Context: an optimization exercise on an open-source flow, tuned for small area. The choices shown serve that exercise and are no tape-out recipe. Where RTL was checked, it was by simulation tests only, not by an equivalence proof against the original. Not every run is shown, and edits may drop behaviour that the tests do not exercise. Function not checked in run 3: the RTL went through the layout flow alone.

==> run_1/met2.png <==
The bar under the picture is 200 um long.
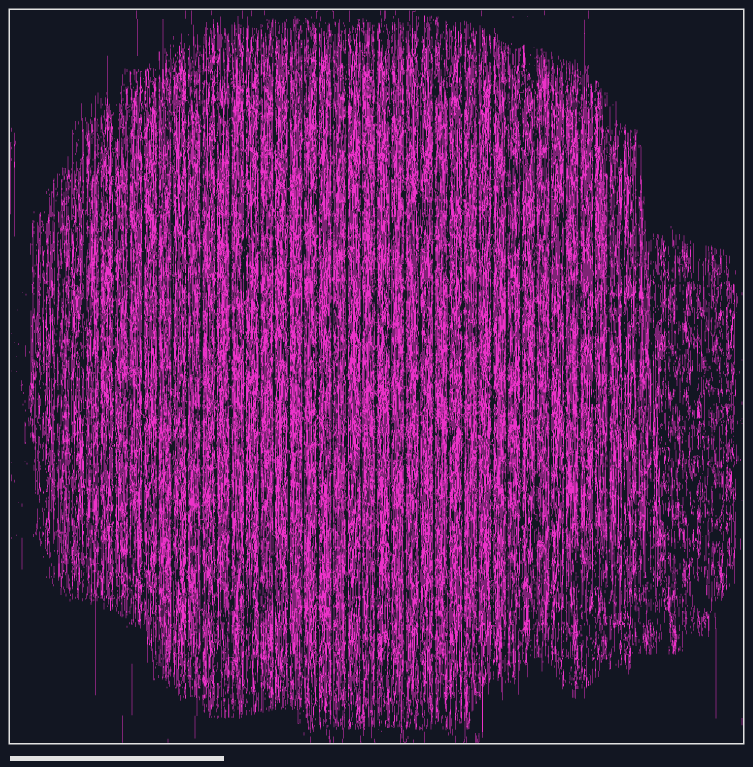
==> run_1/final_all.png <==
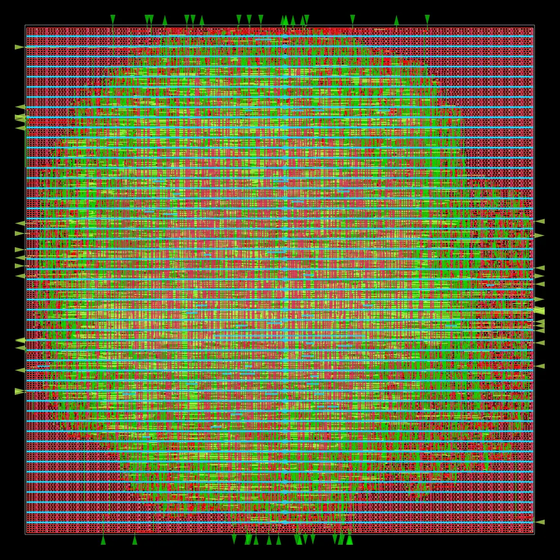
==> run_1/registers.png <==
Other sequential cells in the stronger gray, the rest of the logic in the fainter gray.
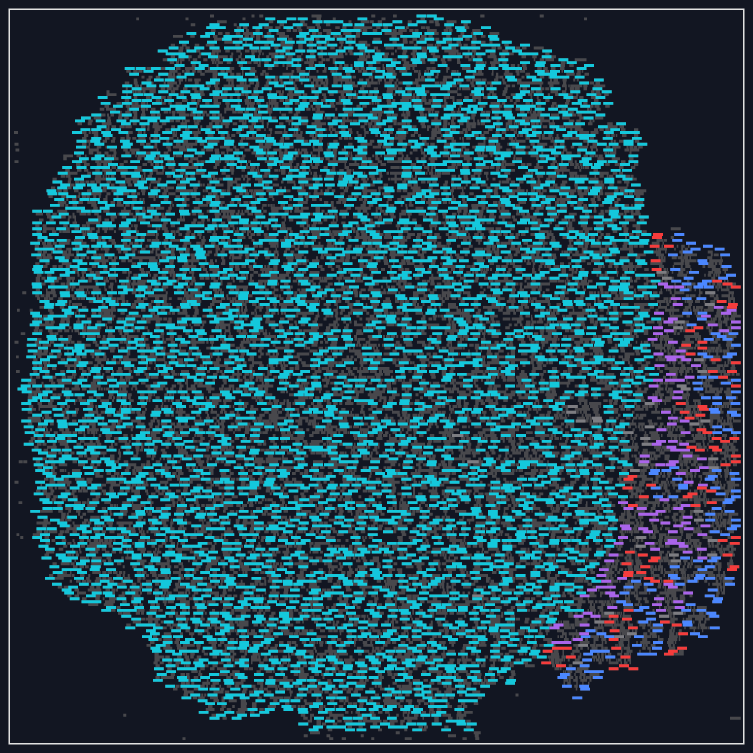
`design/flow/run.sh`:
```
#!/bin/bash
# synth_recipe.tcl (not shown) runs the flow's synth.tcl, then flattens the netlist and writes it again
# the make line also repeats each setting of config.mk as NAME=value (left out here)
make -C /OpenROAD-flow-scripts/flow DESIGN_CONFIG=/design/flow/config.mk WORK_HOME=/design/flow/orfs CLKGATE_MAP_FILE= SYNTH_SCRIPT=/design/flow/synth_recipe.tcl finish
```
`design/flow/config.mk`:
```
export PLATFORM = sky130hd
export DESIGN_NAME = sram_top
export DESIGN_NICKNAME = sram_top
export VERILOG_FILES = /design/flow/design.v
export SDC_FILE = /design/flow/constraint.sdc
export NUM_CORES = 4
export LEC_CHECK = 0
export CAP_MARGIN = 20
export CORE_MARGIN = 2
export CORE_UTILIZATION = 45
export PLACE_DENSITY = 0.6
export SETUP_SLACK_MARGIN = 0.3
export SLEW_MARGIN = 20
```
`design/flow/constraint.sdc`:
```
create_clock -name core_clock -period 10.0 [get_ports {clk}]
set_input_delay 2.0000 -clock core_clock [delete_from_list [all_inputs] [get_ports {clk}]]
set_output_delay 2.0000 -clock core_clock [all_outputs]
set_load 0.01 [all_outputs]
```
`design/flow/design.v`:
```
`timescale 1ns / 1ps
module controller #(
    parameter ADDR_W = 7,
    parameter BANK_ADDR_W = ADDR_W - 4
) ( 
    input  wire        clk,
    input  wire        rst_n,
    input  wire [ADDR_W-1:0] addr,
    input  wire        ce_n,
    input  wire        we_n,
    input  wire [15:0] bank_active_status,
    output reg  [15:0] bank_sel,
    output reg  [BANK_ADDR_W-1:0] bank_addr,
    output reg         precharge_en,
    output reg         row_decode_en,
    output reg         col_decode_en,
    output reg         sense_amp_en,
    output reg         write_driver_en,
    output reg  [15:0] request_wakeup,
    output reg  [15:0] access_done
);
    parameter IDLE       = 3'b000;
    parameter WAIT_PMU   = 3'b001;
    parameter PRECHARGE  = 3'b010;
    parameter DECODE     = 3'b011;
    parameter ACCESS     = 3'b100;
    parameter FINISH     = 3'b101;
    parameter T_PRECHARGE_CYCLES = 2;
    parameter T_DECODE_CYCLES    = 1;
    parameter T_ACCESS_CYCLES    = 3;
    reg [2:0]  current_state;
    reg [2:0]  next_state;
    reg [ADDR_W-1:0] captured_addr;
    reg        captured_we_n;
    reg [1:0]  timer_counter; 
    wire       timer_done;
    always @* begin
        case (current_state)
            IDLE: begin
                if (!ce_n)
                    next_state = WAIT_PMU;
                else
                    next_state = IDLE;
            end
            WAIT_PMU: begin
                if (bank_active_status[captured_addr[ADDR_W-1:BANK_ADDR_W]])
                    next_state = PRECHARGE;
                else
                    next_state = WAIT_PMU;
            end
            PRECHARGE: begin
                if (timer_done)
                    next_state = DECODE;
                else
                    next_state = PRECHARGE;
            end
            DECODE: begin
                if (timer_done)
                    next_state = ACCESS;
                else
                    next_state = DECODE;
            end
            ACCESS: begin
                if (timer_done)
                    next_state = FINISH;
                else
                    next_state = ACCESS;
            end
            FINISH: begin
                next_state = IDLE;
            end
            default: begin
                next_state = IDLE;
            end
        endcase
    end
    assign timer_done = (current_state == PRECHARGE && timer_counter >= T_PRECHARGE_CYCLES) ||
                        (current_state == DECODE    && timer_counter >= T_DECODE_CYCLES)    ||
                        (current_state == ACCESS    && timer_counter >= T_ACCESS_CYCLES);
    always @(posedge clk or negedge rst_n) begin
        if (!rst_n) begin
            current_state <= IDLE;
            timer_counter <= 0;
            captured_addr <= 0;
            captured_we_n <= 1'b1;
        end else begin
            current_state <= next_state;
            if (current_state == IDLE && next_state == WAIT_PMU) begin
                captured_addr <= addr;
                captured_we_n <= we_n;
            end
            if (next_state != current_state) begin
                timer_counter <= 1; 
            end else if (!timer_done) begin
                timer_counter <= timer_counter + 1;
            end
        end
    end
    always @* begin
        bank_sel        = 16'b0;
        bank_addr       = '0;
        precharge_en    = 1'b0;
        row_decode_en   = 1'b0;
        col_decode_en   = 1'b0;
        sense_amp_en    = 1'b0;
        write_driver_en = 1'b0;
        request_wakeup  = 16'b0;
        access_done     = 16'b0;
        case (current_state)
            WAIT_PMU: begin
                bank_sel       = 1'b1 << captured_addr[ADDR_W-1:BANK_ADDR_W];
                bank_addr      = captured_addr[BANK_ADDR_W-1:0];
                request_wakeup = 1'b1 << captured_addr[ADDR_W-1:BANK_ADDR_W];
            end
            PRECHARGE: begin
                bank_sel     = 1'b1 << captured_addr[ADDR_W-1:BANK_ADDR_W];
                bank_addr    = captured_addr[BANK_ADDR_W-1:0];
                precharge_en = 1'b1;
            end
            DECODE: begin
                bank_sel        = 1'b1 << captured_addr[ADDR_W-1:BANK_ADDR_W];
                bank_addr       = captured_addr[BANK_ADDR_W-1:0];
                row_decode_en   = 1'b1;
                col_decode_en   = 1'b1;
            end
            ACCESS: begin
                bank_sel        = 1'b1 << captured_addr[ADDR_W-1:BANK_ADDR_W];
                bank_addr       = captured_addr[BANK_ADDR_W-1:0];
                row_decode_en   = 1'b1;
                col_decode_en   = 1'b1;
                if (captured_we_n) begin 
                    sense_amp_en = 1'b1;
                end else begin 
                    write_driver_en = 1'b1;
                end
            end
            FINISH: begin
                bank_sel    = 1'b1 << captured_addr[ADDR_W-1:BANK_ADDR_W];
                bank_addr   = captured_addr[BANK_ADDR_W-1:0];
                access_done = 1'b1 << captured_addr[ADDR_W-1:BANK_ADDR_W];
            end
        endcase
    end
endmodule
`timescale 1ns / 1ps
module power_management_unit (    
    input  wire        clk,
    input  wire        rst_n, 
    input  wire [15:0] request_wakeup,
    input  wire [15:0] access_done, 
    output wire [15:0] power_gate_en,
    output wire [15:0] rbb_en,
    output wire [15:0] bank_active_status
);
    parameter DEEP_SLEEP = 2'b00;
    parameter STANDBY    = 2'b01;
    parameter ACTIVE     = 2'b10;
    parameter T_WAKEUP_CYCLES      = 50;
    parameter T_IDLE_CYCLES        = 150;
    parameter T_DEEP_SLEEP_CYCLES  = 1000;
    reg [1:0]  current_state [15:0];
    reg [1:0]  next_state [15:0];
    reg [$clog2(T_WAKEUP_CYCLES)-1:0]      wakeup_timer [15:0];
    reg [$clog2(T_IDLE_CYCLES)-1:0]        idle_timer [15:0];
    reg [$clog2(T_DEEP_SLEEP_CYCLES)-1:0]  deep_sleep_timer [15:0];
    genvar i;
    generate
        for (i = 0; i < 16; i = i + 1) begin : bank_fsm
            wire wakeup_timer_done;
            wire idle_timer_done;
            wire deep_sleep_timer_done;
            always @* begin
                case (current_state[i])
                    DEEP_SLEEP: begin
                        if (request_wakeup[i])
                            next_state[i] = STANDBY;
                        else
                            next_state[i] = DEEP_SLEEP;
                    end
                    STANDBY: begin
                        if (wakeup_timer_done)
                            next_state[i] = ACTIVE;
                        else if (deep_sleep_timer_done)
                            next_state[i] = DEEP_SLEEP;
                        else
                            next_state[i] = STANDBY;
                    end
                    ACTIVE: begin
                        if (idle_timer_done && !request_wakeup[i])
                            next_state[i] = STANDBY;
                        else
                            next_state[i] = ACTIVE;
                    end
                    default: begin
                        next_state[i] = DEEP_SLEEP;
                    end
                endcase
            end
            always @(posedge clk or negedge rst_n) begin
                if (!rst_n) begin
                    current_state[i]    <= DEEP_SLEEP;
                    wakeup_timer[i]     <= 0;
                    idle_timer[i]       <= 0;
                    deep_sleep_timer[i] <= 0;
                end else begin                  
                    current_state[i] <= next_state[i];                  
                    if (current_state[i] == DEEP_SLEEP && next_state[i] == STANDBY) begin
                        wakeup_timer[i] <= 1;
                    end else if (current_state[i] == STANDBY && wakeup_timer[i] > 0 && !wakeup_timer_done) begin
                        wakeup_timer[i] <= wakeup_timer[i] + 1;
                    end else begin
                        wakeup_timer[i] <= 0;
                    end                   
                    if (request_wakeup[i] && current_state[i] == ACTIVE) begin
                        idle_timer[i] <= 0; 
                    end else if (access_done[i] && current_state[i] == ACTIVE) begin
                        idle_timer[i] <= 1; 
                    end else if (current_state[i] == ACTIVE && idle_timer[i] > 0 && !idle_timer_done) begin
                        idle_timer[i] <= idle_timer[i] + 1; 
                    end else begin
                        idle_timer[i] <= 0; 
                    end                    
                    if (current_state[i] == ACTIVE && next_state[i] == STANDBY) begin
                        deep_sleep_timer[i] <= 1;
                    end else if (current_state[i] == STANDBY && deep_sleep_timer[i] > 0 && !deep_sleep_timer_done) begin
                        deep_sleep_timer[i] <= deep_sleep_timer[i] + 1;
                    end else begin
                        deep_sleep_timer[i] <= 0; 
                    end
                end
            end
            assign bank_active_status[i] = (current_state[i] == ACTIVE);
            assign power_gate_en[i]      = (current_state[i] != DEEP_SLEEP);
            assign rbb_en[i]             = (current_state[i] == STANDBY);
            assign wakeup_timer_done     = (wakeup_timer[i] >= T_WAKEUP_CYCLES);
            assign idle_timer_done       = (idle_timer[i]   >= T_IDLE_CYCLES);
            assign deep_sleep_timer_done = (deep_sleep_timer[i] >= T_DEEP_SLEEP_CYCLES);
        end
    endgenerate
endmodule
`timescale 1ns / 1ps
module memory_bank_2 #(
    parameter ROW_BITS = 1,
    parameter COL_BITS = 2
) (
    input  logic       clk,
    input  logic       rst_n,
    input  logic [ROW_BITS+COL_BITS-1:0] bank_addr,
    input  logic [31:0] din,
    input  logic       precharge_en,
    input  logic       row_decode_en,
    input  logic       col_decode_en,
    input  logic       sense_amp_en,
    input  logic       write_driver_en,
    input  logic       power_gate_en,
    input  logic       rbb_en,
    output logic [31:0] bank_dout
);
    localparam WORDS = 1 << (ROW_BITS + COL_BITS);
    wire [ROW_BITS-1:0] row_addr = bank_addr[ROW_BITS+COL_BITS-1:COL_BITS];
    wire [COL_BITS-1:0] col_addr = bank_addr[COL_BITS-1:0];
    logic [31:0] memory_array [WORDS-1:0];
    always @(posedge clk or negedge rst_n) begin
        if (!rst_n) begin
            for (int w = 0; w < WORDS; w++) begin
                memory_array[w] <= 32'b0;
            end
        end else if (write_driver_en) begin
            memory_array[{row_addr, col_addr}] <= din;
        end
    end
    always @* begin
        if (sense_amp_en) begin
            bank_dout = memory_array[{row_addr, col_addr}];
        end else begin
            bank_dout = 32'b0;
        end
    end
endmodule
`timescale 1ns / 1ps
module sram_top #(
    parameter ROW_BITS = 1,
    parameter COL_BITS = 2,
    parameter ADDR_W   = 4 + ROW_BITS + COL_BITS
) (
    input  logic        clk,
    input  logic        rst_n,
    input  logic [ADDR_W-1:0] addr,
    input  logic [31:0] din,
    input  logic        ce_n,
    input  logic        we_n,
    output logic [31:0] dout
);
    wire [ROW_BITS+COL_BITS-1:0] bank_addr;
    wire        precharge_en;
    wire        row_decode_en;
    wire        col_decode_en;
    wire        sense_amp_en;
    wire        write_driver_en;
    wire [15:0] request_wakeup;
    wire [15:0] access_done;
    wire [15:0] bank_active_status;
    wire [15:0] power_gate_en;
    wire [15:0] rbb_en;
    wire [15:0] bank_sel;
    wire [31:0] all_banks_dout [15:0];
    controller #(.ADDR_W(ADDR_W)) u_controller (
        .clk(clk),
        .rst_n(rst_n),
        .addr(addr),
        .ce_n(ce_n),
        .we_n(we_n),
        .bank_active_status(bank_active_status),
        .bank_sel(bank_sel),
        .bank_addr(bank_addr),
        .precharge_en(precharge_en),
        .row_decode_en(row_decode_en),
        .col_decode_en(col_decode_en),
        .sense_amp_en(sense_amp_en),
        .write_driver_en(write_driver_en),
        .request_wakeup(request_wakeup),
        .access_done(access_done)
    );
    power_management_unit u_pmu (
        .clk(clk),
        .rst_n(rst_n),
        .request_wakeup(request_wakeup),
        .access_done(access_done),
        .power_gate_en(power_gate_en),
        .rbb_en(rbb_en),
        .bank_active_status(bank_active_status)
    );
   generate
        for (genvar i = 0; i < 16; i++) begin : BANK_GEN
            wire bank_precharge_en   = precharge_en    & bank_sel[i];
            wire bank_row_decode_en  = row_decode_en   & bank_sel[i];
            wire bank_col_decode_en  = col_decode_en   & bank_sel[i];
            wire bank_sense_amp_en   = sense_amp_en    & bank_sel[i];
            wire bank_write_driver_en= write_driver_en & bank_sel[i];
            memory_bank_2 #(.ROW_BITS(ROW_BITS), .COL_BITS(COL_BITS)) u_bank (
                .clk(clk),
                .rst_n(rst_n),
                .bank_addr(bank_addr), 
                .din(din),
                .precharge_en(bank_precharge_en),
                .row_decode_en(bank_row_decode_en),
                .col_decode_en(bank_col_decode_en),
                .sense_amp_en(bank_sense_amp_en),
                .write_driver_en(bank_write_driver_en),
                .power_gate_en(power_gate_en[i]),
                .rbb_en(rbb_en[i]),
                .bank_dout(all_banks_dout[i])
            );
        end
    endgenerate
    always_comb begin
        dout = 32'b0;
        case (bank_sel)
            16'h0001: dout = all_banks_dout[0];
            16'h0002: dout = all_banks_dout[1];
            16'h0004: dout = all_banks_dout[2];
            16'h0008: dout = all_banks_dout[3];
            16'h0010: dout = all_banks_dout[4];
            16'h0020: dout = all_banks_dout[5];
            16'h0040: dout = all_banks_dout[6];
            16'h0080: dout = all_banks_dout[7];
            16'h0100: dout = all_banks_dout[8];
            16'h0200: dout = all_banks_dout[9];
            16'h0400: dout = all_banks_dout[10];
            16'h0800: dout = all_banks_dout[11];
            16'h1000: dout = all_banks_dout[12];
            16'h2000: dout = all_banks_dout[13];
            16'h4000: dout = all_banks_dout[14];
            16'h8000: dout = all_banks_dout[15];
            default:  dout = 32'b0;
        endcase
    end
endmodule
```
==> metrics.md, run 1 <==
| Metric | Value |
|---|---|
| Worst reg2reg startpoint | `u_controller.captured_addr[1]` |
| Die X | `684 um` |
| FILL cells | `40.4k` |
| FFs w/ async S/R, synth | `100%` |
| Vias in the first global route | `145k` |
| Setup Crit Path Kind | `flop to primary output` |
| Distinct cells, synth | `84` |
| Clk root buf | `clkbuf_16` |
| Crit path DAT | `7.73 ns` |
| Worst-path clk slew | `0.06 ns` |
| Synthesized area per cell | `12.4 um2` |
| Routed len/inst | `37.0 um` |
| Register area share after synthesis | `54.4%` |
| DRC viols | `0` |
| Final Hold Fails | `0` |
| Most common cell after layout, fill and taps aside | `dfrtp_1` |
| FF+latch count, synth | `4525` |
| Commonest non-fill, non-tap cells in the layout | `dfrtp_1, mux2_2, o21ai_0, nand2_1, nor2_1` |
| Multi-input logic area | `89200 um2` |
| Final Util | `50.5%` |
| Vias per cell | `6.63` |
| Core area | `460000 um2` |
| Pre-CTS setup slack | `1.86 ns` |
| Syn_nets | `17.0k` |
| H-tree levels | `5` |
| Gr usage total | `35.3%` |
| Share of layout cells above drive strength 1 | `34.0%` |
| Pin count of the biggest net entering global routing | `172` |
| RSZ-0062 raised after global routing | `no` |
| Tcrit/Tclk final | `97.3%` |
| CTS buffer count | `480` |
| Hold Crit Class | `flop to flop` |
| Post-cts resize count | `0` |
| Final setup TNS | `0 ns` |
| Status | `complete, no violations` |
| # setup viols final | `0` |
| Clock sink count | `4525` |
| WHS | `0.478 ns` |
| Max frequency | `103 MHz` |
| Top_reg_cell synth | `dfrtp_1` |
| Post-DP HPWL | `502000 um` |
| Routed Antenna Nets | `0` |
| Register area | `113000 um2` |
| Worst path required time | `8.00 ns` |
| Final WS setup | `0.267 ns` |
| Die H | `684 um` |
| Slew HR | `3.81%` |
| CTS tree | `built` |
| Hold_buf cts | `0` |
| GPL Wtd Cong | `0.917` |
## Picture notes: met2.png
The layer holds 41% of the routed length. The longest straight run is 217 um. The layer carries 350 mm of wire.

## Picture notes: final_all.png
io pins: 75
num rows: 249

## Picture notes: registers.png
Cyan marks `BANK_GEN.u_bank.memory_array`, placed flops 4096, where widely spread. Purple marks `u_pmu.idle_timer`, placed flops 128. Blue marks `u_pmu.deep_sleep_timer`, placed flops 160. Red marks `u_pmu.wakeup_timer`, placed flops 96.
Another 45 sequential cells are not colored.

-- run 1: worst max-delay path, cell delays in order, from the launching register on --
cell and delay (ns):
dfrtp_1 0.74, or3_1 0.85, nand2_4 0.46, buf_12 0.35, buf_4 0.29, a21oi_1 0.21, a31oi_1 0.49, nor4_1 0.86
nand4_1 0.86, or3_1 0.84, clkdlybuf4s50_1 0.56
-- run 1: cell families after synthesis --
logic type	after synthesis	synth area share, %
AOI/OAI and AO/OA	3243	10.3
and+or+nand+nor	2252	5.07
buffers and inverters	1780	3.57
muxes	4599	24.7
adders and majority gates	131	0.787
DFF	4525	54.4
xor gates and xnor gates	274	1.15
-- run 1: sequential cells by signal, summed over array words and instances, names as in the netlist --
name                          flops
u_controller.timer_counter        2
BANK_GEN.u_bank.memory_array   4096
u_pmu.idle_timer                128
u_pmu.current_state              32
u_controller.captured_we_n        1
u_pmu.deep_sleep_timer          160
u_controller.current_state        3
u_pmu.wakeup_timer               96
u_controller.captured_addr        7
-- run 1: worst paths after layout --
path,to,depth (start not counted),slack (ns)
max reg2reg,BANK_GEN[13].u_bank.memory_array[2][19],8,4.16
min,BANK_GEN[5].u_bank.memory_array[2][5],1,0.48
max in group asynchronous,BANK_GEN[0].u_bank.memory_array[7][12],4,6.71
min in group asynchronous,u_pmu.deep_sleep_timer[3][4],1,0.87
max,dout[6],10,0.27
min reg2reg,BANK_GEN[5].u_bank.memory_array[2][5],1,0.48
-- run 1: area by class of cell --
| type | instances | area share, % |
|---|---|---|
| Clock inverter | 130 | 0.651 |
| Inverter | 218 | 0.362 |
| Sequential cell | 4525 | 48.7 |
| Tap cell | 6149 | 3.31 |
| Antenna cell | 84 | 0.0904 |
| Timing Repair Buffer | 589 | 2.44 |
| Clock buffer | 732 | 6.11 |
| Multi-Input combinational cell | 10500 | 38.3 |
-- run 1: metrics by stage --
| stage | instance area (um2) | std cells |
|---|---|---|
| floorplan | 208000 | 16800 |
| global placement | 216000 | 22000 |
| detailed placement | 217000 | 22000 |
| CTS | 232000 | 22800 |
| global route | 232000 | 22900 |
| finish | 233000 | 22900 |
-- run 1: layer usage --
layer / track usage (%) / share of wire, % / wire (um)
met5: 0.316 / 0.086 / 730
met4: 23.3 / 8.0 / 68100
met3: 11.1 / 12 / 102000
met2: 50.1 / 41 / 350000
met1: 46.4 / 38 / 326000
-- run 1: synth_stat cells (60+ instances only) --
| master | n | share of area, % |
|---|---|---|
| clkbuf_1 | 974 | 1.8 |
| dfrtp_1 | 4524 | 54 |
| xnor2_1 | 103 | 0.43 |
| nor4_1 | 90 | 0.27 |
| a211oi_1 | 133 | 0.48 |
| a31oi_1 | 122 | 0.37 |
| nand2b_1 | 136 | 0.41 |
| inv_1 | 216 | 0.39 |
| mux2_1 | 100 | 0.54 |
| a22oi_1 | 201 | 0.72 |
| a22o_1 | 94 | 0.40 |
| mux2i_1 | 411 | 2.0 |
| buf_2 | 430 | 1.0 |
| xor2_1 | 171 | 0.72 |
| a21oi_1 | 537 | 1.3 |
| and3_1 | 100 | 0.30 |
| buf_1 | 108 | 0.19 |
| o21ai_0 | 1065 | 2.6 |
| nand2_1 | 612 | 1.1 |
| a221o_1 | 97 | 0.47 |
| nor2_1 | 706 | 1.3 |
| a221oi_1 | 305 | 1.3 |
| o22ai_1 | 73 | 0.22 |
| mux2_2 | 4070 | 22 |
| ha_1 | 131 | 0.79 |
| o221ai_1 | 132 | 0.56 |
| a21boi_0 | 60 | 0.22 |
| nand3_1 | 311 | 0.75 |
==> run_1/final_worst_path.png <==
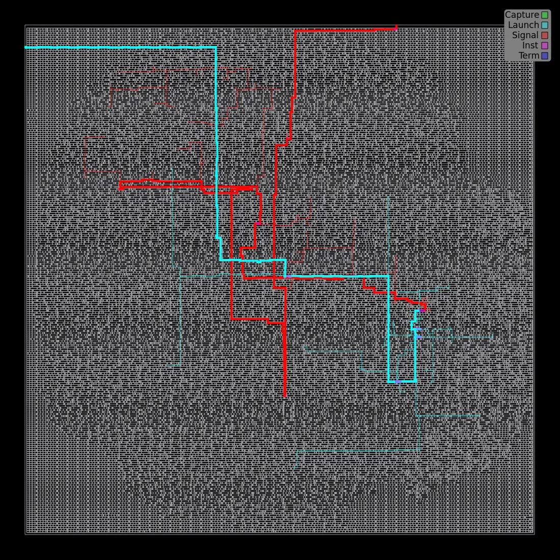

## Run 2: files that changed since run 1, shown whole
==> design/flow/design.v <==
`timescale 1ns / 1ps
module controller (
    input  wire        clk,
    input  wire        rst_n,
    input  wire [6:0]  addr,
    input  wire        ce_n,
    input  wire        we_n,
    input  wire [15:0] bank_active_status,
    output wire [6:0]  cap_addr,      
    output wire        seek,          
    output wire        show,          
    output wire        wload,         
    output wire [15:0] request_wakeup,
    output wire [15:0] access_done
);
    localparam IDLE = 4'd0, WAIT = 4'd1, PRE1 = 4'd2, PRE2 = 4'd3, DEC = 4'd4,
               ACC1 = 4'd5, ACC2 = 4'd6, ACC3 = 4'd7, FIN = 4'd8;
    reg [3:0] st;
    reg [6:0] ca;
    reg       cwe_n;
    wire [15:0] bdec = 16'd1 << ca[6:3];
    always @(posedge clk or negedge rst_n) begin
        if (!rst_n)
            st <= IDLE;
        else case (st)
            IDLE:    st <= ce_n ? IDLE : WAIT;
            WAIT:    st <= bank_active_status[ca[6:3]] ? PRE1 : WAIT;
            FIN:     st <= IDLE;
            default: st <= (st > FIN) ? IDLE : st + 4'd1;
        endcase
    end
    always @(posedge clk) begin
        if (st == IDLE && !ce_n) begin
            ca    <= addr;
            cwe_n <= we_n;
        end
    end
    assign cap_addr       = ca;
    assign seek           = (st >= WAIT) && (st <= DEC);
    assign show           = (st >= ACC1) && (st <= ACC3) && cwe_n;
    assign wload          = (st == ACC3) && !cwe_n;
    assign request_wakeup = (st == WAIT) ? bdec : 16'd0;
    assign access_done    = (st == FIN)  ? bdec : 16'd0;
endmodule
`timescale 1ns / 1ps
module power_management_unit (
    input  wire        clk,
    input  wire        rst_n,
    input  wire [15:0] request_wakeup,
    input  wire [15:0] access_done,
    output wire [15:0] bank_active_status
);
    localparam [9:0] TERM = 10'h3ff;
    localparam [9:0] K_WAKE = 10'h12f;   
    localparam [9:0] K_IDLE = 10'h0ca;   
    localparam [9:0] K_DEEP = 10'h3f7;   
    genvar i;
    generate
        for (i = 0; i < 16; i = i + 1) begin : bank_fsm
            reg       act, sb, mode;
            reg [9:0] cnt;
            wire req  = request_wakeup[i];
            wire done = access_done[i];
            wire term = (cnt == TERM);
            wire ld_wake = !act && !sb && req;
            wire ld_deep = act && !req && mode && term;
            wire ld_idle = act && !req && !(mode && term) && done;
            always @(posedge clk or negedge rst_n) begin
                if (!rst_n) begin
                    act  <= 1'b0;
                    sb   <= 1'b0;
                    mode <= 1'b0;
                end else if (act) begin
                    if (req)
                        mode <= 1'b0;
                    else if (mode && term) begin
                        act <= 1'b0;
                        sb  <= 1'b1;
                    end else if (done)
                        mode <= 1'b1;
                end else if (sb) begin
                    if (term) begin
                        sb   <= 1'b0;
                        act  <= !mode;
                        mode <= 1'b0;
                    end
                end else if (req) begin
                    sb   <= 1'b1;
                    mode <= 1'b0;
                end
            end
            always @(posedge clk) begin
                if (ld_wake)
                    cnt <= K_WAKE;
                else if (ld_deep)
                    cnt <= K_DEEP;
                else if (ld_idle)
                    cnt <= K_IDLE;
                else
                    cnt <= {cnt[8:0], cnt[9] ^ cnt[6]};
            end
            assign bank_active_status[i] = act;
        end
    endgenerate
endmodule
`timescale 1ns / 1ps
module memory_bank_2 (
    input  wire        clk,
    input  wire        rst_n,
    input  wire [6:0]  raddr,
    input  wire        seek,
    input  wire        show,
    input  wire [6:0]  waddr,
    input  wire [31:0] din,
    input  wire        wload,
    output wire [31:0] dout
);
    reg  [6:0]  phase;
    reg  [31:0] wbuf;
    reg  [6:0]  wa;
    reg         pend;
    reg  [31:0] rreg;
    reg         rval;
    wire [31:0] d [0:127];
    wire        v [0:127];
    always @(posedge clk)
        phase <= phase + 7'd1;
    wire [6:0] wpos  = wa + phase;
    wire       wfire = pend && (wpos[2:0] == 3'd7);
    always @(posedge clk) begin
        if (wload) begin
            wbuf <= din;
            wa   <= waddr;
        end
    end
    always @(posedge clk or negedge rst_n) begin
        if (!rst_n)
            pend <= 1'b0;
        else
            pend <= wload | (pend & !wfire);
    end
    genvar p;
    generate
        for (p = 0; p < 128; p = p + 1) begin : slot
            reg [31:0] q;
            reg        qv;
            if (p % 8 == 0) begin : wtap
                wire wen = wfire && (wpos[6:3] == ((p / 8 + 15) % 16));
                always @(posedge clk)
                    q <= wen ? wbuf : d[(p + 127) % 128];
                always @(posedge clk or negedge rst_n)
                    if (!rst_n) qv <= 1'b0;
                    else        qv <= wen | v[(p + 127) % 128];
            end else begin : plain
                always @(posedge clk)
                    q <= d[p - 1];
                always @(posedge clk or negedge rst_n)
                    if (!rst_n) qv <= 1'b0;
                    else        qv <= v[p - 1];
            end
            assign d[p] = q;
            assign v[p] = qv;
        end
    endgenerate
    wire [6:0] rpos = raddr + phase;
    wire       fwd  = pend && (wa == raddr);
    wire       rhit = (rpos[1:0] == 2'd0);
    reg [31:0] tap_d;
    reg        tap_v;
    integer k;
    always @* begin
        tap_d = 32'd0;
        tap_v = 1'b0;
        for (k = 0; k < 32; k = k + 1) begin
            tap_d = tap_d | (d[4 * k] & {32{rpos[6:2] == k}});
            tap_v = tap_v | (v[4 * k] & (rpos[6:2] == k));
        end
    end
    always @(posedge clk) begin
        if (seek && (fwd || rhit)) begin
            rreg <= fwd ? wbuf : tap_d;
            rval <= fwd | tap_v;
        end
    end
    assign dout = rreg & {32{show & rval}};
endmodule
`timescale 1ns / 1ps
module sram_top #(
    parameter ROW_BITS = 1,
    parameter COL_BITS = 2,
    parameter ADDR_W   = 4 + ROW_BITS + COL_BITS
) (
    input  logic        clk,
    input  logic        rst_n,
    input  logic [ADDR_W-1:0] addr,
    input  logic [31:0] din,
    input  logic        ce_n,
    input  logic        we_n,
    output logic [31:0] dout
);
    wire [6:0]  cap_addr;
    wire        seek, show, wload;
    wire [15:0] request_wakeup;
    wire [15:0] access_done;
    wire [15:0] bank_active_status;
    controller u_controller (
        .clk(clk),
        .rst_n(rst_n),
        .addr(addr),
        .ce_n(ce_n),
        .we_n(we_n),
        .bank_active_status(bank_active_status),
        .cap_addr(cap_addr),
        .seek(seek),
        .show(show),
        .wload(wload),
        .request_wakeup(request_wakeup),
        .access_done(access_done)
    );
    power_management_unit u_pmu (
        .clk(clk),
        .rst_n(rst_n),
        .request_wakeup(request_wakeup),
        .access_done(access_done),
        .bank_active_status(bank_active_status)
    );
    memory_bank_2 u_mem (
        .clk(clk),
        .rst_n(rst_n),
        .raddr(cap_addr),
        .seek(seek),
        .show(show),
        .waddr(cap_addr),
        .din(din),
        .wload(wload),
        .dout(dout)
    );
endmodule
==> run_2/final_worst_path.png <==
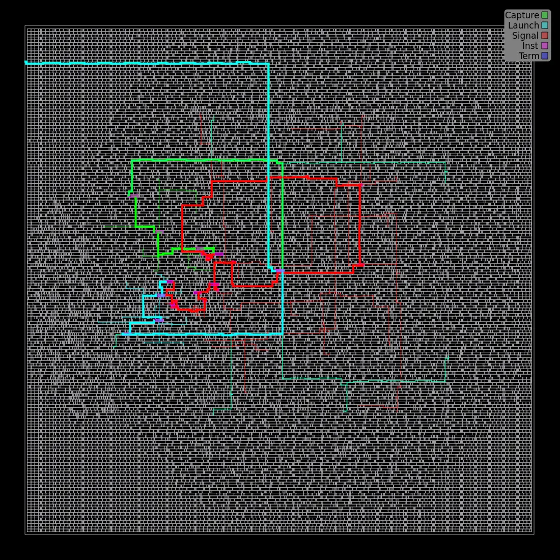
Non-Filler Instances: 11.1k
Final WS setup: 4.22 ns
Tmin final: 5.78 ns

==> metrics.md, run 2 <==
| Metric | Value |
|---|---|
| Final setup TNS | `0 ns` |
| CTS buffer count | `420` |
| Clk root buf | `clkbuf_16` |
| Clock sink count | `4524` |
| CP endpoint kind | `flop` |
| Ranking of synthesized cells by area | `dfxtp_1, mux2_2, dfrtp_1` |
| Post-cts resize count | `0` |
| Gr usage total | `23.3%` |
| Routed Antenna Nets | `0` |
| Initial antenna violation count | `31` |
| Hold_buf cts | `0` |
| Syn_nets | `7206` |
| Io pins | `75` |
| Number of synthesized flops with an enable pin | `80` |
| Syn. warnings | `3` |
| Crit path DAT | `6.59 ns` |
| CTS tree | `built` |
| Initial Utilization | `45.2%` |
| Slew HR | `15.3%` |
| Via Count | `56.9k` |
| Top_reg_cell synth | `dfxtp_1` |
| Hold Crit Class | `flop to flop` |
| WL final | `297000 um` |
| Die area | `251000 um2` |
| FFs w/ async S/R, synth | `4.00%` |
| Most frequent cell after synthesis | `dfxtp_1` |
| Max frequency | `173 MHz` |
| Post-DP HPWL | `179000 um` |
| Num rows | `182` |
| Placed Area | `116000 um2` |
| FILL cells | `19.7k` |
| Routed len/inst | `26.8 um` |
| DR iter-0 viols | `5410` |
| Tcrit/Tclk final | `57.8%` |
| WHS | `0.266 ns` |
| Vias in the first global route | `55.9k` |
| Clock Skew | `0.0734 ns` |
| Pin count of the biggest net entering global routing | `121` |
| Hold Path End | `u_mem.slot[38].q[31]` |
| Reg2reg end | `u_mem.rreg[0]` |
| First-pass GRT wire length | `413000 um` |
| Largest regs | `u_mem.slot.q (4096), u_pmu.bank_fsm.cnt (160), u_mem.slot.qv (128)` |
| Cell Area, Synth | `111000 um2` |
| Distinct cells, synth | `91` |
| Die H | `501 um` |
| Final Hold Fails | `0` |
| Fin area | `130000 um2` |
| Port buffer count | `74` |
| Hold_sp | `u_mem.slot[37].q[31]` |
| Biggest register | `u_mem.slot.q` |
| Status | `complete, no violations` |
| Measured slew at the worst slew-check pin | `1.27 ns` |
| DRC viols | `0` |
| Vias per cell | `5.13` |
| Clock latency at the later pin of the worst-skew pair | `1.00 ns` |
| CTS max path bufs | `4` |
| Overflow after GRT | `0` |
| Final nets | `7573` |
| FF+latch count, synth | `4524` |
| Most common cell after layout, fill and taps aside | `dfxtp_1` |
| Commonest cells post-synth | `dfxtp_1, mux2_2, nand2_1` |
| Post-synthesis instance total | `7144` |
| Slowest stage delay, CP | `0.99 ns` |
| Setup Crit Path Kind | `flop to flop` |
| RSZ-0062 raised after global routing | `no` |
| Core area | `246000 um2` |
| Synth top area share | `76.8%` |
| Setup Buffers After CTS | `0` |
| CP startpoint kind | `flop` |
| Synthesized area per cell | `15.6 um2` |
| CP cell instances | `ha_1 > inv_1 > fa_1 > and2b_4 > o22ai_4 > xnor2_4 > buf_4 > nand3_2 > nor3_4 > buf_4 > a221oi_1 > nand3_1 > a2111oi_0 > a21oi_1` |
| R2R Setup Slk | `4.22 ns` |
| Max reg flops | `4096` |
| Worst reg2reg startpoint | `u_mem.phase[0]` |
| GPL Wtd Cong | `0.865` |
| H-tree levels | `5` |
| Hold depth | `0` |
| Die X | `501 um` |
| Register area share after synthesis | `83.0%` |
| Commonest non-fill, non-tap cells in the layout | `dfxtp_1, mux2_2, clkbuf_16, nand2_1, a22oi_1` |
| Max Cap Viol | `0` |
| Share of layout cells above drive strength 1 | `18.0%` |
| Synth-to-layout area growth | `17.0%` |
| Max-slew violations | `0` |
| R2r worst-path depth | `14` |
| Slowest CP cell | `nor3_4` |
| Crit-path most repeated cell | `buf_4` |
| Area leader, netlist | `dfxtp_1` |
| Worst path required time | `10.81 ns` |
| Worst-path fanout max | `33` |
| 1st-pass router iterations | `7` |
| # setup viols final | `0` |
| Worst-path clk slew | `0.06 ns` |
| Worst Setup SP | `u_mem.phase[0]` |
==> run_2/cell_classes.png <==
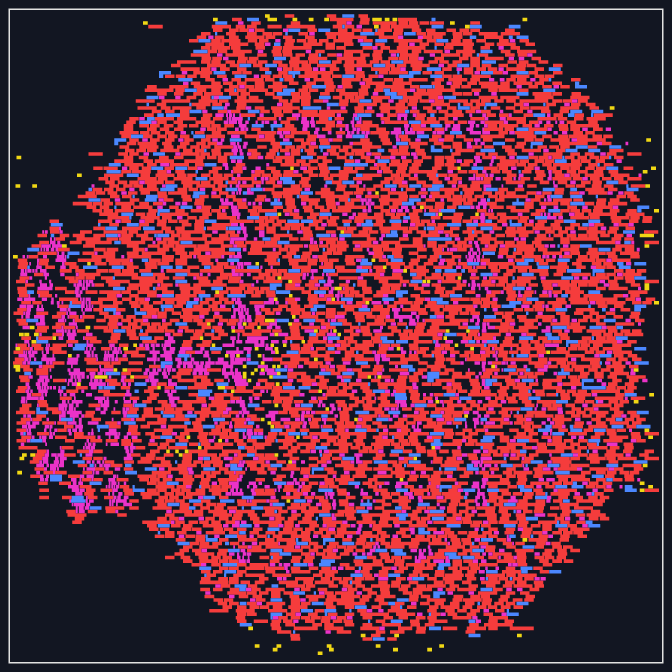
Red marks flip-flops, cells 4524. Blue marks clock drivers and dummy loads, cells 752. Yellow marks other buffers and delay cells, cells 179. Magenta marks all other logic, cells 2386.

[run 2: worst max-delay path by stage]
stage                                to  slack (ns)  cells past startpoint
after floorplan           u_mem.rreg[0]        5.60                      7
after global placement    u_mem.rreg[0]        4.48                     14
after detailed placement  u_mem.rreg[0]        4.33                     14
after CTS                      dout[22]        4.23                      6
after global routing      u_mem.rreg[0]        4.16                     14
final                     u_mem.rreg[0]        4.22                     14
[run 2: layout make-up]
class / count / area (um2) / area share (%)
Sequential cell: 4524 / 92300 / 70.9
Multi-Input combinational cell: 2338 / 18100 / 13.9
Clock buffer: 599 / 12200 / 9.39
Tap cell: 3220 / 4030 / 3.10
Clock inverter: 153 / 1700 / 1.30
Timing Repair Buffer: 179 / 1570 / 1.20
Inverter: 48 / 180 / 0.139
Antenna cell: 14 / 35.0 / 0.0269
[run 2: per-stage QoR]
step / instances / util [%] / setup WS, ns
floorplan: 7144 / - / 5.60
global placement: 10300 / 47.2 / 4.48
detailed placement: 10300 / 47.2 / 4.33
CTS: 11100 / 52.9 / 4.23
global route: 11100 / 52.9 / 4.16
finish: 11100 / 52.9 / 4.22
[run 2: worst max-delay path: cells and delay by family (launching register included)]
family                     cells  cell delay [ns]
buffers and inverters          3             1.32
DFF                            1             0.44
xor gates and xnor gates       1             0.15
and+or+nand+nor                4             2.16
AOI/OAI and AO/OA              4             0.59
adders and majority gates      2             0.93
[run 2: per-layer routing]
layer / track usage, % / vias to the layer above / wire length [um]
li1: - / 25200 / -
met1: 33.0 / 28700 / 134000
met2: 35.2 / 2340 / 131000
met3: 4.86 / 591 / 22200
met4: 8.14 / 8 / 9490
met5: 0 / - / 50
[run 2: kinds of logic after synthesis]
| logic type | synth area share (%) |
|---|---|
| flip-flops | 83.0 |
| buffers and inverters | 1.12 |
| multiplexers | 5.54 |
| AND/OR/NAND/NOR | 4.09 |
| XOR/XNOR | 0.364 |
| AO/OA/AOI/OAI | 5.66 |
| adder cells (fa/ha/maj) | 0.227 |
==> run_2/final_all.png <==
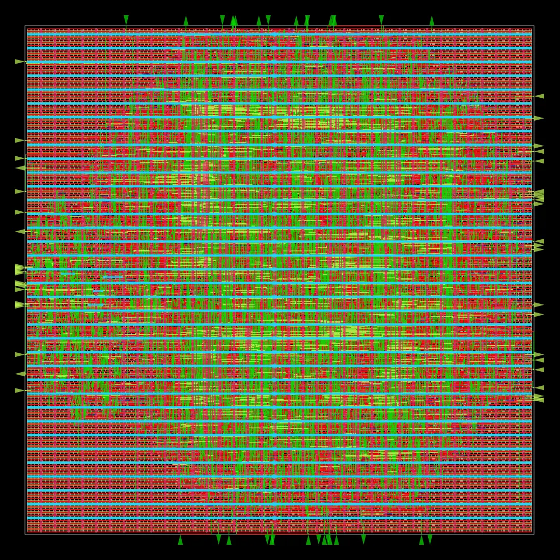

## Run 3: what changed since run 2
--- a/design/flow/design.v
+++ b/design/flow/design.v
@@ -52,6 +52,14 @@
 );
-    localparam [9:0] TERM = 10'h3ff;
-    localparam [9:0] K_WAKE = 10'h12f;   
-    localparam [9:0] K_IDLE = 10'h0ca;   
-    localparam [9:0] K_DEEP = 10'h3f7;   
+    localparam [9:0] TERM   = 10'h13f;
+    localparam [9:0] K_WAKE = 10'h136;   
+    localparam [9:0] K_IDLE = 10'h334;   
+    localparam [9:0] K_DEEP = 10'h335;   
+    reg         wk;
+    wire [15:0] ld_wake;
+    always @(posedge clk or negedge rst_n) begin
+        if (!rst_n)
+            wk <= 1'b0;
+        else
+            wk <= (|ld_wake) | (wk & (|request_wakeup));
+    end
     genvar i;
@@ -59,3 +67,3 @@
         for (i = 0; i < 16; i = i + 1) begin : bank_fsm
-            reg       act, sb, mode;
+            reg       act, m;
             reg [9:0] cnt;
@@ -64,31 +72,26 @@
             wire term = (cnt == TERM);
-            wire ld_wake = !act && !sb && req;
-            wire ld_deep = act && !req && mode && term;
-            wire ld_idle = act && !req && !(mode && term) && done;
+            assign ld_wake[i] = !act && !m && req;
+            wire ld_deep = act && !req && m && term;
+            wire ld_idle = act && !req && !(m && term) && done;
             always @(posedge clk or negedge rst_n) begin
                 if (!rst_n) begin
-                    act  <= 1'b0;
-                    sb   <= 1'b0;
-                    mode <= 1'b0;
+                    act <= 1'b0;
+                    m   <= 1'b0;
                 end else if (act) begin
                     if (req)
-                        mode <= 1'b0;
-                    else if (mode && term) begin
+                        m <= 1'b0;
+                    else if (m && term)
                         act <= 1'b0;
-                        sb  <= 1'b1;
-                    end else if (done)
-                        mode <= 1'b1;
-                end else if (sb) begin
+                    else if (done)
+                        m <= 1'b1;
+                end else if (m) begin
                     if (term) begin
-                        sb   <= 1'b0;
-                        act  <= !mode;
-                        mode <= 1'b0;
+                        act <= req && wk;
+                        m   <= 1'b0;
                     end
-                end else if (req) begin
-                    sb   <= 1'b1;
-                    mode <= 1'b0;
-                end
+                end else if (req)
+                    m <= 1'b1;
             end
             always @(posedge clk) begin
-                if (ld_wake)
+                if (ld_wake[i])
                     cnt <= K_WAKE;
@@ -122,14 +125,20 @@
     reg  [31:0] rreg;
-    reg         rval;
+    reg  [3:0]  clrcnt;
     wire [31:0] d [0:127];
-    wire        v [0:127];
     always @(posedge clk)
         phase <= phase + 7'd1;
-    wire [6:0] wpos  = wa + phase;
-    wire       wfire = pend && (wpos[2:0] == 3'd7);
+    wire clr = !(&clrcnt);
+    always @(posedge clk or negedge rst_n) begin
+        if (!rst_n)
+            clrcnt <= 4'd0;
+        else if (clr)
+            clrcnt <= clrcnt + 4'd1;
+    end
+    wire [6:0]  wpos  = wa + phase;
+    wire        wfire = pend && (wpos[2:0] == 3'd7);
     always @(posedge clk) begin
-        if (wload) begin
-            wbuf <= din;
+        if (wload || clr)
+            wbuf <= din & {32{!clr}};
+        if (wload)
             wa   <= waddr;
-        end
     end
@@ -145,10 +154,6 @@
             reg [31:0] q;
-            reg        qv;
             if (p % 8 == 0) begin : wtap
-                wire wen = wfire && (wpos[6:3] == ((p / 8 + 15) % 16));
+                wire wen = clr || (wfire && (wpos[6:3] == ((p / 8 + 15) % 16)));
                 always @(posedge clk)
                     q <= wen ? wbuf : d[(p + 127) % 128];
-                always @(posedge clk or negedge rst_n)
-                    if (!rst_n) qv <= 1'b0;
-                    else        qv <= wen | v[(p + 127) % 128];
             end else begin : plain
@@ -156,8 +161,4 @@
                     q <= d[p - 1];
-                always @(posedge clk or negedge rst_n)
-                    if (!rst_n) qv <= 1'b0;
-                    else        qv <= v[p - 1];
             end
             assign d[p] = q;
-            assign v[p] = qv;
         end
@@ -168,3 +169,2 @@
     reg [31:0] tap_d;
-    reg        tap_v;
     integer k;
@@ -172,15 +172,10 @@
         tap_d = 32'd0;
-        tap_v = 1'b0;
-        for (k = 0; k < 32; k = k + 1) begin
+        for (k = 0; k < 32; k = k + 1)
             tap_d = tap_d | (d[4 * k] & {32{rpos[6:2] == k}});
-            tap_v = tap_v | (v[4 * k] & (rpos[6:2] == k));
-        end
     end
     always @(posedge clk) begin
-        if (seek && (fwd || rhit)) begin
+        if (seek && (fwd || rhit))
             rreg <= fwd ? wbuf : tap_d;
-            rval <= fwd | tap_v;
-        end
-    end
-    assign dout = rreg & {32{show & rval}};
+    end
+    assign dout = rreg & {32{show}};
 endmodule
--- a/design/flow/config.mk
+++ b/design/flow/config.mk
@@ -10,2 +10,3 @@
 export CORE_UTILIZATION = 45
+export CTS_BUF_LIST = sky130_fd_sc_hd__clkbuf_4 sky130_fd_sc_hd__clkbuf_8
 export PLACE_DENSITY = 0.6
==> run_3/final_all.png <==
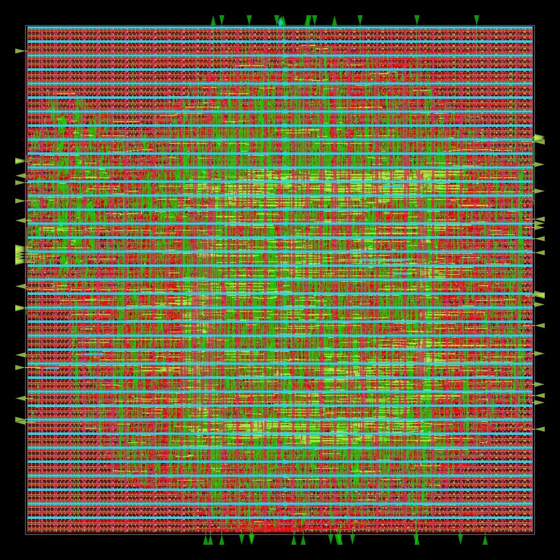
fin area: 127000 um2
Die X: 494 um
die area: 244000 um2
WL final: 305000 um
Die H: 494 um

==> metrics.md, run 3 <==
| Metric | Value |
|---|---|
| Status | `complete, no violations` |
| Mux cell area share after synthesis | `6.17%` |
| Port buffer count | `74` |
| Biggest register | `u_mem.slot.q` |
| FILL cells | `19.5k` |
| Worst path required time | `8.00 ns` |
| Post-cts resize count | `0` |
| Slowest stage delay, CP | `0.59 ns` |
| Synth top area share | `78.9%` |
| DRC viols | `0` |
| Slowest CP cell | `buf_4` |
| 1st-pass router iterations | `9` |
| Vias in the first global route | `57.5k` |
| Post-synthesis share of cell area spent on xor and xnor gates | `0.392%` |
| Synth-to-layout area growth | `17.3%` |
| Via Count | `57.8k` |
| Max-slew violations | `0` |
| Setup Buffers After CTS | `0` |
| Multi-input logic area | `18900 um2` |
| CP startpoint kind | `flop` |
| Syn_nets | `7107` |
| WHS | `0.262 ns` |
| Tmin final | `5.74 ns` |
| CTS max path bufs | `4` |
| Slew HR | `10.6%` |
| Measured slew at the worst slew-check pin | `1.34 ns` |
| Ranking of synthesized cells by area | `dfxtp_1, mux2_2, edfxtp_1` |
| Overflow after GRT | `0` |
| Commonest cells post-synth | `dfxtp_1, mux2_2, nand2_1` |
| Num rows | `180` |
| Distinct cells, synth | `86` |
| Critical path's top delay family | `buffers and inverters` |
| Gr usage total | `24.5%` |
| H-tree levels | `6` |
| Clock sink count | `4384` |
| Hold Crit Class | `flop to flop` |
| Clk root buf | `clkbuf_8` |
| RSZ-0062 raised after global routing | `no` |
| CTS buffer count | `641` |
| Worst-path clk slew | `0.06 ns` |
| Max Cap Viol | `0` |
| FFs w/ async S/R, synth | `0.958%` |
| Post-synthesis instance total | `7044` |
| Placed Area | `114000 um2` |
| Pin count of the biggest net entering global routing | `80` |
| Pre-CTS setup slack | `4.55 ns` |
| Commonest non-fill, non-tap cells in the layout | `dfxtp_1, clkbuf_8, mux2_2, nand2_1, clkbuf_4` |
| Syn. warnings | `3` |
| Clock Skew | `0.0843 ns` |
| Post-DP HPWL | `188000 um` |
| Most common cell after layout, fill and taps aside | `dfxtp_1` |
| Initial antenna violation count | `31` |
| Synth Area in Adders | `0.245%` |
| Largest regs | `u_mem.slot.q (4096), u_pmu.bank_fsm.cnt (160)` |
| Core area | `240000 um2` |
| CP endpoint kind | `primary output` |
| Hold_buf cts | `0` |
| Final Hold Fails | `0` |
| Main combinational cell family by area after synthesis | `multiplexers` |
| Share of layout cells above drive strength 1 | `24.0%` |
| Crit path DAT | `3.74 ns` |
| Worst Path Buf+Inv | `3` |
| Final nets | `7690` |
| # setup viols final | `0` |
| Final WS setup | `4.26 ns` |
| Number of synthesized flops with an enable pin | `79` |
| Max frequency | `174 MHz` |
| Io pins | `75` |
| FF+latch count, synth | `4384` |
| Synthesized area per cell | `15.4 um2` |
| Register area | `88800 um2` |
| Final setup TNS | `0 ns` |
| Cell Area, Synth | `108000 um2` |
==> run_3/registers.png <==
Other sequential cells in the stronger gray, the rest of the logic in the fainter gray.
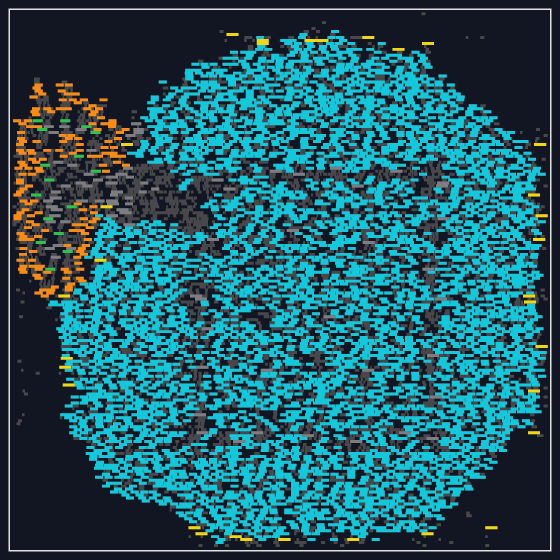
Final Util: 52.9%
Seq/total area: 69.9%

## run 3: cell types whose count changed after synthesis, moves of 23 or more
cell      previous run  this run
and2_1              54        89
clkbuf_1           111       195
a21o_1              35        12
o21ai_0            107        54
mux2i_1             11        57
nand2_1            297       255
a22oi_1            234       147
buf_1               32         9
dfrtp_1            181        42
or2_2               10        49
nand4_1            107        81
a221oi_1            51        86
## run 3: logic make-up after synthesis
logic type	Yosys count
fa+ha+maj	20
simple gates	899
mux	591
compound gates	805
flops	4384
xor+xnor	45
buf+inv	300
## run 3: cell type report
class / count / area share [%]
Clock buffer: 1008 / 9.81
Tap cell: 3185 / 3.14
Sequential cell: 4384 / 69.9
Clock inverter: 98 / 0.700
Inverter: 31 / 0.0917
Timing Repair Buffer: 209 / 1.43
Antenna cell: 13 / 0.0256
Multi-Input combinational cell: 2360 / 14.9
## run 3: worst paths after layout
kind,cells after the start,from,endpoint,slack (ns)
setup / recovery,7,u_controller.st[1],dout[28],4.26
hold / removal,0,u_mem.slot[38].q[12],u_mem.slot[39].q[12],0.26
setup reg to reg,11,u_controller.ca[3],u_mem.rreg[10],4.32
hold reg to reg,0,u_mem.slot[38].q[12],u_mem.slot[39].q[12],0.26
max in group asynchronous,1,rst_n,u_mem.pend,8.59
min in group asynchronous,1,rst_n,u_pmu.bank_fsm[3].act,0.96
## run 3: through the flow
step / instances
floorplan: 7044
global placement: 10200
detailed placement: 10200
CTS: 11300
global route: 11300
finish: 11300
## run 3: metal layers
metal	global-route usage, %	share of wire [%]
met5	0	0.030
met4	10.3	4.1
met3	6.28	8.2
met1	33.6	44
met2	36.6	43
## run 3: worst reg2reg max path, stage by stage, from the launching register on
cell      delay, ns
edfxtp_1       0.64
ha_1           0.84
nand2_1        0.16
o311ai_0       0.95
or2_2          0.26
buf_4          0.47
nand3_1        0.25
nor2_1         1.04
buf_4          0.43
a22oi_1        0.11
and4_1         0.20
a41oi_1        0.17
==> run_3/met2.png <==
The bar under the picture is 100 um long.
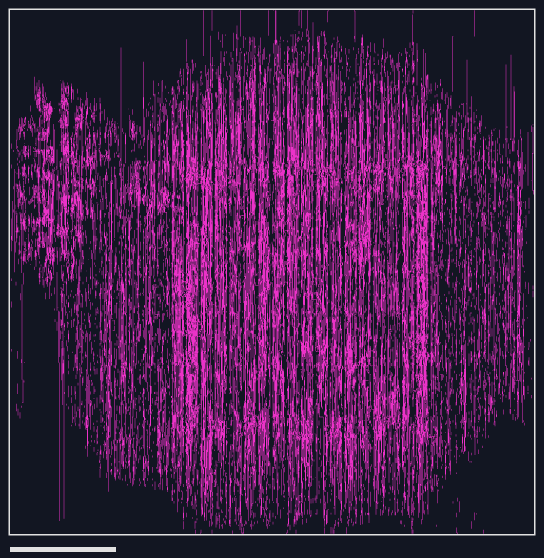

## Run 4: what changed since run 3
--- a/design/flow/design.v
+++ b/design/flow/design.v
@@ -9,2 +9,3 @@
     output wire [6:0]  cap_addr,      
+    output wire [6:0]  req_addr,      
     output wire        seek,          
@@ -38,3 +39,4 @@
     assign cap_addr       = ca;
-    assign seek           = (st >= WAIT) && (st <= DEC);
+    assign req_addr       = (st == IDLE) ? addr : ca;
+    assign seek           = ((st == IDLE) && !ce_n) || ((st >= WAIT) && (st <= DEC));
     assign show           = (st >= ACC1) && (st <= ACC3) && cwe_n;
@@ -167,4 +169,4 @@
     wire       fwd  = pend && (wa == raddr);
-    wire       rhit = (rpos[1:0] == 2'd0);
     reg [31:0] tap_d;
+    reg        rhit;
     integer k;
@@ -172,4 +174,7 @@
         tap_d = 32'd0;
-        for (k = 0; k < 32; k = k + 1)
-            tap_d = tap_d | (d[4 * k] & {32{rpos[6:2] == k}});
+        rhit  = 1'b0;
+        for (k = 0; k < 26; k = k + 1) begin
+            tap_d = tap_d | (d[5 * k] & {32{rpos == 5 * k}});
+            rhit  = rhit | (rpos == 5 * k);
+        end
     end
@@ -195,3 +200,3 @@
 );
-    wire [6:0]  cap_addr;
+    wire [6:0]  cap_addr, req_addr;
     wire        seek, show, wload;
@@ -208,2 +213,3 @@
         .cap_addr(cap_addr),
+        .req_addr(req_addr),
         .seek(seek),
@@ -224,3 +230,3 @@
         .rst_n(rst_n),
-        .raddr(cap_addr),
+        .raddr(req_addr),
         .seek(seek),
==> design/flow/flow/run.sh (new file) <==
#!/bin/bash
# Layout flow: the standard flow, with the combinational logic mapped by an
# area-oriented ABC script (flow/area.abc) instead of ORFS's speed script.
# Registers, their names and cell types are those of the standard synthesis.
set -euo pipefail
cd "$(dirname "$0")/.."
W=$PWD
sed 's|log_cmd abc {\*}\$abc_args|log_cmd abc {*}[lreplace $abc_args 1 1 '"$W"'/flow/area.abc]|' \
    "$FLOW_HOME/scripts/synth.tcl" > "$W/flow_synth.tcl"
grep -q "flow/area.abc" "$W/flow_synth.tcl"
sed "s|source \$::env(SCRIPTS_DIR)/synth.tcl|source $W/flow_synth.tcl|" \
    "$W/synth_recipe.tcl" > "$W/flow_synth_recipe.tcl"
grep -q "flow_synth.tcl" "$W/flow_synth_recipe.tcl"
bash "$W/standard.sh" SYNTH_SCRIPT="$W/flow_synth_recipe.tcl" finish > "$W/flow_standard.log" 2>&1
==> design/flow/flow/area.abc (new file) <==
strash
dc2
dch -f
amap -m
topo
==> design/flow/standard.sh (new file) <==
#!/bin/bash
# synth_recipe.tcl (not shown) runs the flow's synth.tcl, then flattens the netlist and writes it again
# the make line also repeats each setting of config.mk as NAME=value (left out here)
make -C /OpenROAD-flow-scripts/flow DESIGN_CONFIG=/design/flow/config.mk WORK_HOME=/design/flow/orfs CLKGATE_MAP_FILE= SYNTH_SCRIPT=/design/flow/synth_recipe.tcl "${@:-finish}"
--- a/design/flow/config.mk
+++ b/design/flow/config.mk
@@ -10,3 +10,2 @@
 export CORE_UTILIZATION = 45
-export CTS_BUF_LIST = sky130_fd_sc_hd__clkbuf_4 sky130_fd_sc_hd__clkbuf_8
 export PLACE_DENSITY = 0.6
removed: design/flow/run.sh
==> run_4/met2.png <==
The bar under the picture is 100 um long.
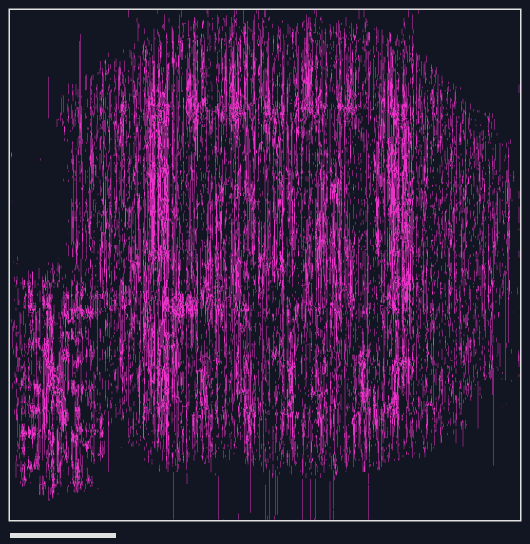
Via Count: 52.8k
WL final: 235000 um

==> metrics.md, run 4 <==
| Metric | Value |
|---|---|
| Status | `complete, no violations` |
| Commonest cells post-synth | `dfxtp_1, nor2_1, a21oi_1` |
| Max frequency | `136 MHz` |
| Cell Area, Synth | `103000 um2` |
| Largest regs | `u_mem.slot.q (4096), u_pmu.bank_fsm.cnt (160)` |
| Clk root buf | `clkbuf_16` |
| Overflow after GRT | `0` |
| Core area | `227000 um2` |
| GPL Wtd Cong | `0.843` |
| 1st-pass router iterations | `8` |
| Routed Antenna Nets | `0` |
| Distinct cells, synth | `52` |
| Commonest non-fill, non-tap cells in the layout | `dfxtp_1, nor2_1, a21oi_1, clkbuf_16, nand2_1` |
| Vias per cell | `4.90` |
| Slew HR | `30.1%` |
| Clock sink count | `4384` |
| Max reg flops | `4096` |
| H-tree levels | `5` |
| Area leader, netlist | `dfxtp_1` |
| Final Hold Fails | `0` |
| First-pass GRT wire length | `339000 um` |
| Biggest register | `u_mem.slot.q` |
| Vias in the first global route | `51.8k` |
| Tmin final | `7.35 ns` |
| Initial antenna violation count | `11` |
| RSZ-0062 raised after global routing | `no` |
| Final nets | `7508` |
| CTS max path bufs | `4` |
| Measured slew at the worst slew-check pin | `1.05 ns` |
| R2r worst-path depth | `26` |
| Worst path required time | `10.54 ns` |
| Syn. warnings | `3` |
| # setup viols final | `0` |
| Most frequent cell after synthesis | `dfxtp_1` |
| Worst-path clk slew | `0.06 ns` |
| CP startpoint kind | `flop` |
| CTS tree | `built` |
| Number of synthesized flops with an enable pin | `79` |
| Hold Crit Class | `flop to flop` |
| Gr usage total | `19.9%` |
| Die H | `481 um` |
| Crit path DAT | `7.89 ns` |
| Non-Filler Instances | `10.8k` |
| CTS buffer count | `404` |
| Synth top area share | `83.2%` |
| Initial Utilization | `45.2%` |
| Synthesized area per cell | `14.9 um2` |
| Ranking of synthesized cells by area | `dfxtp_1, edfxtp_1, a21oi_1` |
| Synth-to-layout area growth | `18.5%` |
| DRC viols | `0` |
| WHS | `0.259 ns` |
| Io pins | `75` |
| Tcrit/Tclk final | `73.5%` |
| Worst-path fanout max | `32` |
| Top_reg_cell synth | `dfxtp_1` |
| Routed len/inst | `21.8 um` |
| Hold_buf cts | `0` |
| Max Cap Viol | `0` |
| Setup Buffers After CTS | `0` |
| Setup Crit Path Kind | `flop to flop` |
| Die X | `481 um` |
| Post-synthesis instance total | `6895` |
| Syn_nets | `6960` |
| FF+latch count, synth | `4384` |
| Clock Skew | `0.0734 ns` |
| Post-cts resize count | `0` |
==> run_4/registers.png <==
Other sequential cells in the stronger gray, the rest of the logic in the fainter gray.
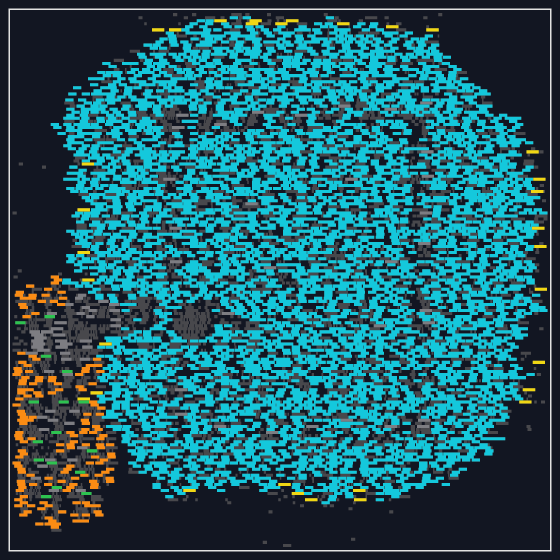
Final Util: 53.5%
register area: 88800 um2
Seq/total area: 73.0%

[run 4: changes by cell type after synthesis, moves of 170 or more]
cell      change
clkinv_1    +170
clkbuf_1    -195
mux2_2      -526
nor2_1      +515
a21oi_1     +319
[run 4: cell families after synthesis]
family | count (synthesis) | share of synthesized area [%]
fa+ha+maj | 22 | 0.283
buf+inv | 170 | 0.622
simple gates | 1224 | 5.51
flops | 4384 | 86.5
compound gates | 1095 | 7.06
[run 4: worst max-delay path, stage by stage, from the launching register on]
cell and delay (ns):
dfrtp_1 0.42, clkinv_1 0.10, ha_1 0.17, nor2b_1 0.19, clkinv_1 0.12, nor2_1 0.37, clkinv_1 0.35, o22ai_1 0.37
clkinv_1 0.18, ha_1 0.35, a21o_1 0.12, a31oi_1 0.05, nor2_1 0.14, nor2_1 0.06, nor2_1 0.09, nor2_1 0.06
o21ai_0 0.77, clkinv_1 0.32, nand3_1 0.28, nor3_2 0.07, buf_4 0.26, buf_4 0.37, nor4_1 0.34, nand3_1 0.12
nor4b_1 0.74, a31oi_4 0.02, buf_4 0.46
[run 4: path summary, 6_finish.rpt]
| path | startpoint | slack [ns] | to |
|---|---|---|---|
| max | u_controller.st[0] | 2.65 | u_mem.rreg[18] |
| min | u_mem.slot[67].q[23] | 0.26 | u_mem.slot[68].q[23] |
| max reg2reg | u_controller.st[0] | 2.65 | u_mem.rreg[18] |
| min reg2reg | u_mem.slot[67].q[23] | 0.26 | u_mem.slot[68].q[23] |
| max in group asynchronous | rst_n | 8.42 | u_pmu.bank_fsm[5].m |
| min in group asynchronous | rst_n | 1.09 | u_pmu.bank_fsm[9].m |
[run 4: through the flow]
stage | utilization [%] | setup WS (ns) | cell area [um2]
5_1_grt | 53.5 | 2.37 | 122000
2_1_floorplan | - | 1.38 | 103000
6_report | 53.5 | 2.65 | 122000
4_1_cts | 53.5 | 2.88 | 122000
3_3_place_gp | 47.6 | 2.26 | 108000
3_5_place_dp | 47.6 | 2.15 | 108000
[run 4: cell type report]
cell class / count / area [um2]
diodes: 7 / 17.5
clock buffers: 600 / 12100
clock inverters: 117 / 1440
fillers: 18200 / 105000
inverters: 170 / 647
multi-input cells: 2341 / 13600
flip-flops and latches: 4384 / 88800
well taps: 3009 / 3760
repair buffers: 142 / 1270
[run 4: metal layers]
metal  up-vias  track usage (%)  wire, um
li1      24500                -         -
met1     25800             29.5    113000
met2      1894             28.8     98200
met3       568             4.11     16300
met4         2             6.96      7380
met5         -                0        14
==> run_4/final_all.png <==
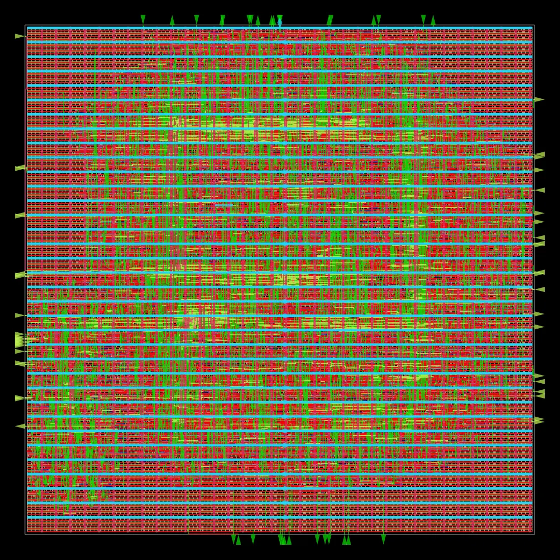

## Run 5: what changed since run 4
--- a/design/flow/flow/run.sh
+++ b/design/flow/flow/run.sh
@@ -4,2 +4,4 @@
 # Registers, their names and cell types are those of the standard synthesis.
+# Clock tree synthesis runs with the arguments in flow/cts_args.txt (no dummy
+# load cells).
 set -euo pipefail
@@ -13,2 +15,2 @@
 grep -q "flow_synth.tcl" "$W/flow_synth_recipe.tcl"
-bash "$W/standard.sh" SYNTH_SCRIPT="$W/flow_synth_recipe.tcl" finish > "$W/flow_standard.log" 2>&1
+bash "$W/standard.sh" SYNTH_SCRIPT="$W/flow_synth_recipe.tcl" CTS_ARGS="$(cat "$W/flow/cts_args.txt")" finish > "$W/flow_standard.log" 2>&1
==> design/flow/flow/cts_args.txt (new file) <==
-sink_clustering_enable -repair_clock_nets -dont_use_dummy_load
==> run_5/final_all.png <==
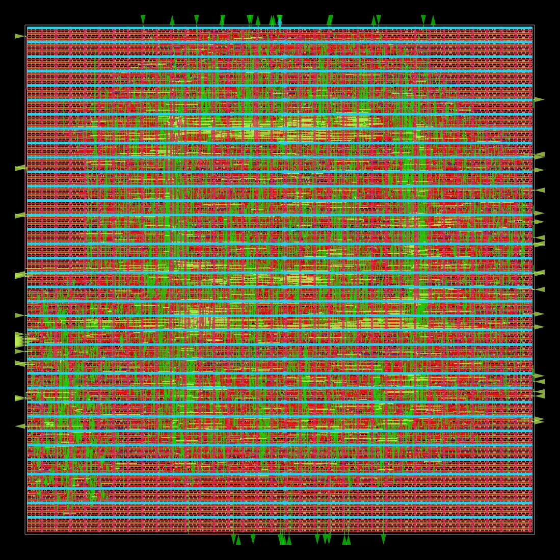
num rows: 175
fin area: 118000 um2
Die H: 481 um

==> run_5/registers.png <==
Other sequential cells in the stronger gray, the rest of the logic in the fainter gray.
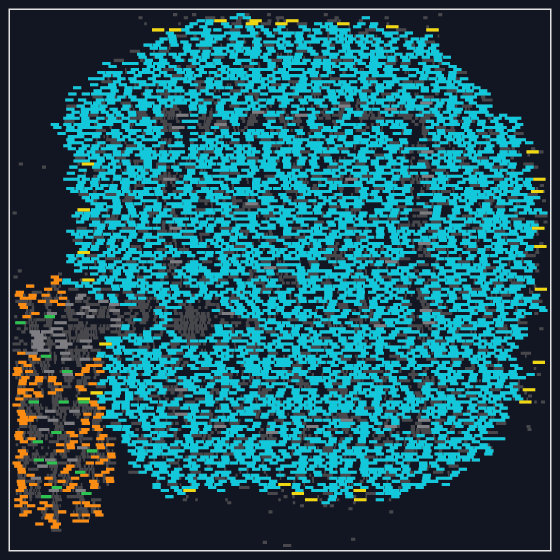
Yellow marks `u_mem.wbuf`, placed flops 32, where widely spread. Green marks `u_pmu.bank_fsm.m`, placed flops 16, where south-west. Cyan marks `u_mem.slot.q`, placed flops 4096, where widely spread. Orange marks `u_pmu.bank_fsm.cnt`, placed flops 160, where south-west.

==> metrics.md, run 5 <==
| Metric | Value |
|---|---|
| Status | `complete, no violations` |
| Pin count of the biggest net entering global routing | `55` |
| RSZ-0062 raised after global routing | `no` |
| Final nets | `7508` |
| Number of synthesized flops with an enable pin | `79` |
| GPL Wtd Cong | `0.843` |
| Slew HR | `27.2%` |
| Io pins | `75` |
| Max-slew violations | `0` |
| # setup viols final | `0` |
| Clk root buf | `clkbuf_16` |
| Area leader, netlist | `dfxtp_1` |
| Slowest stage delay, CP | `0.72 ns` |
| Routed Antenna Nets | `0` |
| FFs w/ async S/R, synth | `0.958%` |
| Max Cap Viol | `0` |
| Hold_buf cts | `0` |
| Cell Area, Synth | `103000 um2` |
| Most frequent cell after synthesis | `dfxtp_1` |
| Post-synthesis instance total | `6895` |
| Initial Utilization | `45.2%` |
| Final Hold Fails | `0` |
| Die area | `232000 um2` |
| CTS tree | `built` |
| Crit-path most repeated cell | `clkinv_1` |
| Slowest CP cell | `nor4b_1` |
| WL final | `233000 um` |
| Commonest cells post-synth | `dfxtp_1, nor2_1, a21oi_1` |
| Largest regs | `u_mem.slot.q (4096), u_pmu.bank_fsm.cnt (160)` |
| R2r worst-path depth | `25` |
| Vias in the first global route | `51.4k` |
| CP startpoint kind | `flop` |
| Die X | `481 um` |
| Setup Crit Path Kind | `flop to flop` |
| DRC viols | `0` |
| Non-Filler Instances | `10.5k` |
| First-pass GRT wire length | `337000 um` |
| Crit path DAT | `7.89 ns` |
| Post-DP HPWL | `135000 um` |
| Share of layout cells above drive strength 1 | `7.03%` |
| Final WS setup | `2.64 ns` |
| Clock sink count | `4384` |
| Post-cts resize count | `0` |
| CP endpoint | `u_mem.rreg[18]` |
| Most common cell after layout, fill and taps aside | `dfxtp_1` |
| WHS | `0.261 ns` |
| Top_reg_cell synth | `dfxtp_1` |
| Synth top area share | `83.2%` |
| Gr usage total | `19.8%` |
| Vias per cell | `4.99` |
| Clock Skew | `0.105 ns` |
| Routed len/inst | `22.3 um` |
| Syn. warnings | `3` |
| Clock latency at the later pin of the worst-skew pair | `0.99 ns` |
| Ranking of synthesized cells by area | `dfxtp_1, edfxtp_1, a21oi_1` |
| Worst Setup SP | `u_controller.st[0]` |
| Commonest non-fill, non-tap cells in the layout | `dfxtp_1, nor2_1, a21oi_1, clkbuf_16, nand2_1` |
| 1st-pass router iterations | `8` |
| Worst reg2reg startpoint | `u_controller.st[0]` |
| Synth-to-layout area growth | `15.2%` |
| Max layer used | `met4` |
| Distinct cells, synth | `52` |
| Measured slew at the worst slew-check pin | `1.09 ns` |
| Via Count | `52.1k` |
| Pre-CTS setup slack | `2.15 ns` |
| Setup Buffers After CTS | `0` |
| R2R Setup Slk | `2.64 ns` |
| Metal2 WL | `98000 um` |
| Core area | `227000 um2` |
| Register area share after synthesis | `86.5%` |
| Overflow after GRT | `0` |
| Worst-path fanout max | `32` |
| Placed Cells incl. Taps | `10.0k` |
| Reg2reg end | `u_mem.rreg[18]` |
| Multi-input logic area | `13600 um2` |
| FF+latch count, synth | `4384` |
| CTS max path bufs | `4` |
| Synthesized area per cell | `14.9 um2` |
| Max reg flops | `4096` |
| Tmin final | `7.36 ns` |
| Biggest register | `u_mem.slot.q` |
| CTS buffer count | `404` |
| FILL cells | `18.6k` |
| Syn_nets | `6960` |
| Worst-path clk slew | `0.06 ns` |
| Register area | `88800 um2` |
| Final setup TNS | `0 ns` |
| Hold Crit Class | `flop to flop` |
| Tcrit/Tclk final | `73.6%` |
| DR iter-0 viols | `4788` |
| Port buffer count | `74` |
| CP endpoint kind | `flop` |
| Max frequency | `136 MHz` |
| Placed Area | `108000 um2` |
| Initial antenna violation count | `9` |
| M1 wire length | `111000 um` |
| Worst path required time | `10.53 ns` |
| H-tree levels | `5` |
run 5: cell counts after synthesis:
No cell type changed its count.
run 5: worst max-delay path: cells and delay by family (launching register included):
kind            cells  cell delay [ns]
simple gates        9             2.22
buf+inv             8             2.11
compound gates      6             1.69
flops               1             0.42
fa+ha+maj           2             0.46
run 5: worst min path at each step:
stage / slack, ns / depth (start not counted) / endpoint / start
2_1_floorplan: 0.31 / 0 / u_mem.slot[100].q[0] / u_mem.slot[99].q[0]
6_report: 0.26 / 0 / u_mem.slot[68].q[23] / u_mem.slot[67].q[23]
4_1_cts: 0.26 / 0 / u_mem.slot[59].q[14] / u_mem.slot[58].q[14]
3_5_place_dp: 0.31 / 0 / u_mem.slot[10].q[18] / u_mem.slot[9].q[18]
5_1_grt: 0.27 / 0 / u_mem.slot[59].q[14] / u_mem.slot[58].q[14]
3_3_place_gp: 0.31 / 0 / u_mem.slot[43].q[20] / u_mem.slot[42].q[20]
run 5: logic make-up (layout without fill, tap and decap cells):
group / after synthesis / count (layout) / share of synthesized area [%]
DFF: 4384 / 4384 / 86.5
adders and majority gates: 22 / 22 / 0.283
and+or+nand+nor: 1224 / 1224 / 5.51
buffers and inverters: 170 / 716 / 0.622
other: 0 / 5 / 0
AOI/OAI and AO/OA: 1095 / 1095 / 7.06
run 5: layout make-up:
class / instances / area share, %
Sequential cell: 4384 / 75.1
Tap cell: 3009 / 3.19
Clock buffer: 404 / 8.56
Antenna cell: 5 / 0.0106
Inverter: 170 / 0.548
Multi-Input combinational cell: 2341 / 11.5
Timing Repair Buffer: 142 / 1.07
run 5: stage by stage:
stage          util (%)
4_1_cts            52.0
2_1_floorplan         -
5_1_grt            52.0
3_3_place_gp       47.6
6_report           52.0
3_5_place_dp       47.6
run 5: layer usage:
metal / global-route usage [%] / vias up
li1: - / 24200
met1: 29.2 / 25600
met2: 28.8 / 1817
met3: 4.13 / 529
met4: 6.79 / 0
met5: 0 / -
==> run_5/cell_classes.png <==
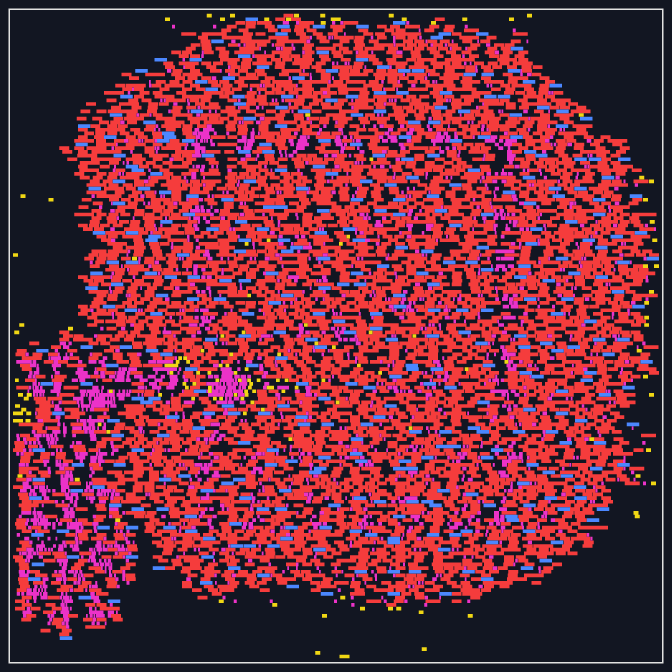

## Run 6: what changed since run 5
==> design/flow/flow/cts_args.txt (replaced) <==
-sink_clustering_enable -repair_clock_nets -dont_use_dummy_load -sink_clustering_size 24 -sink_clustering_max_diameter 80
==> run_6/cell_classes.png <==
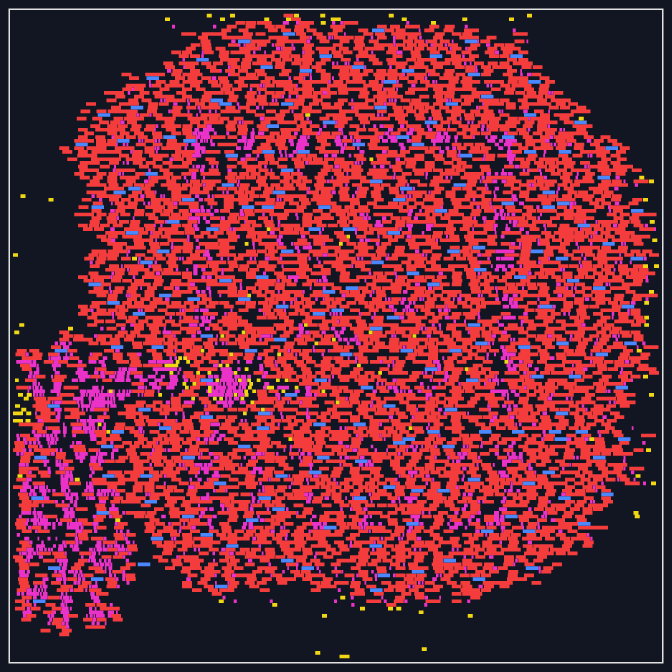
Final Util: 49.8%
core area: 227000 um2

==> metrics.md, run 6 <==
| Metric | Value |
|---|---|
| Reg2reg end | `u_mem.rreg[15]` |
| Mux cell area share after synthesis | `0%` |
| # setup viols final | `0` |
| Most common cell after layout, fill and taps aside | `dfxtp_1` |
| CP endpoint kind | `flop` |
| H-tree levels | `4` |
| Hold Crit Class | `flop to flop` |
| Crit path DAT | `7.82 ns` |
| Most frequent cell after synthesis | `dfxtp_1` |
| Final WS setup | `2.61 ns` |
| Synth top area share | `83.2%` |
| Max-slew violations | `0` |
| Share of layout cells above drive strength 1 | `4.45%` |
| Tmin final | `7.39 ns` |
| Worst path required time | `10.42 ns` |
| GPL Wtd Cong | `0.843` |
| Commonest cells post-synth | `dfxtp_1, nor2_1, a21oi_1` |
| Top_reg_cell synth | `dfxtp_1` |
| Register area share after synthesis | `86.5%` |
| Worst reg2reg startpoint | `u_controller.st[0]` |
| Slowest CP cell | `o21ai_0` |
| Max frequency | `135 MHz` |
| Post-synthesis simple-gate area fraction | `5.51%` |
| Syn. warnings | `3` |
| Io pins | `75` |
| Die H | `481 um` |
| Slowest stage delay, CP | `0.83 ns` |
| Initial antenna violation count | `8` |
| CP startpoint kind | `flop` |
| Routed len/inst | `22.2 um` |
| Largest regs | `u_mem.slot.q (4096), u_pmu.bank_fsm.cnt (160)` |
| Hold Path End | `u_mem.slot[39].q[23]` |
| Non-Filler Instances | `10.3k` |
| DR iter-0 viols | `5252` |
| FF+latch count, synth | `4384` |
| Vias in the first global route | `48.8k` |
| Worst-path fanout max | `32` |
| Placed Area | `108000 um2` |
| Via Count | `50.8k` |
| Placed Cells incl. Taps | `10.0k` |
| Overflow after GRT | `0` |
| Final nets | `7307` |
| 1st-pass router iterations | `9` |
| Post-synthesis compound-gate area fraction | `7.06%` |
| Hold depth | `0` |
| WL final | `228000 um` |
| Post-cts resize count | `0` |
| R2r worst-path depth | `26` |
| Status | `complete, no violations` |
| Ranking of synthesized cells by area | `dfxtp_1, edfxtp_1, a21oi_1` |
| Setup Crit Path Kind | `flop to flop` |
| RSZ-0062 raised after global routing | `no` |
| Clock Skew | `0.0758 ns` |
| Multi-input logic area | `13600 um2` |
| R2R Setup Slk | `2.61 ns` |
| Initial Utilization | `45.2%` |
| Synthesized area per cell | `14.9 um2` |
| Gr usage total | `19.3%` |
| CTS max path bufs | `3` |
| FFs w/ async S/R, synth | `0.958%` |
| Synth-to-layout area growth | `10.3%` |
| Main combinational cell family by area after synthesis | `compound AO/OA/AOI/OAI gates` |
| Number of synthesized flops with an enable pin | `79` |
| Hold_buf cts | `0` |
| Max reg flops | `4096` |
| Synth Area in Adders | `0.283%` |
| Post-DP HPWL | `135000 um` |
| Register area | `88800 um2` |
| CTS tree | `built` |
| Commonest non-fill, non-tap cells in the layout | `dfxtp_1, nor2_1, a21oi_1, clkbuf_16, nand2_1` |
| Die area | `232000 um2` |
| FILL cells | `19.1k` |
| Routed Antenna Nets | `0` |
| Biggest register | `u_mem.slot.q` |
| Cell Area, Synth | `103000 um2` |
| DRC viols | `0` |
| Pin count of the biggest net entering global routing | `55` |
| Pre-CTS setup slack | `2.15 ns` |
| First-pass GRT wire length | `327000 um` |
| Final Hold Fails | `0` |
| Hold_sp | `u_mem.slot[38].q[23]` |
| Post-synthesis instance total | `6895` |
| Vias per cell | `4.95` |
| Die X | `481 um` |
| Distinct cells, synth | `52` |
| Port buffer count | `74` |
| CTS buffer count | `203` |
| Slew HR | `28.4%` |
| WHS | `0.258 ns` |
| Final setup TNS | `0 ns` |
| Tcrit/Tclk final | `73.9%` |
| Num rows | `175` |
| Area leader, netlist | `dfxtp_1` |
| Clock latency at the later pin of the worst-skew pair | `0.87 ns` |
==> run_6/met2.png <==
The bar under the picture is 100 um long.
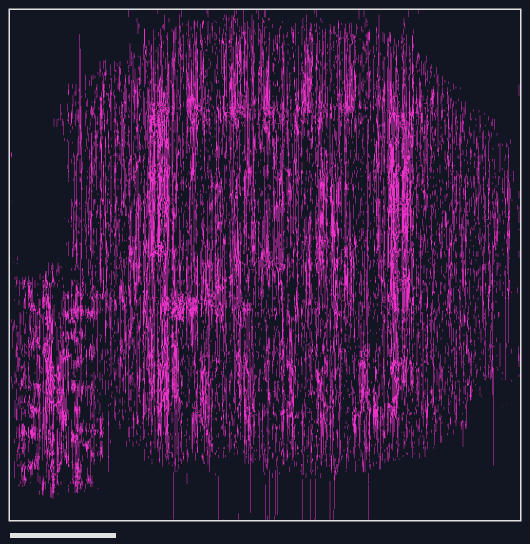
The longest straight run is 270 um. The wires run mostly vertical. The layer holds 42% of the routed length. 6326 nets have wire on it. The layer carries 95.7 mm of wire.

run 6: cell counts after synthesis:
No cell type changed its count.
run 6: cell families after synthesis:
kind of cell | count (synthesis)
AOI/OAI and AO/OA | 1095
adders and majority gates | 22
buffers and inverters | 170
DFF | 4384
and+or+nand+nor | 1224
run 6: layer usage:
layer	share of wire (%)	GRT usage (%)	wire length, um	vias up
li1	-	-	-	23700
met4	2.6	5.38	5840	0
met3	6.4	3.52	14600	415
met5	0	0	0	-
met1	49	29.3	112000	25000
met2	42	28.1	95700	1628
run 6: area by class of cell:
type                       instances  share of cell area (%)
clock buffer                     203                    4.49
sequential                      4384                    78.5
inverter                         170                   0.572
multi-input combinational       2341                    12.0
tap                             3009                    3.33
antenna                           10                  0.0221
timing repair buffer             142                    1.12
run 6: how the worst max path moves through the flow:
stage / startpoint / endpoint / slack (ns) / depth (start not counted)
2_1_floorplan: addr[0] / u_mem.rreg[0] / 1.38 / 16
3_3_place_gp: addr[0] / u_mem.rreg[15] / 2.26 / 22
3_5_place_dp: addr[0] / u_mem.rreg[15] / 2.15 / 22
4_1_cts: u_controller.st[0] / u_mem.rreg[15] / 2.84 / 21
5_1_grt: u_controller.st[0] / u_mem.rreg[15] / 2.33 / 25
6_report: u_controller.st[0] / u_mem.rreg[15] / 2.61 / 26
run 6: critical path, delay by kind of cell (launching register included):
| family | cells | cell delay (ns) |
|---|---|---|
| DFF | 1 | 0.43 |
| adders and majority gates | 2 | 0.51 |
| AOI/OAI and AO/OA | 5 | 1.39 |
| and+or+nand+nor | 11 | 2.40 |
| buffers and inverters | 8 | 2.18 |
==> run_6/final_worst_path.png <==
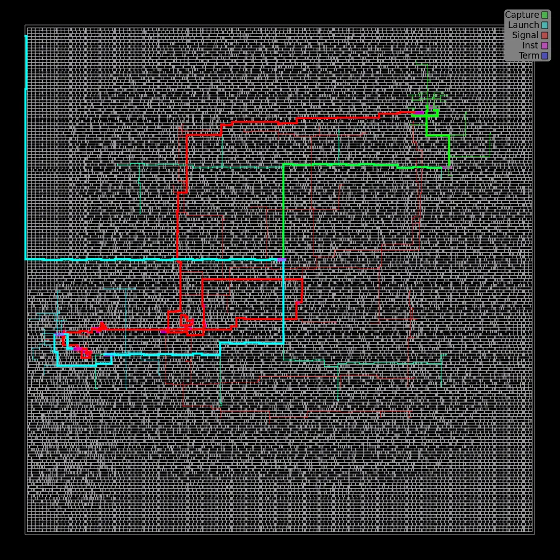

## Run 7: what changed since run 6
--- a/design/flow/flow/run.sh
+++ b/design/flow/flow/run.sh
@@ -5,3 +5,3 @@
 # Clock tree synthesis runs with the arguments in flow/cts_args.txt (no dummy
-# load cells).
+# load cells). Ports are buffered with sky130_fd_sc_hd__buf_1.
 set -euo pipefail
@@ -15,2 +15,3 @@
 grep -q "flow_synth.tcl" "$W/flow_synth_recipe.tcl"
-bash "$W/standard.sh" SYNTH_SCRIPT="$W/flow_synth_recipe.tcl" CTS_ARGS="$(cat "$W/flow/cts_args.txt")" finish > "$W/flow_standard.log" 2>&1
+bash "$W/standard.sh" SYNTH_SCRIPT="$W/flow_synth_recipe.tcl" CTS_ARGS="$(cat "$W/flow/cts_args.txt")" \
+    BUFFER_PORTS_ARGS="-buffer_cell sky130_fd_sc_hd__buf_1" finish > "$W/flow_standard.log" 2>&1
==> design/flow/flow/cts_args.txt (replaced) <==
-sink_clustering_enable -repair_clock_nets -dont_use_dummy_load -buf_list sky130_fd_sc_hd__clkbuf_4 -sink_clustering_size 10 -sink_clustering_max_diameter 40
--- a/design/flow/config.mk
+++ b/design/flow/config.mk
@@ -7,3 +7,3 @@
 export LEC_CHECK = 0
-export CAP_MARGIN = 20
+export CAP_MARGIN = 0
 export CORE_MARGIN = 2
@@ -12,2 +12,2 @@
 export SETUP_SLACK_MARGIN = 0.3
-export SLEW_MARGIN = 20
+export SLEW_MARGIN = 0
==> run_7/final_worst_path.png <==
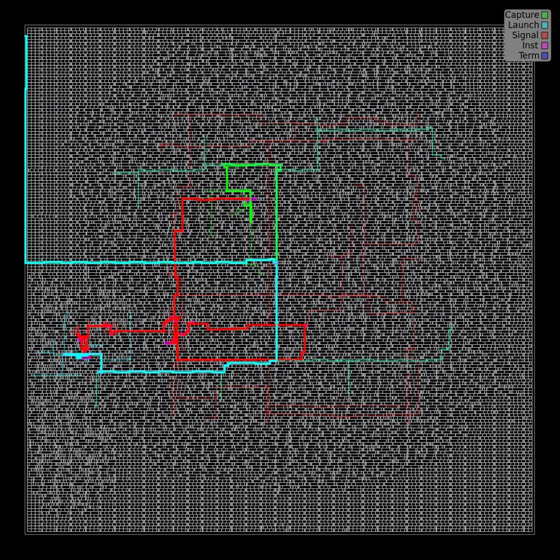
Final WS setup: 2.44 ns
Non-Filler Instances: 10.6k
final setup TNS: 0 ns
Final Util: 49.2%
Tmin final: 7.56 ns

==> metrics.md, run 7 <==
| Metric | Value |
|---|---|
| Status | `complete, no violations` |
| Clock latency at the later pin of the worst-skew pair | `1.36 ns` |
| CP endpoint | `u_mem.rreg[28]` |
| Vias per cell | `4.97` |
| CTS buffer count | `544` |
| Top_reg_cell synth | `dfxtp_1` |
| # setup viols final | `0` |
| Most frequent cell after synthesis | `dfxtp_1` |
| Tcrit/Tclk final | `75.6%` |
| Gr usage total | `19.9%` |
| CTS max path bufs | `4` |
| WL final | `233000 um` |
| Reg2reg end | `u_mem.rreg[28]` |
| Clock Skew | `0.120 ns` |
| Commonest cells post-synth | `dfxtp_1, nor2_1, a21oi_1` |
| Post-synthesis instance total | `6895` |
| FFs w/ async S/R, synth | `0.958%` |
| Commonest non-fill, non-tap cells in the layout | `dfxtp_1, nor2_1, clkbuf_4, a21oi_1, nand2_1` |
| Register area share after synthesis | `86.5%` |
| DRC viols | `0` |
| Worst Setup SP | `u_controller.st[0]` |
| Placed Cells incl. Taps | `10.0k` |
| Clk root buf | `clkbuf_4` |
| Crit path DAT | `8.46 ns` |
| Synthesized area per cell | `14.9 um2` |
| Post-cts resize count | `0` |
| CP cell instances | `clkinv_1 > ha_1 > nor2b_1 > clkinv_1 > nor2_1 > clkinv_1 > o22ai_1 > clkinv_1 > ha_1 > nand2_1 > o21ai_0 > o21ai_0 > nand4_1 > nor2_4 > buf_4 > nor3_1 > nand2_1 > nor3_1 > nor4b_1 > a31oi_4 > buf_4` |
| Overflow after GRT | `0` |
| 1st-pass router iterations | `9` |
| CP startpoint kind | `flop` |
| Final nets | `7647` |
| Die X | `481 um` |
| Worst-path fanout max | `32` |
| GPL Wtd Cong | `0.817` |
| Synth-to-layout area growth | `8.83%` |
| H-tree levels | `6` |
| Post-DP HPWL | `134000 um` |
| Crit-path most repeated cell | `clkinv_1` |
| Synth top area share | `83.2%` |
| CTS tree | `built` |
| Distinct cells, synth | `52` |
| Syn. warnings | `3` |
| RSZ-0062 raised after global routing | `no` |
| Area leader, netlist | `dfxtp_1` |
| Worst reg2reg startpoint | `u_controller.st[0]` |
| Initial antenna violation count | `12` |
| Most common cell after layout, fill and taps aside | `dfxtp_1` |
| Pin count of the biggest net entering global routing | `51` |
| Routed len/inst | `21.9 um` |
| Via Count | `52.7k` |
| Measured slew at the worst slew-check pin | `1.26 ns` |
| FF+latch count, synth | `4384` |
| R2r worst-path depth | `21` |
| Max Cap Viol | `0` |
| Setup Crit Path Kind | `flop to flop` |
| Core area | `227000 um2` |
| Slowest CP cell | `o21ai_0` |
| Syn_nets | `6960` |
| Final Hold Fails | `0` |
| Worst-path clk slew | `0.10 ns` |
| Port buffer count | `74` |
| Routed Antenna Nets | `0` |
| Slowest stage delay, CP | `0.96 ns` |
| DR iter-0 viols | `4693` |
| Slew HR | `15.7%` |
| Max frequency | `132 MHz` |
| CP endpoint kind | `flop` |
| Setup Buffers After CTS | `0` |
| R2R Setup Slk | `2.44 ns` |
| Max reg flops | `4096` |
| Io pins | `75` |
| Hold_buf cts | `0` |
| Worst path required time | `10.90 ns` |
| First-pass GRT wire length | `339000 um` |
| Number of synthesized flops with an enable pin | `79` |
| Biggest register | `u_mem.slot.q` |
| Vias in the first global route | `52.3k` |
| Cell Area, Synth | `103000 um2` |
| Hold Crit Class | `flop to flop` |
| Initial Utilization | `45.2%` |
| Max-slew violations | `0` |
| Ranking of synthesized cells by area | `dfxtp_1, edfxtp_1, a21oi_1` |
| Share of layout cells above drive strength 1 | `8.72%` |
| Largest regs | `u_mem.slot.q (4096), u_pmu.bank_fsm.cnt (160)` |
| Die area | `232000 um2` |
| Num rows | `175` |
| Clock sink count | `4384` |
| Die H | `481 um` |
==> run_7/registers.png <==
Other sequential cells in the stronger gray, the rest of the logic in the fainter gray.
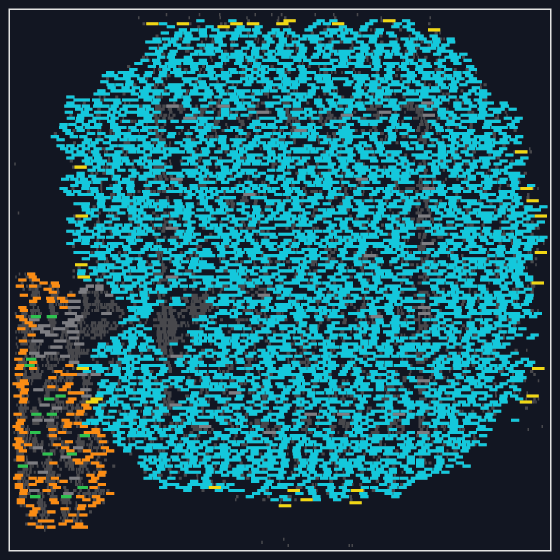
Cyan marks `u_mem.slot.q`, placed flops 4096, where widely spread. Yellow marks `u_mem.wbuf`, placed flops 32, where widely spread. Orange marks `u_pmu.bank_fsm.cnt`, placed flops 160. Green marks `u_pmu.bank_fsm.m`, placed flops 16, where south-west.

-- run 7: worst max-delay path, delay by kind of cell, from the launching register on --
kind | cells | cell delay, ns
buf+inv | 6 | 2.15
compound gates | 4 | 1.74
flops | 1 | 0.42
fa+ha+maj | 2 | 0.47
simple gates | 9 | 2.30
-- run 7: cells by family (layout without fill, tap and decap cells) --
group | count (synthesis) | count (layout) | share of synthesized area (%)
AO/OA/AOI/OAI | 1095 | 1095 | 7.06
adder cells (fa/ha/maj) | 22 | 22 | 0.283
buffers and inverters | 170 | 855 | 0.622
flip-flops | 4384 | 4384 | 86.5
other | 0 | 14 | 0
AND/OR/NAND/NOR | 1224 | 1224 | 5.51
-- run 7: worst min-delay path by stage --
| stage | slack [ns] | start | endpoint | cells past startpoint |
|---|---|---|---|---|
| 2_1_floorplan | 0.31 | u_mem.slot[99].q[0] | u_mem.slot[100].q[0] | 0 |
| 3_3_place_gp | 0.31 | u_mem.slot[44].q[5] | u_mem.slot[45].q[5] | 0 |
| 3_5_place_dp | 0.31 | u_mem.slot[99].q[11] | u_mem.slot[100].q[11] | 0 |
| 4_1_cts | 0.24 | u_mem.slot[58].q[0] | u_mem.slot[59].q[0] | 0 |
| 5_1_grt | 0.23 | u_mem.slot[73].q[0] | u_mem.slot[74].q[0] | 0 |
| 6_report | 0.24 | u_mem.slot[73].q[0] | u_mem.slot[74].q[0] | 0 |
-- run 7: routing by layer --
| layer | global-route usage, % | routed length, um | vias to the layer above |
|---|---|---|---|
| met2 | 29.1 | 98600 | 1886 |
| met5 | 0 | 0 | - |
| met4 | 7.66 | 8010 | 0 |
| met3 | 4.47 | 16300 | 538 |
| met1 | 28.8 | 110000 | 25600 |
| li1 | - | - | 24600 |
-- run 7: area by class of cell --
type / count / area (um2)
Timing Repair Buffer: 141 / 782
Multi-Input combinational cell: 2341 / 13600
Tap cell: 3009 / 3760
Clock buffer: 544 / 4080
Sequential cell: 4384 / 88800
Antenna cell: 14 / 35.0
Inverter: 170 / 647
Fill cell: 19400 / 115000
-- run 7: per-stage QoR --
| stage | setup WS (ns) | hold slack (ns) | utilization (%) | area [um2] |
|---|---|---|---|---|
| after CTS | 2.72 | 0.238 | 49.2 | 112000 |
| after global routing | 2.14 | 0.232 | 49.2 | 112000 |
| final | 2.44 | 0.242 | 49.2 | 112000 |
| after detailed placement | 2.30 | 0.312 | 47.4 | 108000 |
| after floorplan | 1.38 | 0.310 | - | 103000 |
| after global placement | 2.48 | 0.310 | 47.4 | 108000 |
==> run_7/final_all.png <==
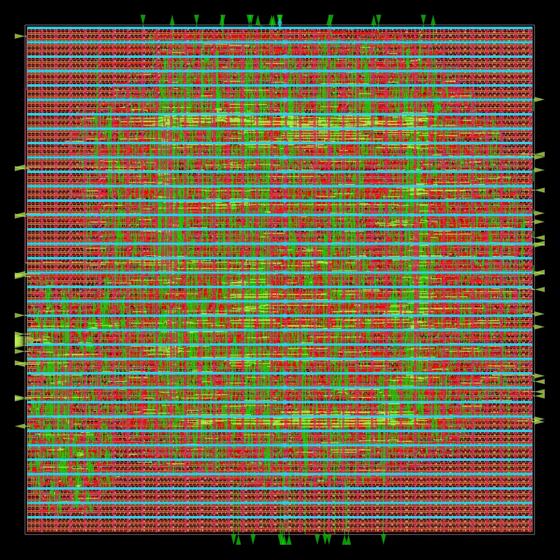

## Run 8: what changed since run 7
--- a/design/flow/config.mk
+++ b/design/flow/config.mk
@@ -7,3 +7,3 @@
 export LEC_CHECK = 0
-export CAP_MARGIN = 0
+export CAP_MARGIN = 20
 export CORE_MARGIN = 2
@@ -12,2 +12,2 @@
 export SETUP_SLACK_MARGIN = 0.3
-export SLEW_MARGIN = 0
+export SLEW_MARGIN = 20
==> run_8/final_all.png <==
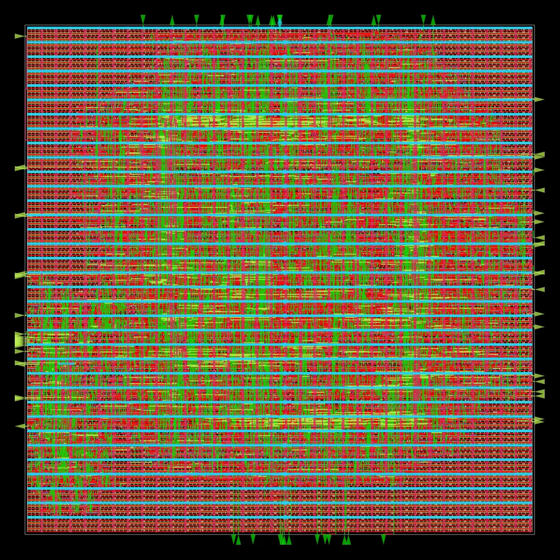
Final Util: 49.2%
Non-Filler Instances: 10.6k
fin area: 112000 um2
die area: 232000 um2

==> metrics.md, run 8 <==
| Metric | Value |
|---|---|
| Status | `complete, no violations` |
| Crit path DAT | `8.32 ns` |
| Die X | `481 um` |
| Hold_buf cts | `0` |
| GPL Wtd Cong | `0.817` |
| Clk root buf | `clkbuf_4` |
| H-tree levels | `6` |
| Vias in the first global route | `52.2k` |
| Pre-CTS setup slack | `2.30 ns` |
| Final setup TNS | `0 ns` |
| Placed Cells incl. Taps | `10.0k` |
| 1st-pass router iterations | `7` |
| DRC viols | `0` |
| CP startpoint kind | `flop` |
| Commonest cells post-synth | `dfxtp_1, nor2_1, a21oi_1` |
| Max reg flops | `4096` |
| Clock latency at the later pin of the worst-skew pair | `1.35 ns` |
| Max frequency | `135 MHz` |
| Core area | `227000 um2` |
| Biggest register | `u_mem.slot.q` |
| Setup Buffers After CTS | `0` |
| Die H | `481 um` |
| Final nets | `7651` |
| Routed len/inst | `22.0 um` |
| Final Hold Fails | `0` |
| RSZ-0062 raised after global routing | `no` |
| Num rows | `175` |
| Worst path required time | `10.91 ns` |
| Routed Antenna Nets | `0` |
| CTS buffer count | `548` |
| Top_reg_cell synth | `dfxtp_1` |
| Distinct cells, synth | `52` |
| Clock Skew | `0.130 ns` |
| Clock sink count | `4384` |
| # setup viols final | `0` |
| Most frequent cell after synthesis | `dfxtp_1` |
| Tcrit/Tclk final | `74.1%` |
| Initial Utilization | `45.2%` |
| CTS max path bufs | `4` |
| Post-DP HPWL | `134000 um` |
| Commonest non-fill, non-tap cells in the layout | `dfxtp_1, nor2_1, clkbuf_4, a21oi_1, nand2_1` |
| Post-cts resize count | `0` |
| Area leader, netlist | `dfxtp_1` |
| Port buffer count | `74` |
| Tmin final | `7.41 ns` |
| Worst-path clk slew | `0.10 ns` |
| Worst-path fanout max | `32` |
| WL final | `233000 um` |
| Final WS setup | `2.59 ns` |
| Slew HR | `27.7%` |
| Register area share after synthesis | `86.5%` |
| DR iter-0 viols | `4681` |
| First-pass GRT wire length | `338000 um` |
| Initial antenna violation count | `12` |
| Synth top area share | `83.2%` |
| Pin count of the biggest net entering global routing | `51` |
| Via Count | `52.7k` |
| FF+latch count, synth | `4384` |
| Synth-to-layout area growth | `8.87%` |
| FFs w/ async S/R, synth | `0.958%` |
| Synthesized area per cell | `14.9 um2` |
| Number of synthesized flops with an enable pin | `79` |
| Cell Area, Synth | `103000 um2` |
| Hold Crit Class | `flop to flop` |
| Setup Crit Path Kind | `flop to flop` |
| Placed Area | `108000 um2` |
| Vias per cell | `4.96` |
| Most common cell after layout, fill and taps aside | `dfxtp_1` |
| Largest regs | `u_mem.slot.q (4096), u_pmu.bank_fsm.cnt (160)` |
| Share of layout cells above drive strength 1 | `8.78%` |
| FILL cells | `19.4k` |
| Syn_nets | `6960` |
| Overflow after GRT | `0` |
| Max Cap Viol | `0` |
| Syn. warnings | `3` |
| Io pins | `75` |
| Ranking of synthesized cells by area | `dfxtp_1, edfxtp_1, a21oi_1` |
| Measured slew at the worst slew-check pin | `1.08 ns` |
| WHS | `0.206 ns` |
| Post-synthesis instance total | `6895` |
| CP endpoint kind | `flop` |
| Gr usage total | `19.9%` |
| Max-slew violations | `0` |
| CTS tree | `built` |
==> run_8/met2.png <==
The bar under the picture is 100 um long.
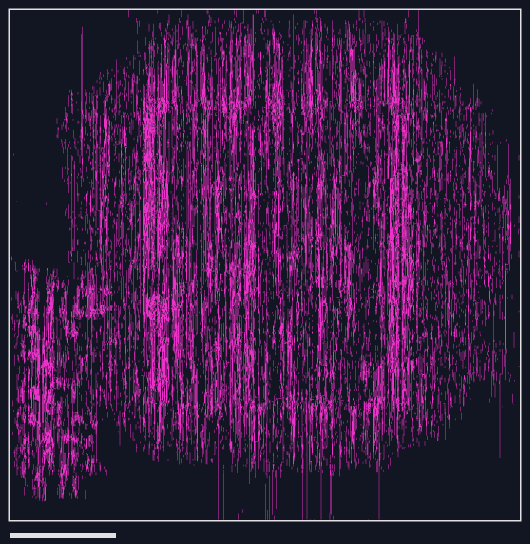
The layer holds 42% of the routed length. 6671 nets have wire on it. The layer carries 99.0 mm of wire. The wires run mostly vertical. The longest straight run is 132 um.

-- run 8: cell count changes in the layout (fill, tap and decap cells not counted) --
| cell | delta |
|---|---|
| o21ai_2 | +1 |
| diode_2 | +3 |
| o21ai_0 | -1 |
| clkbuf_4 | +4 |
-- run 8: path summary, 6_finish.rpt --
check | start | to | slack (ns) | depth (start not counted)
setup / recovery | u_controller.st[0] | u_mem.rreg[10] | 2.59 | 24
hold / removal | u_mem.slot[67].q[1] | u_mem.slot[68].q[1] | 0.21 | 0
setup reg to reg | u_controller.st[0] | u_mem.rreg[10] | 2.59 | 24
hold reg to reg | u_mem.slot[67].q[1] | u_mem.slot[68].q[1] | 0.21 | 0
max in group asynchronous | rst_n | u_controller.st[0] | 8.77 | 2
min in group asynchronous | rst_n | u_pmu.bank_fsm[12].m | 0.74 | 2
-- run 8: routing by layer --
layer | track usage, % | part of all wire (%) | wire length, um | vias up
met1 | 28.9 | 47 | 110000 | 25600
met2 | 29.1 | 42 | 99000 | 1901
li1 | - | - | - | 24600
met5 | 0 | 0.0051 | 12 | -
met4 | 7.38 | 3.4 | 7820 | 2
met3 | 4.33 | 7.0 | 16200 | 532
-- run 8: final cells by class --
type                            count  area [um2]  share of cell area, %
Timing Repair Buffer              141         782                  0.700
Sequential cell                  4384       88800                   79.5
Inverter                          170         647                  0.579
Tap cell                         3009        3760                   3.37
Multi-Input combinational cell   2341       13600                   12.2
Clock buffer                      548        4110                   3.68
Antenna cell                       17        42.5                 0.0381
-- run 8: cells by family (layout without fill, tap and decap cells) --
kind of cell / Yosys count / count (layout) / share of synthesized area [%]
buffers and inverters: 170 / 859 / 0.622
and+or+nand+nor: 1224 / 1224 / 5.51
DFF: 4384 / 4384 / 86.5
other: 0 / 17 / 0
adders and majority gates: 22 / 22 / 0.283
AOI/OAI and AO/OA: 1095 / 1095 / 7.06
-- run 8: worst max-delay path, cell delays in order (launching register included) --
cell and delay [ns]:
dfrtp_1 0.42, clkinv_1 0.09, ha_1 0.17, nor2b_1 0.20
clkinv_1 0.13, nor2_1 0.35, clkinv_1 0.32, o22ai_1 0.45
clkinv_1 0.13, ha_1 0.30, nand2_1 0.05, o21ai_0 0.30
a21oi_1 0.13, o21bai_1 0.19, nor2_1 0.06, a21oi_1 0.41
nand3_1 0.38, nor2_4 0.72, buf_4 0.67, nor3_1 0.09
nand2_1 0.11, nor3_1 0.04, nor4b_1 0.22, a31oi_4 0.19
buf_4 0.80
==> run_8/final_worst_path.png <==
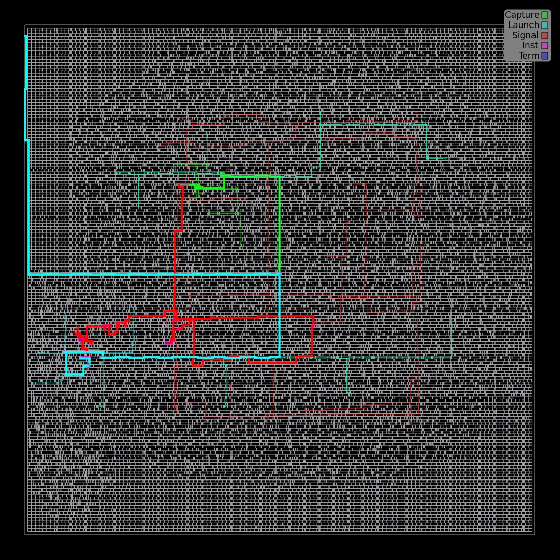

## Run 9: what changed since run 8
--- a/design/flow/design.v
+++ b/design/flow/design.v
@@ -159,3 +159,3 @@
                 always @(posedge clk)
-                    q <= wen ? wbuf : d[(p + 127) % 128];
+                    q <= wen ? ((p / 8) % 2 ? ~wbuf : wbuf) : ~d[(p + 127) % 128];
             end else begin : plain
@@ -176,3 +176,3 @@
         for (k = 0; k < 26; k = k + 1) begin
-            tap_d = tap_d | (d[5 * k] & {32{rpos == 5 * k}});
+            tap_d = tap_d | ((((5 * k) / 8) % 2 ? ~d[5 * k] : d[5 * k]) & {32{rpos == 5 * k}});
             rhit  = rhit | (rpos == 5 * k);
--- a/design/flow/config.mk
+++ b/design/flow/config.mk
@@ -10,2 +10,3 @@
 export CORE_UTILIZATION = 45
+export GPL_TIMING_DRIVEN = 0
 export PLACE_DENSITY = 0.6
==> run_9/final_worst_path.png <==
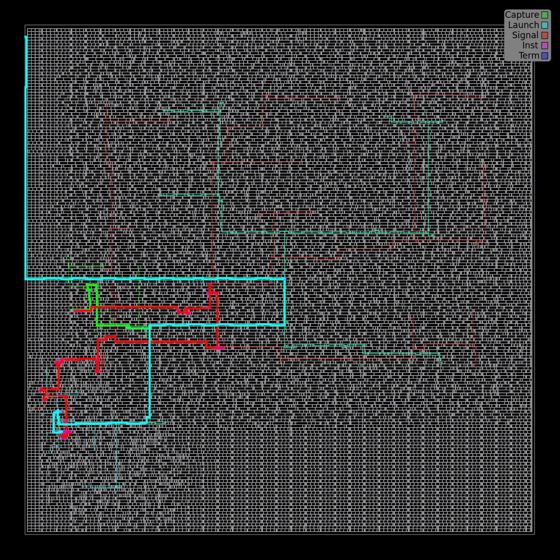
Final Util: 50.6%
Final WS setup: 3.47 ns
Non-Filler Instances: 10.4k
Tmin final: 6.53 ns

==> run_9/cell_classes.png <==
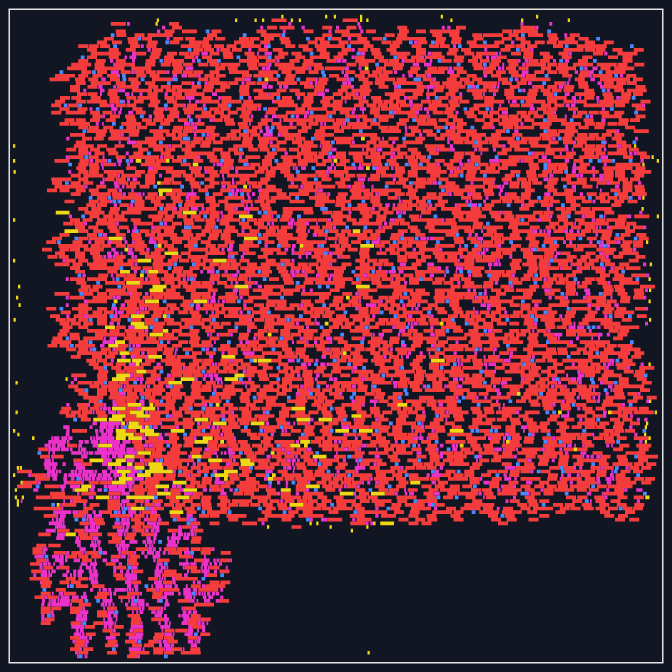
Red marks flip-flops, cells 4384. Yellow marks other buffers and delay cells, cells 234. Blue marks cells driving clock nets, cells 541. Magenta marks all other logic, cells 2272.

==> metrics.md, run 9 <==
| Metric | Value |
|---|---|
| Status | `complete, no violations` |
| CP endpoint kind | `flop` |
| Crit path DAT | `7.58 ns` |
| Biggest register | `u_mem.slot.q` |
| Area leader, netlist | `dfxtp_1` |
| Register area share after synthesis | `87.3%` |
| Hold depth | `0` |
| Initial antenna violation count | `14` |
| Worst-path clk slew | `0.10 ns` |
| DRC viols | `0` |
| Measured slew at the worst slew-check pin | `1.09 ns` |
| Clock sink count | `4384` |
| Setup Crit Path Kind | `flop to flop` |
| Max-slew violations | `0` |
| Fin area | `114000 um2` |
| Most frequent cell after synthesis | `dfxtp_1` |
| Final Hold Fails | `0` |
| Most common cell after layout, fill and taps aside | `dfxtp_1` |
| Share of layout cells above drive strength 1 | `10.4%` |
| R2R Setup Slk | `3.47 ns` |
| Slowest CP cell | `o21ai_0` |
| Die area | `230000 um2` |
| 1st-pass router iterations | `6` |
| Vias per cell | `5.15` |
| DR iter-0 viols | `4373` |
| Worst Path Buf+Inv | `5` |
| Setup Buffers After CTS | `0` |
| Post-DP HPWL | `164000 um` |
| Core area | `225000 um2` |
| Max Cap Viol | `0` |
| Num rows | `174` |
| # setup viols final | `0` |
| Port buffer count | `74` |
| Hold Path End | `u_mem.slot[28].q[9]` |
| Synthesized area per cell | `15.3 um2` |
| Slew HR | `26.8%` |
| GPL Wtd Cong | `0.781` |
| Commonest non-fill, non-tap cells in the layout | `dfxtp_1, o22ai_1, clkbuf_4, nor2_1, nand2_1` |
| CP startpoint kind | `flop` |
| Clock latency at the later pin of the worst-skew pair | `1.38 ns` |
| Placed Area | `110000 um2` |
| Reg2reg end | `u_mem.rreg[8]` |
| FF+latch count, synth | `4384` |
| Clock Skew | `0.142 ns` |
| Post-cts resize count | `0` |
| Overflow after GRT | `0` |
| Cell Area, Synth | `102000 um2` |
| Slowest stage delay, CP | `0.86 ns` |
| Placed Cells incl. Taps | `9881` |
| Max reg flops | `4096` |
| Worst-path fanout max | `18` |
| Worst path required time | `11.04 ns` |
| Routed Antenna Nets | `0` |
| R2r worst-path depth | `22` |
| Io pins | `75` |
| Syn. warnings | `3` |
| Via Count | `53.7k` |
| Hold_buf cts | `0` |
| Final nets | `7498` |
| Die X | `479 um` |
| RSZ-0062 raised after global routing | `no` |
| Max frequency | `153 MHz` |
| Number of synthesized flops with an enable pin | `79` |
| Largest regs | `u_mem.slot.q (4096), u_pmu.bank_fsm.cnt (160)` |
| FFs w/ async S/R, synth | `0.958%` |
| Syn_nets | `6721` |
| Routed len/inst | `25.2 um` |
| Synth top area share | `83.9%` |
| Worst reg2reg startpoint | `u_controller.st[0]` |
| Clk root buf | `clkbuf_4` |
| Pin count of the biggest net entering global routing | `45` |
| Hold Crit Class | `flop to flop` |
| Gr usage total | `22.6%` |
| CTS max path bufs | `4` |
| First-pass GRT wire length | `372000 um` |
| Tcrit/Tclk final | `65.3%` |
| Vias in the first global route | `54.2k` |
| Worst Setup SP | `u_controller.st[0]` |
| Distinct cells, synth | `49` |
| CTS tree | `built` |
| Initial Utilization | `45.3%` |
| Die H | `479 um` |
| Hold_sp | `u_mem.slot[27].q[9]` |
| Critical path's top delay family | `compound AO/OA/AOI/OAI gates` |
| Commonest cells post-synth | `dfxtp_1, o22ai_1, nor2_1` |
| Top_reg_cell synth | `dfxtp_1` |
| Post-synthesis instance total | `6656` |
| Crit-path most repeated cell | `clkinv_1` |
| Ranking of synthesized cells by area | `dfxtp_1, o22ai_1, edfxtp_1` |
| H-tree levels | `6` |
| Synth-to-layout area growth | `11.7%` |
| WL final | `263000 um` |
| CP cell instances | `clkinv_1 > ha_1 > clkinv_1 > nor2_1 > nand2_1 > clkinv_1 > o22ai_1 > clkinv_1 > ha_1 > nand3_1 > nand3b_1 > o21ai_0 > or2_0 > or3_4 > buf_16 > o22ai_1 > a211oi_1 > o211ai_1 > a211oi_1 > o2111ai_1 > a2111oi_0 > a22oi_1` |
| CTS buffer count | `541` |
## run 9: cell count changes after synthesis, moves of 20 or more
cell       change
or3_1         +20
a21oi_1      -379
a22o_1        -95
o21ai_0       -20
nand3_1       -24
a222oi_1      -94
o22ai_1      +564
nor2_1       -231
o2111ai_1     +24
nand2_1       -22
## run 9: per-layer routing
layer,vias up,routed length (um),GRT usage (%)
met2,2011,112000,33.1
li1,24300,-,-
met4,2,9210,8.69
met5,-,13,0
met3,543,18100,4.59
met1,26800,124000,32.9
## run 9: worst max path at each step
stage	cells after the start	to	slack, ns
2_1_floorplan	18	u_mem.rreg[0]	2.74
5_1_grt	22	u_mem.rreg[8]	2.99
4_1_cts	27	u_mem.rreg[8]	3.56
3_5_place_dp	23	u_mem.rreg[8]	2.97
6_report	22	u_mem.rreg[8]	3.47
3_3_place_gp	13	u_mem.rreg[28]	-11.02
## run 9: per-stage QoR
step	utilization, %	setup WS [ns]	setup TNS [ns]	hold WS [ns]
after floorplan	-	2.74	0	0.310
after global placement	47.1	-11.02	-4801.67	0.310
after detailed placement	48.7	2.97	0	0.312
after CTS	50.6	3.56	0	0.228
after global routing	50.6	2.99	0	0.243
final	50.6	3.47	0	0.236
## run 9: cell type report
cell class,count,area [um2]
well taps,2992,3740
fillers,18900,111000
repair buffers,234,3610
diodes,12,30.0
inverters,180,802
multi-input cells,2092,12600
clock buffers,541,4060
flip-flops and latches,4384,88800
## run 9: cell families (layout without fill, tap and decap cells)
| family | count (synthesis) | in the layout | synth area share (%) |
|---|---|---|---|
| buf+inv | 180 | 955 | 0.664 |
| other cells | 0 | 12 | 0 |
| fa+ha+maj | 22 | 22 | 0.285 |
| flops | 4384 | 4384 | 87.3 |
| simple gates | 970 | 970 | 4.65 |
| compound gates | 1100 | 1100 | 7.14 |
==> run_9/final_all.png <==
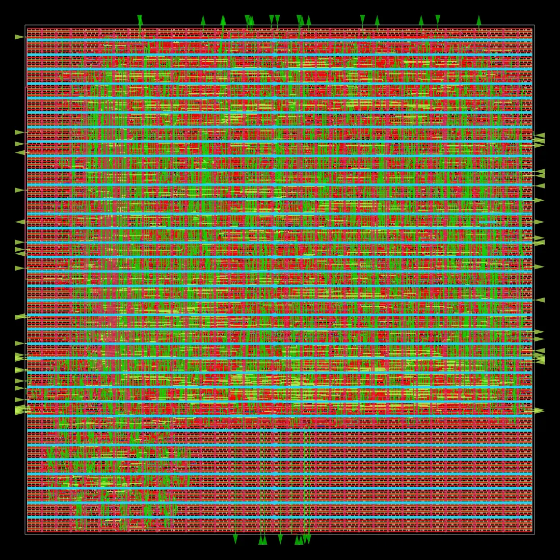

## Run 10: what changed since run 9
--- a/design/flow/config.mk
+++ b/design/flow/config.mk
@@ -10,3 +10,2 @@
 export CORE_UTILIZATION = 45
-export GPL_TIMING_DRIVEN = 0
 export PLACE_DENSITY = 0.6
==> run_10/final_all.png <==
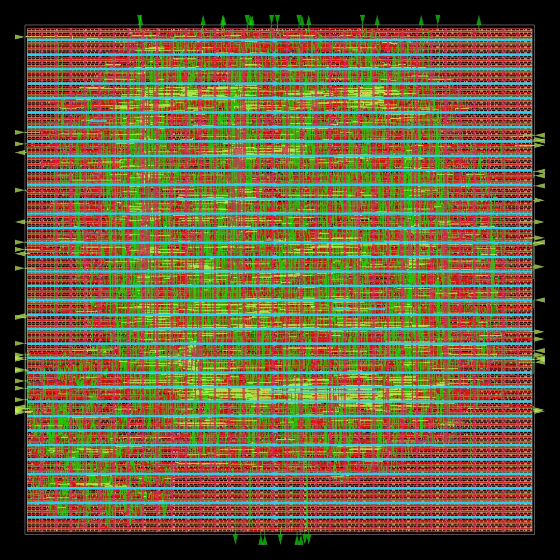
Die X: 479 um
WL final: 264000 um

==> run_10/met2.png <==
The bar under the picture is 100 um long.
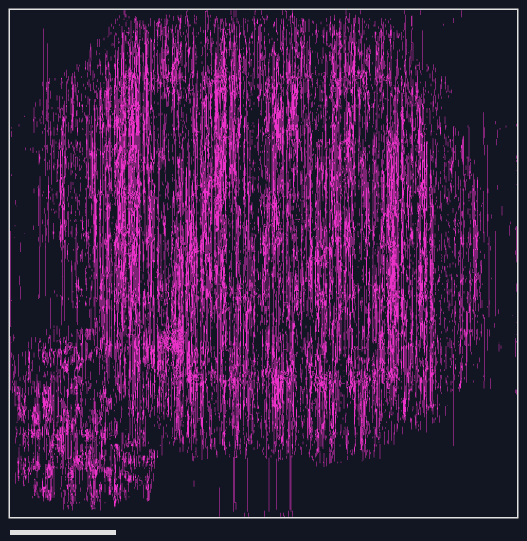
The layer carries 112 mm of wire. 6565 nets have wire on it. The layer holds 42% of the routed length.

==> metrics.md, run 10 <==
| Metric | Value |
|---|---|
| Status | `complete, no violations` |
| Clock sink count | `4384` |
| Biggest register | `u_mem.slot.q` |
| DR iter-0 viols | `4853` |
| H-tree levels | `6` |
| CTS tree | `built` |
| Measured slew at the worst slew-check pin | `1.25 ns` |
| Final Hold Fails | `0` |
| Port buffer count | `74` |
| Cell Area, Synth | `102000 um2` |
| Worst-path clk slew | `0.09 ns` |
| Max reg flops | `4096` |
| Share of layout cells above drive strength 1 | `9.43%` |
| Routed len/inst | `25.5 um` |
| FILL cells | `19.3k` |
| Via Count | `54.1k` |
| Crit path DAT | `7.99 ns` |
| Syn. warnings | `3` |
| Number of synthesized flops with an enable pin | `79` |
| Clk root buf | `clkbuf_4` |
| Clock latency at the later pin of the worst-skew pair | `1.41 ns` |
| Vias per cell | `5.22` |
| Setup Buffers After CTS | `0` |
| Worst-path fanout max | `19` |
| Hold_buf cts | `0` |
| Synth-to-layout area growth | `8.94%` |
| CTS max path bufs | `4` |
| Post-cts resize count | `0` |
| Routed Antenna Nets | `0` |
| DRC viols | `0` |
| Fin area | `111000 um2` |
| Hold Crit Class | `flop to flop` |
| 1st-pass router iterations | `6` |
| Vias in the first global route | `53.2k` |
| Max-slew violations | `0` |
| First-pass GRT wire length | `372000 um` |
| Core area | `225000 um2` |
| Post-synthesis instance total | `6656` |
| CP endpoint kind | `flop` |
| Initial antenna violation count | `26` |
| Most frequent cell after synthesis | `dfxtp_1` |
| Top_reg_cell synth | `dfxtp_1` |
| Setup Crit Path Kind | `flop to flop` |
[run 10: cell types whose count changed in the layout (fill, tap and decap cells not counted), moves of 4 or more]
cell,before,now
buf_16,89,0
buf_4,39,86
buf_12,26,0
clkinv_4,25,0
inv_2,0,25
buf_6,5,0
diode_2,12,16
[run 10: per-layer routing]
| metal | global-route usage (%) | vias up | part of all wire (%) | wire [um] |
|---|---|---|---|---|
| met3 | 5.49 | 612 | 8.4 | 22300 |
| met2 | 33.0 | 2597 | 42 | 112000 |
| met5 | 0.311 | - | 0.054 | 142 |
| met1 | 32.5 | 26800 | 46 | 120000 |
| li1 | - | 24200 | - | - |
| met4 | 8.77 | 9 | 3.5 | 9150 |
[run 10: final timing paths]
check / from / endpoint / slack [ns] / depth (start not counted)
worst max register to register: u_controller.st[0] / u_mem.rreg[25] / 3.00 / 24
worst min-delay path: u_mem.slot[93].q[22] / u_mem.slot[94].q[22] / 0.26 / 0
max in group asynchronous: rst_n / u_pmu.bank_fsm[6].m / 8.80 / 2
worst min register to register: u_mem.slot[93].q[22] / u_mem.slot[94].q[22] / 0.26 / 0
worst max-delay path: u_controller.st[0] / u_mem.rreg[25] / 3.00 / 24
min in group asynchronous: rst_n / u_controller.st[1] / 0.71 / 2
[run 10: logic make-up after synthesis]
group | after synthesis | synth area share [%]
adder cells (fa/ha/maj) | 22 | 0.285
AO/OA/AOI/OAI | 1100 | 7.14
buffers and inverters | 180 | 0.664
AND/OR/NAND/NOR | 970 | 4.65
flip-flops | 4384 | 87.3
[run 10: critical path, cell delays in order, from the launching register on]
cell and delay, ns:
dfrtp_1 0.40, clkinv_1 0.15, ha_1 0.23, clkinv_1 0.05, nor2_1 0.06, nand2_1 0.32
clkinv_1 0.26, o22ai_1 0.40, clkinv_1 0.13, ha_1 0.29, nand3_1 0.06, nand3b_1 0.12
a21oi_1 0.09, o21bai_1 0.18, nor2_1 0.06, a21oi_1 0.54, clkinv_1 0.30, or3_1 0.54
nor2_4 0.51, nor4b_1 0.13, nand4_1 0.13, nor4_1 0.06, nand3_1 0.12, o32a_2 0.94
buf_4 0.54
[run 10: through the flow]
step / hold WS [ns] / utilization (%) / cells
5_1_grt: 0.250 / 49.3 / 10400
6_report: 0.258 / 49.3 / 10400
2_1_floorplan: 0.310 / - / 6656
3_3_place_gp: 0.310 / 47.5 / 9808
4_1_cts: 0.252 / 49.3 / 10300
3_5_place_dp: 0.312 / 47.5 / 9808
[run 10: final cells by class]
class / instances / area, um2 / area share, %
Antenna cell: 16 / 40.0 / 0.0361
Clock buffer: 541 / 4060 / 3.66
Inverter: 180 / 677 / 0.611
Multi-Input combinational cell: 2092 / 12600 / 11.4
Sequential cell: 4384 / 88800 / 80.1
Tap cell: 2992 / 3740 / 3.38
Timing Repair Buffer: 160 / 925 / 0.834

==> screenshots <==
Cells colored by class.
(a)
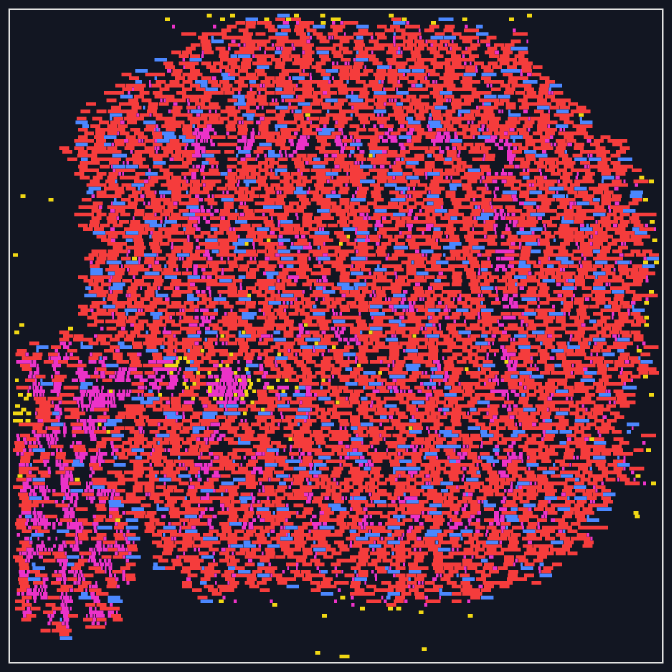
(b)
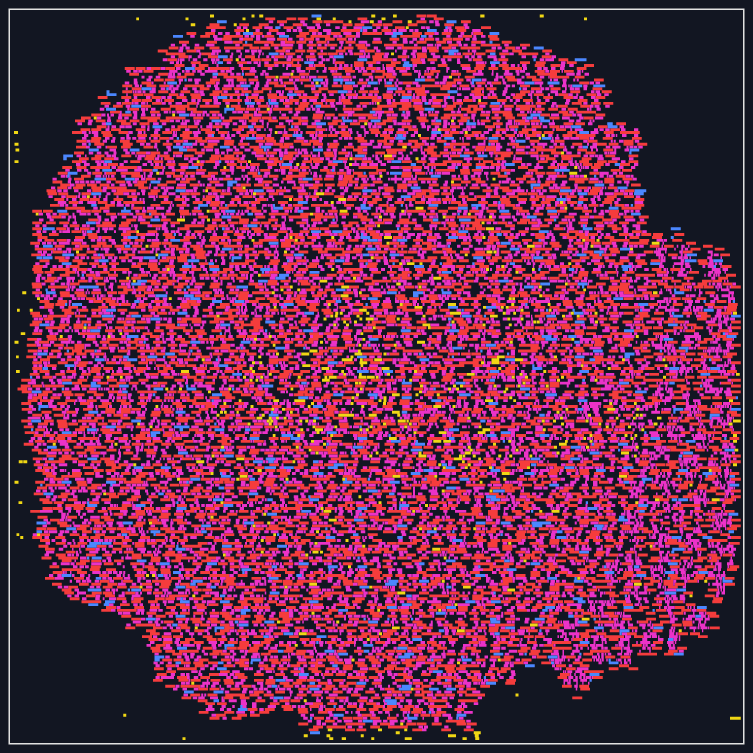
(c)
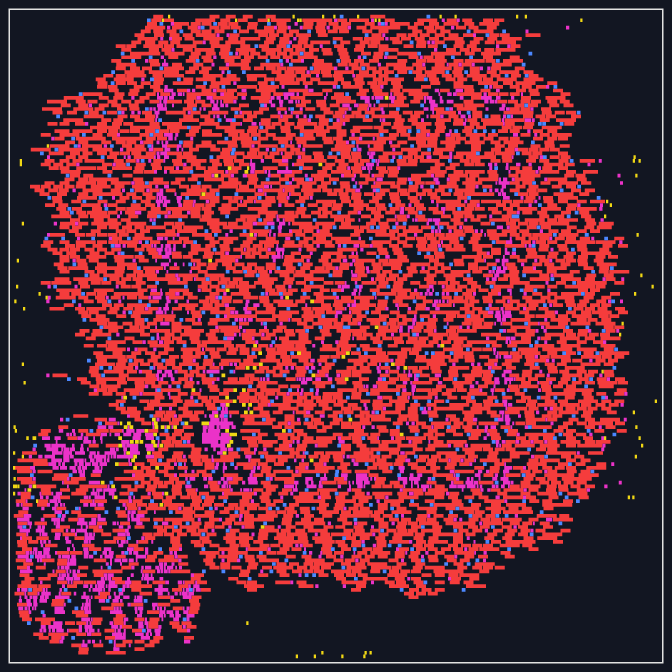
(d)
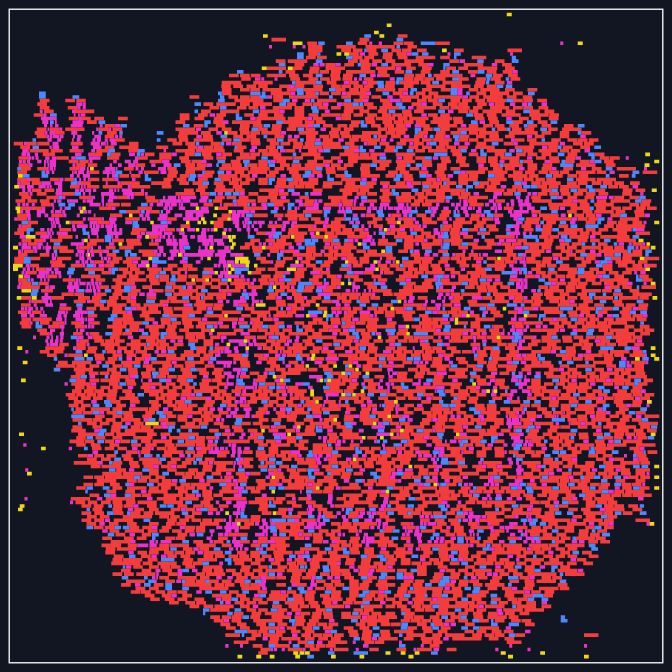
For run 10, see (c).
For run 4, see (a).
For run 3, see (d).
For run 1, see (b).
The one with the most cells is (b).

[static timing again, ports no longer ideal]
In the flow no input, the clock included, has a driving cell. The finished layouts below were timed again as built, in two steps.
Step 1 sets driving cells, clkbuf_16 on the clock port and buf_2 on the other inputs (assumed; they add their load-dependent delay and slew).
Step 2, shift: input delay + t, output delay - t, t = (earliest + latest rising clock arrival at the registers) / 2. This alone moves slack from input paths to output paths.
a / b / c = ideal ports / drivers / drivers and shift; a / b = the first two.
run	shift t [ns]	slack for setup (ns)	hold slack, ns	worst data-port slew with drivers (ns)
run 1	1.193	0.267 / 0.136 / 1.329	0.478 / 0.478 / 0.478	0.13
run 2	1.041	4.217 / 4.217 / 4.217	0.266 / 0.266 / 0.266	0.10
run 3	1.154	4.258 / 4.170 / 4.318	0.262 / 0.262 / 0.262	0.06
run 4	1.031	2.649 / 2.649 / 1.819	0.259 / 0.259 / 0.259	0.06
run 5	1.020	2.637 / 2.637 / 1.799	0.261 / 0.261 / 0.261	0.06
run 6	0.909	2.606 / 2.606 / 1.821	0.258 / 0.258 / 0.258	0.07
run 7	1.357	2.440 / 2.440 / 2.069	0.242 / 0.242 / 0.242	0.07
run 8	1.395	2.589 / 2.589 / 2.182	0.206 / 0.206 / 0.206	0.07
run 9	1.409	3.466 / 3.466 / 2.856	0.236 / 0.236 / 0.236	0.07
run 10	1.421	3.004 / 3.004 / 2.427	0.258 / 0.258 / 0.258	0.07
After both steps every run listed still meets setup and hold. For run 5, which loses most, drivers alone change the setup slack by 0.000 ns; drivers and shift together by -0.838 ns.
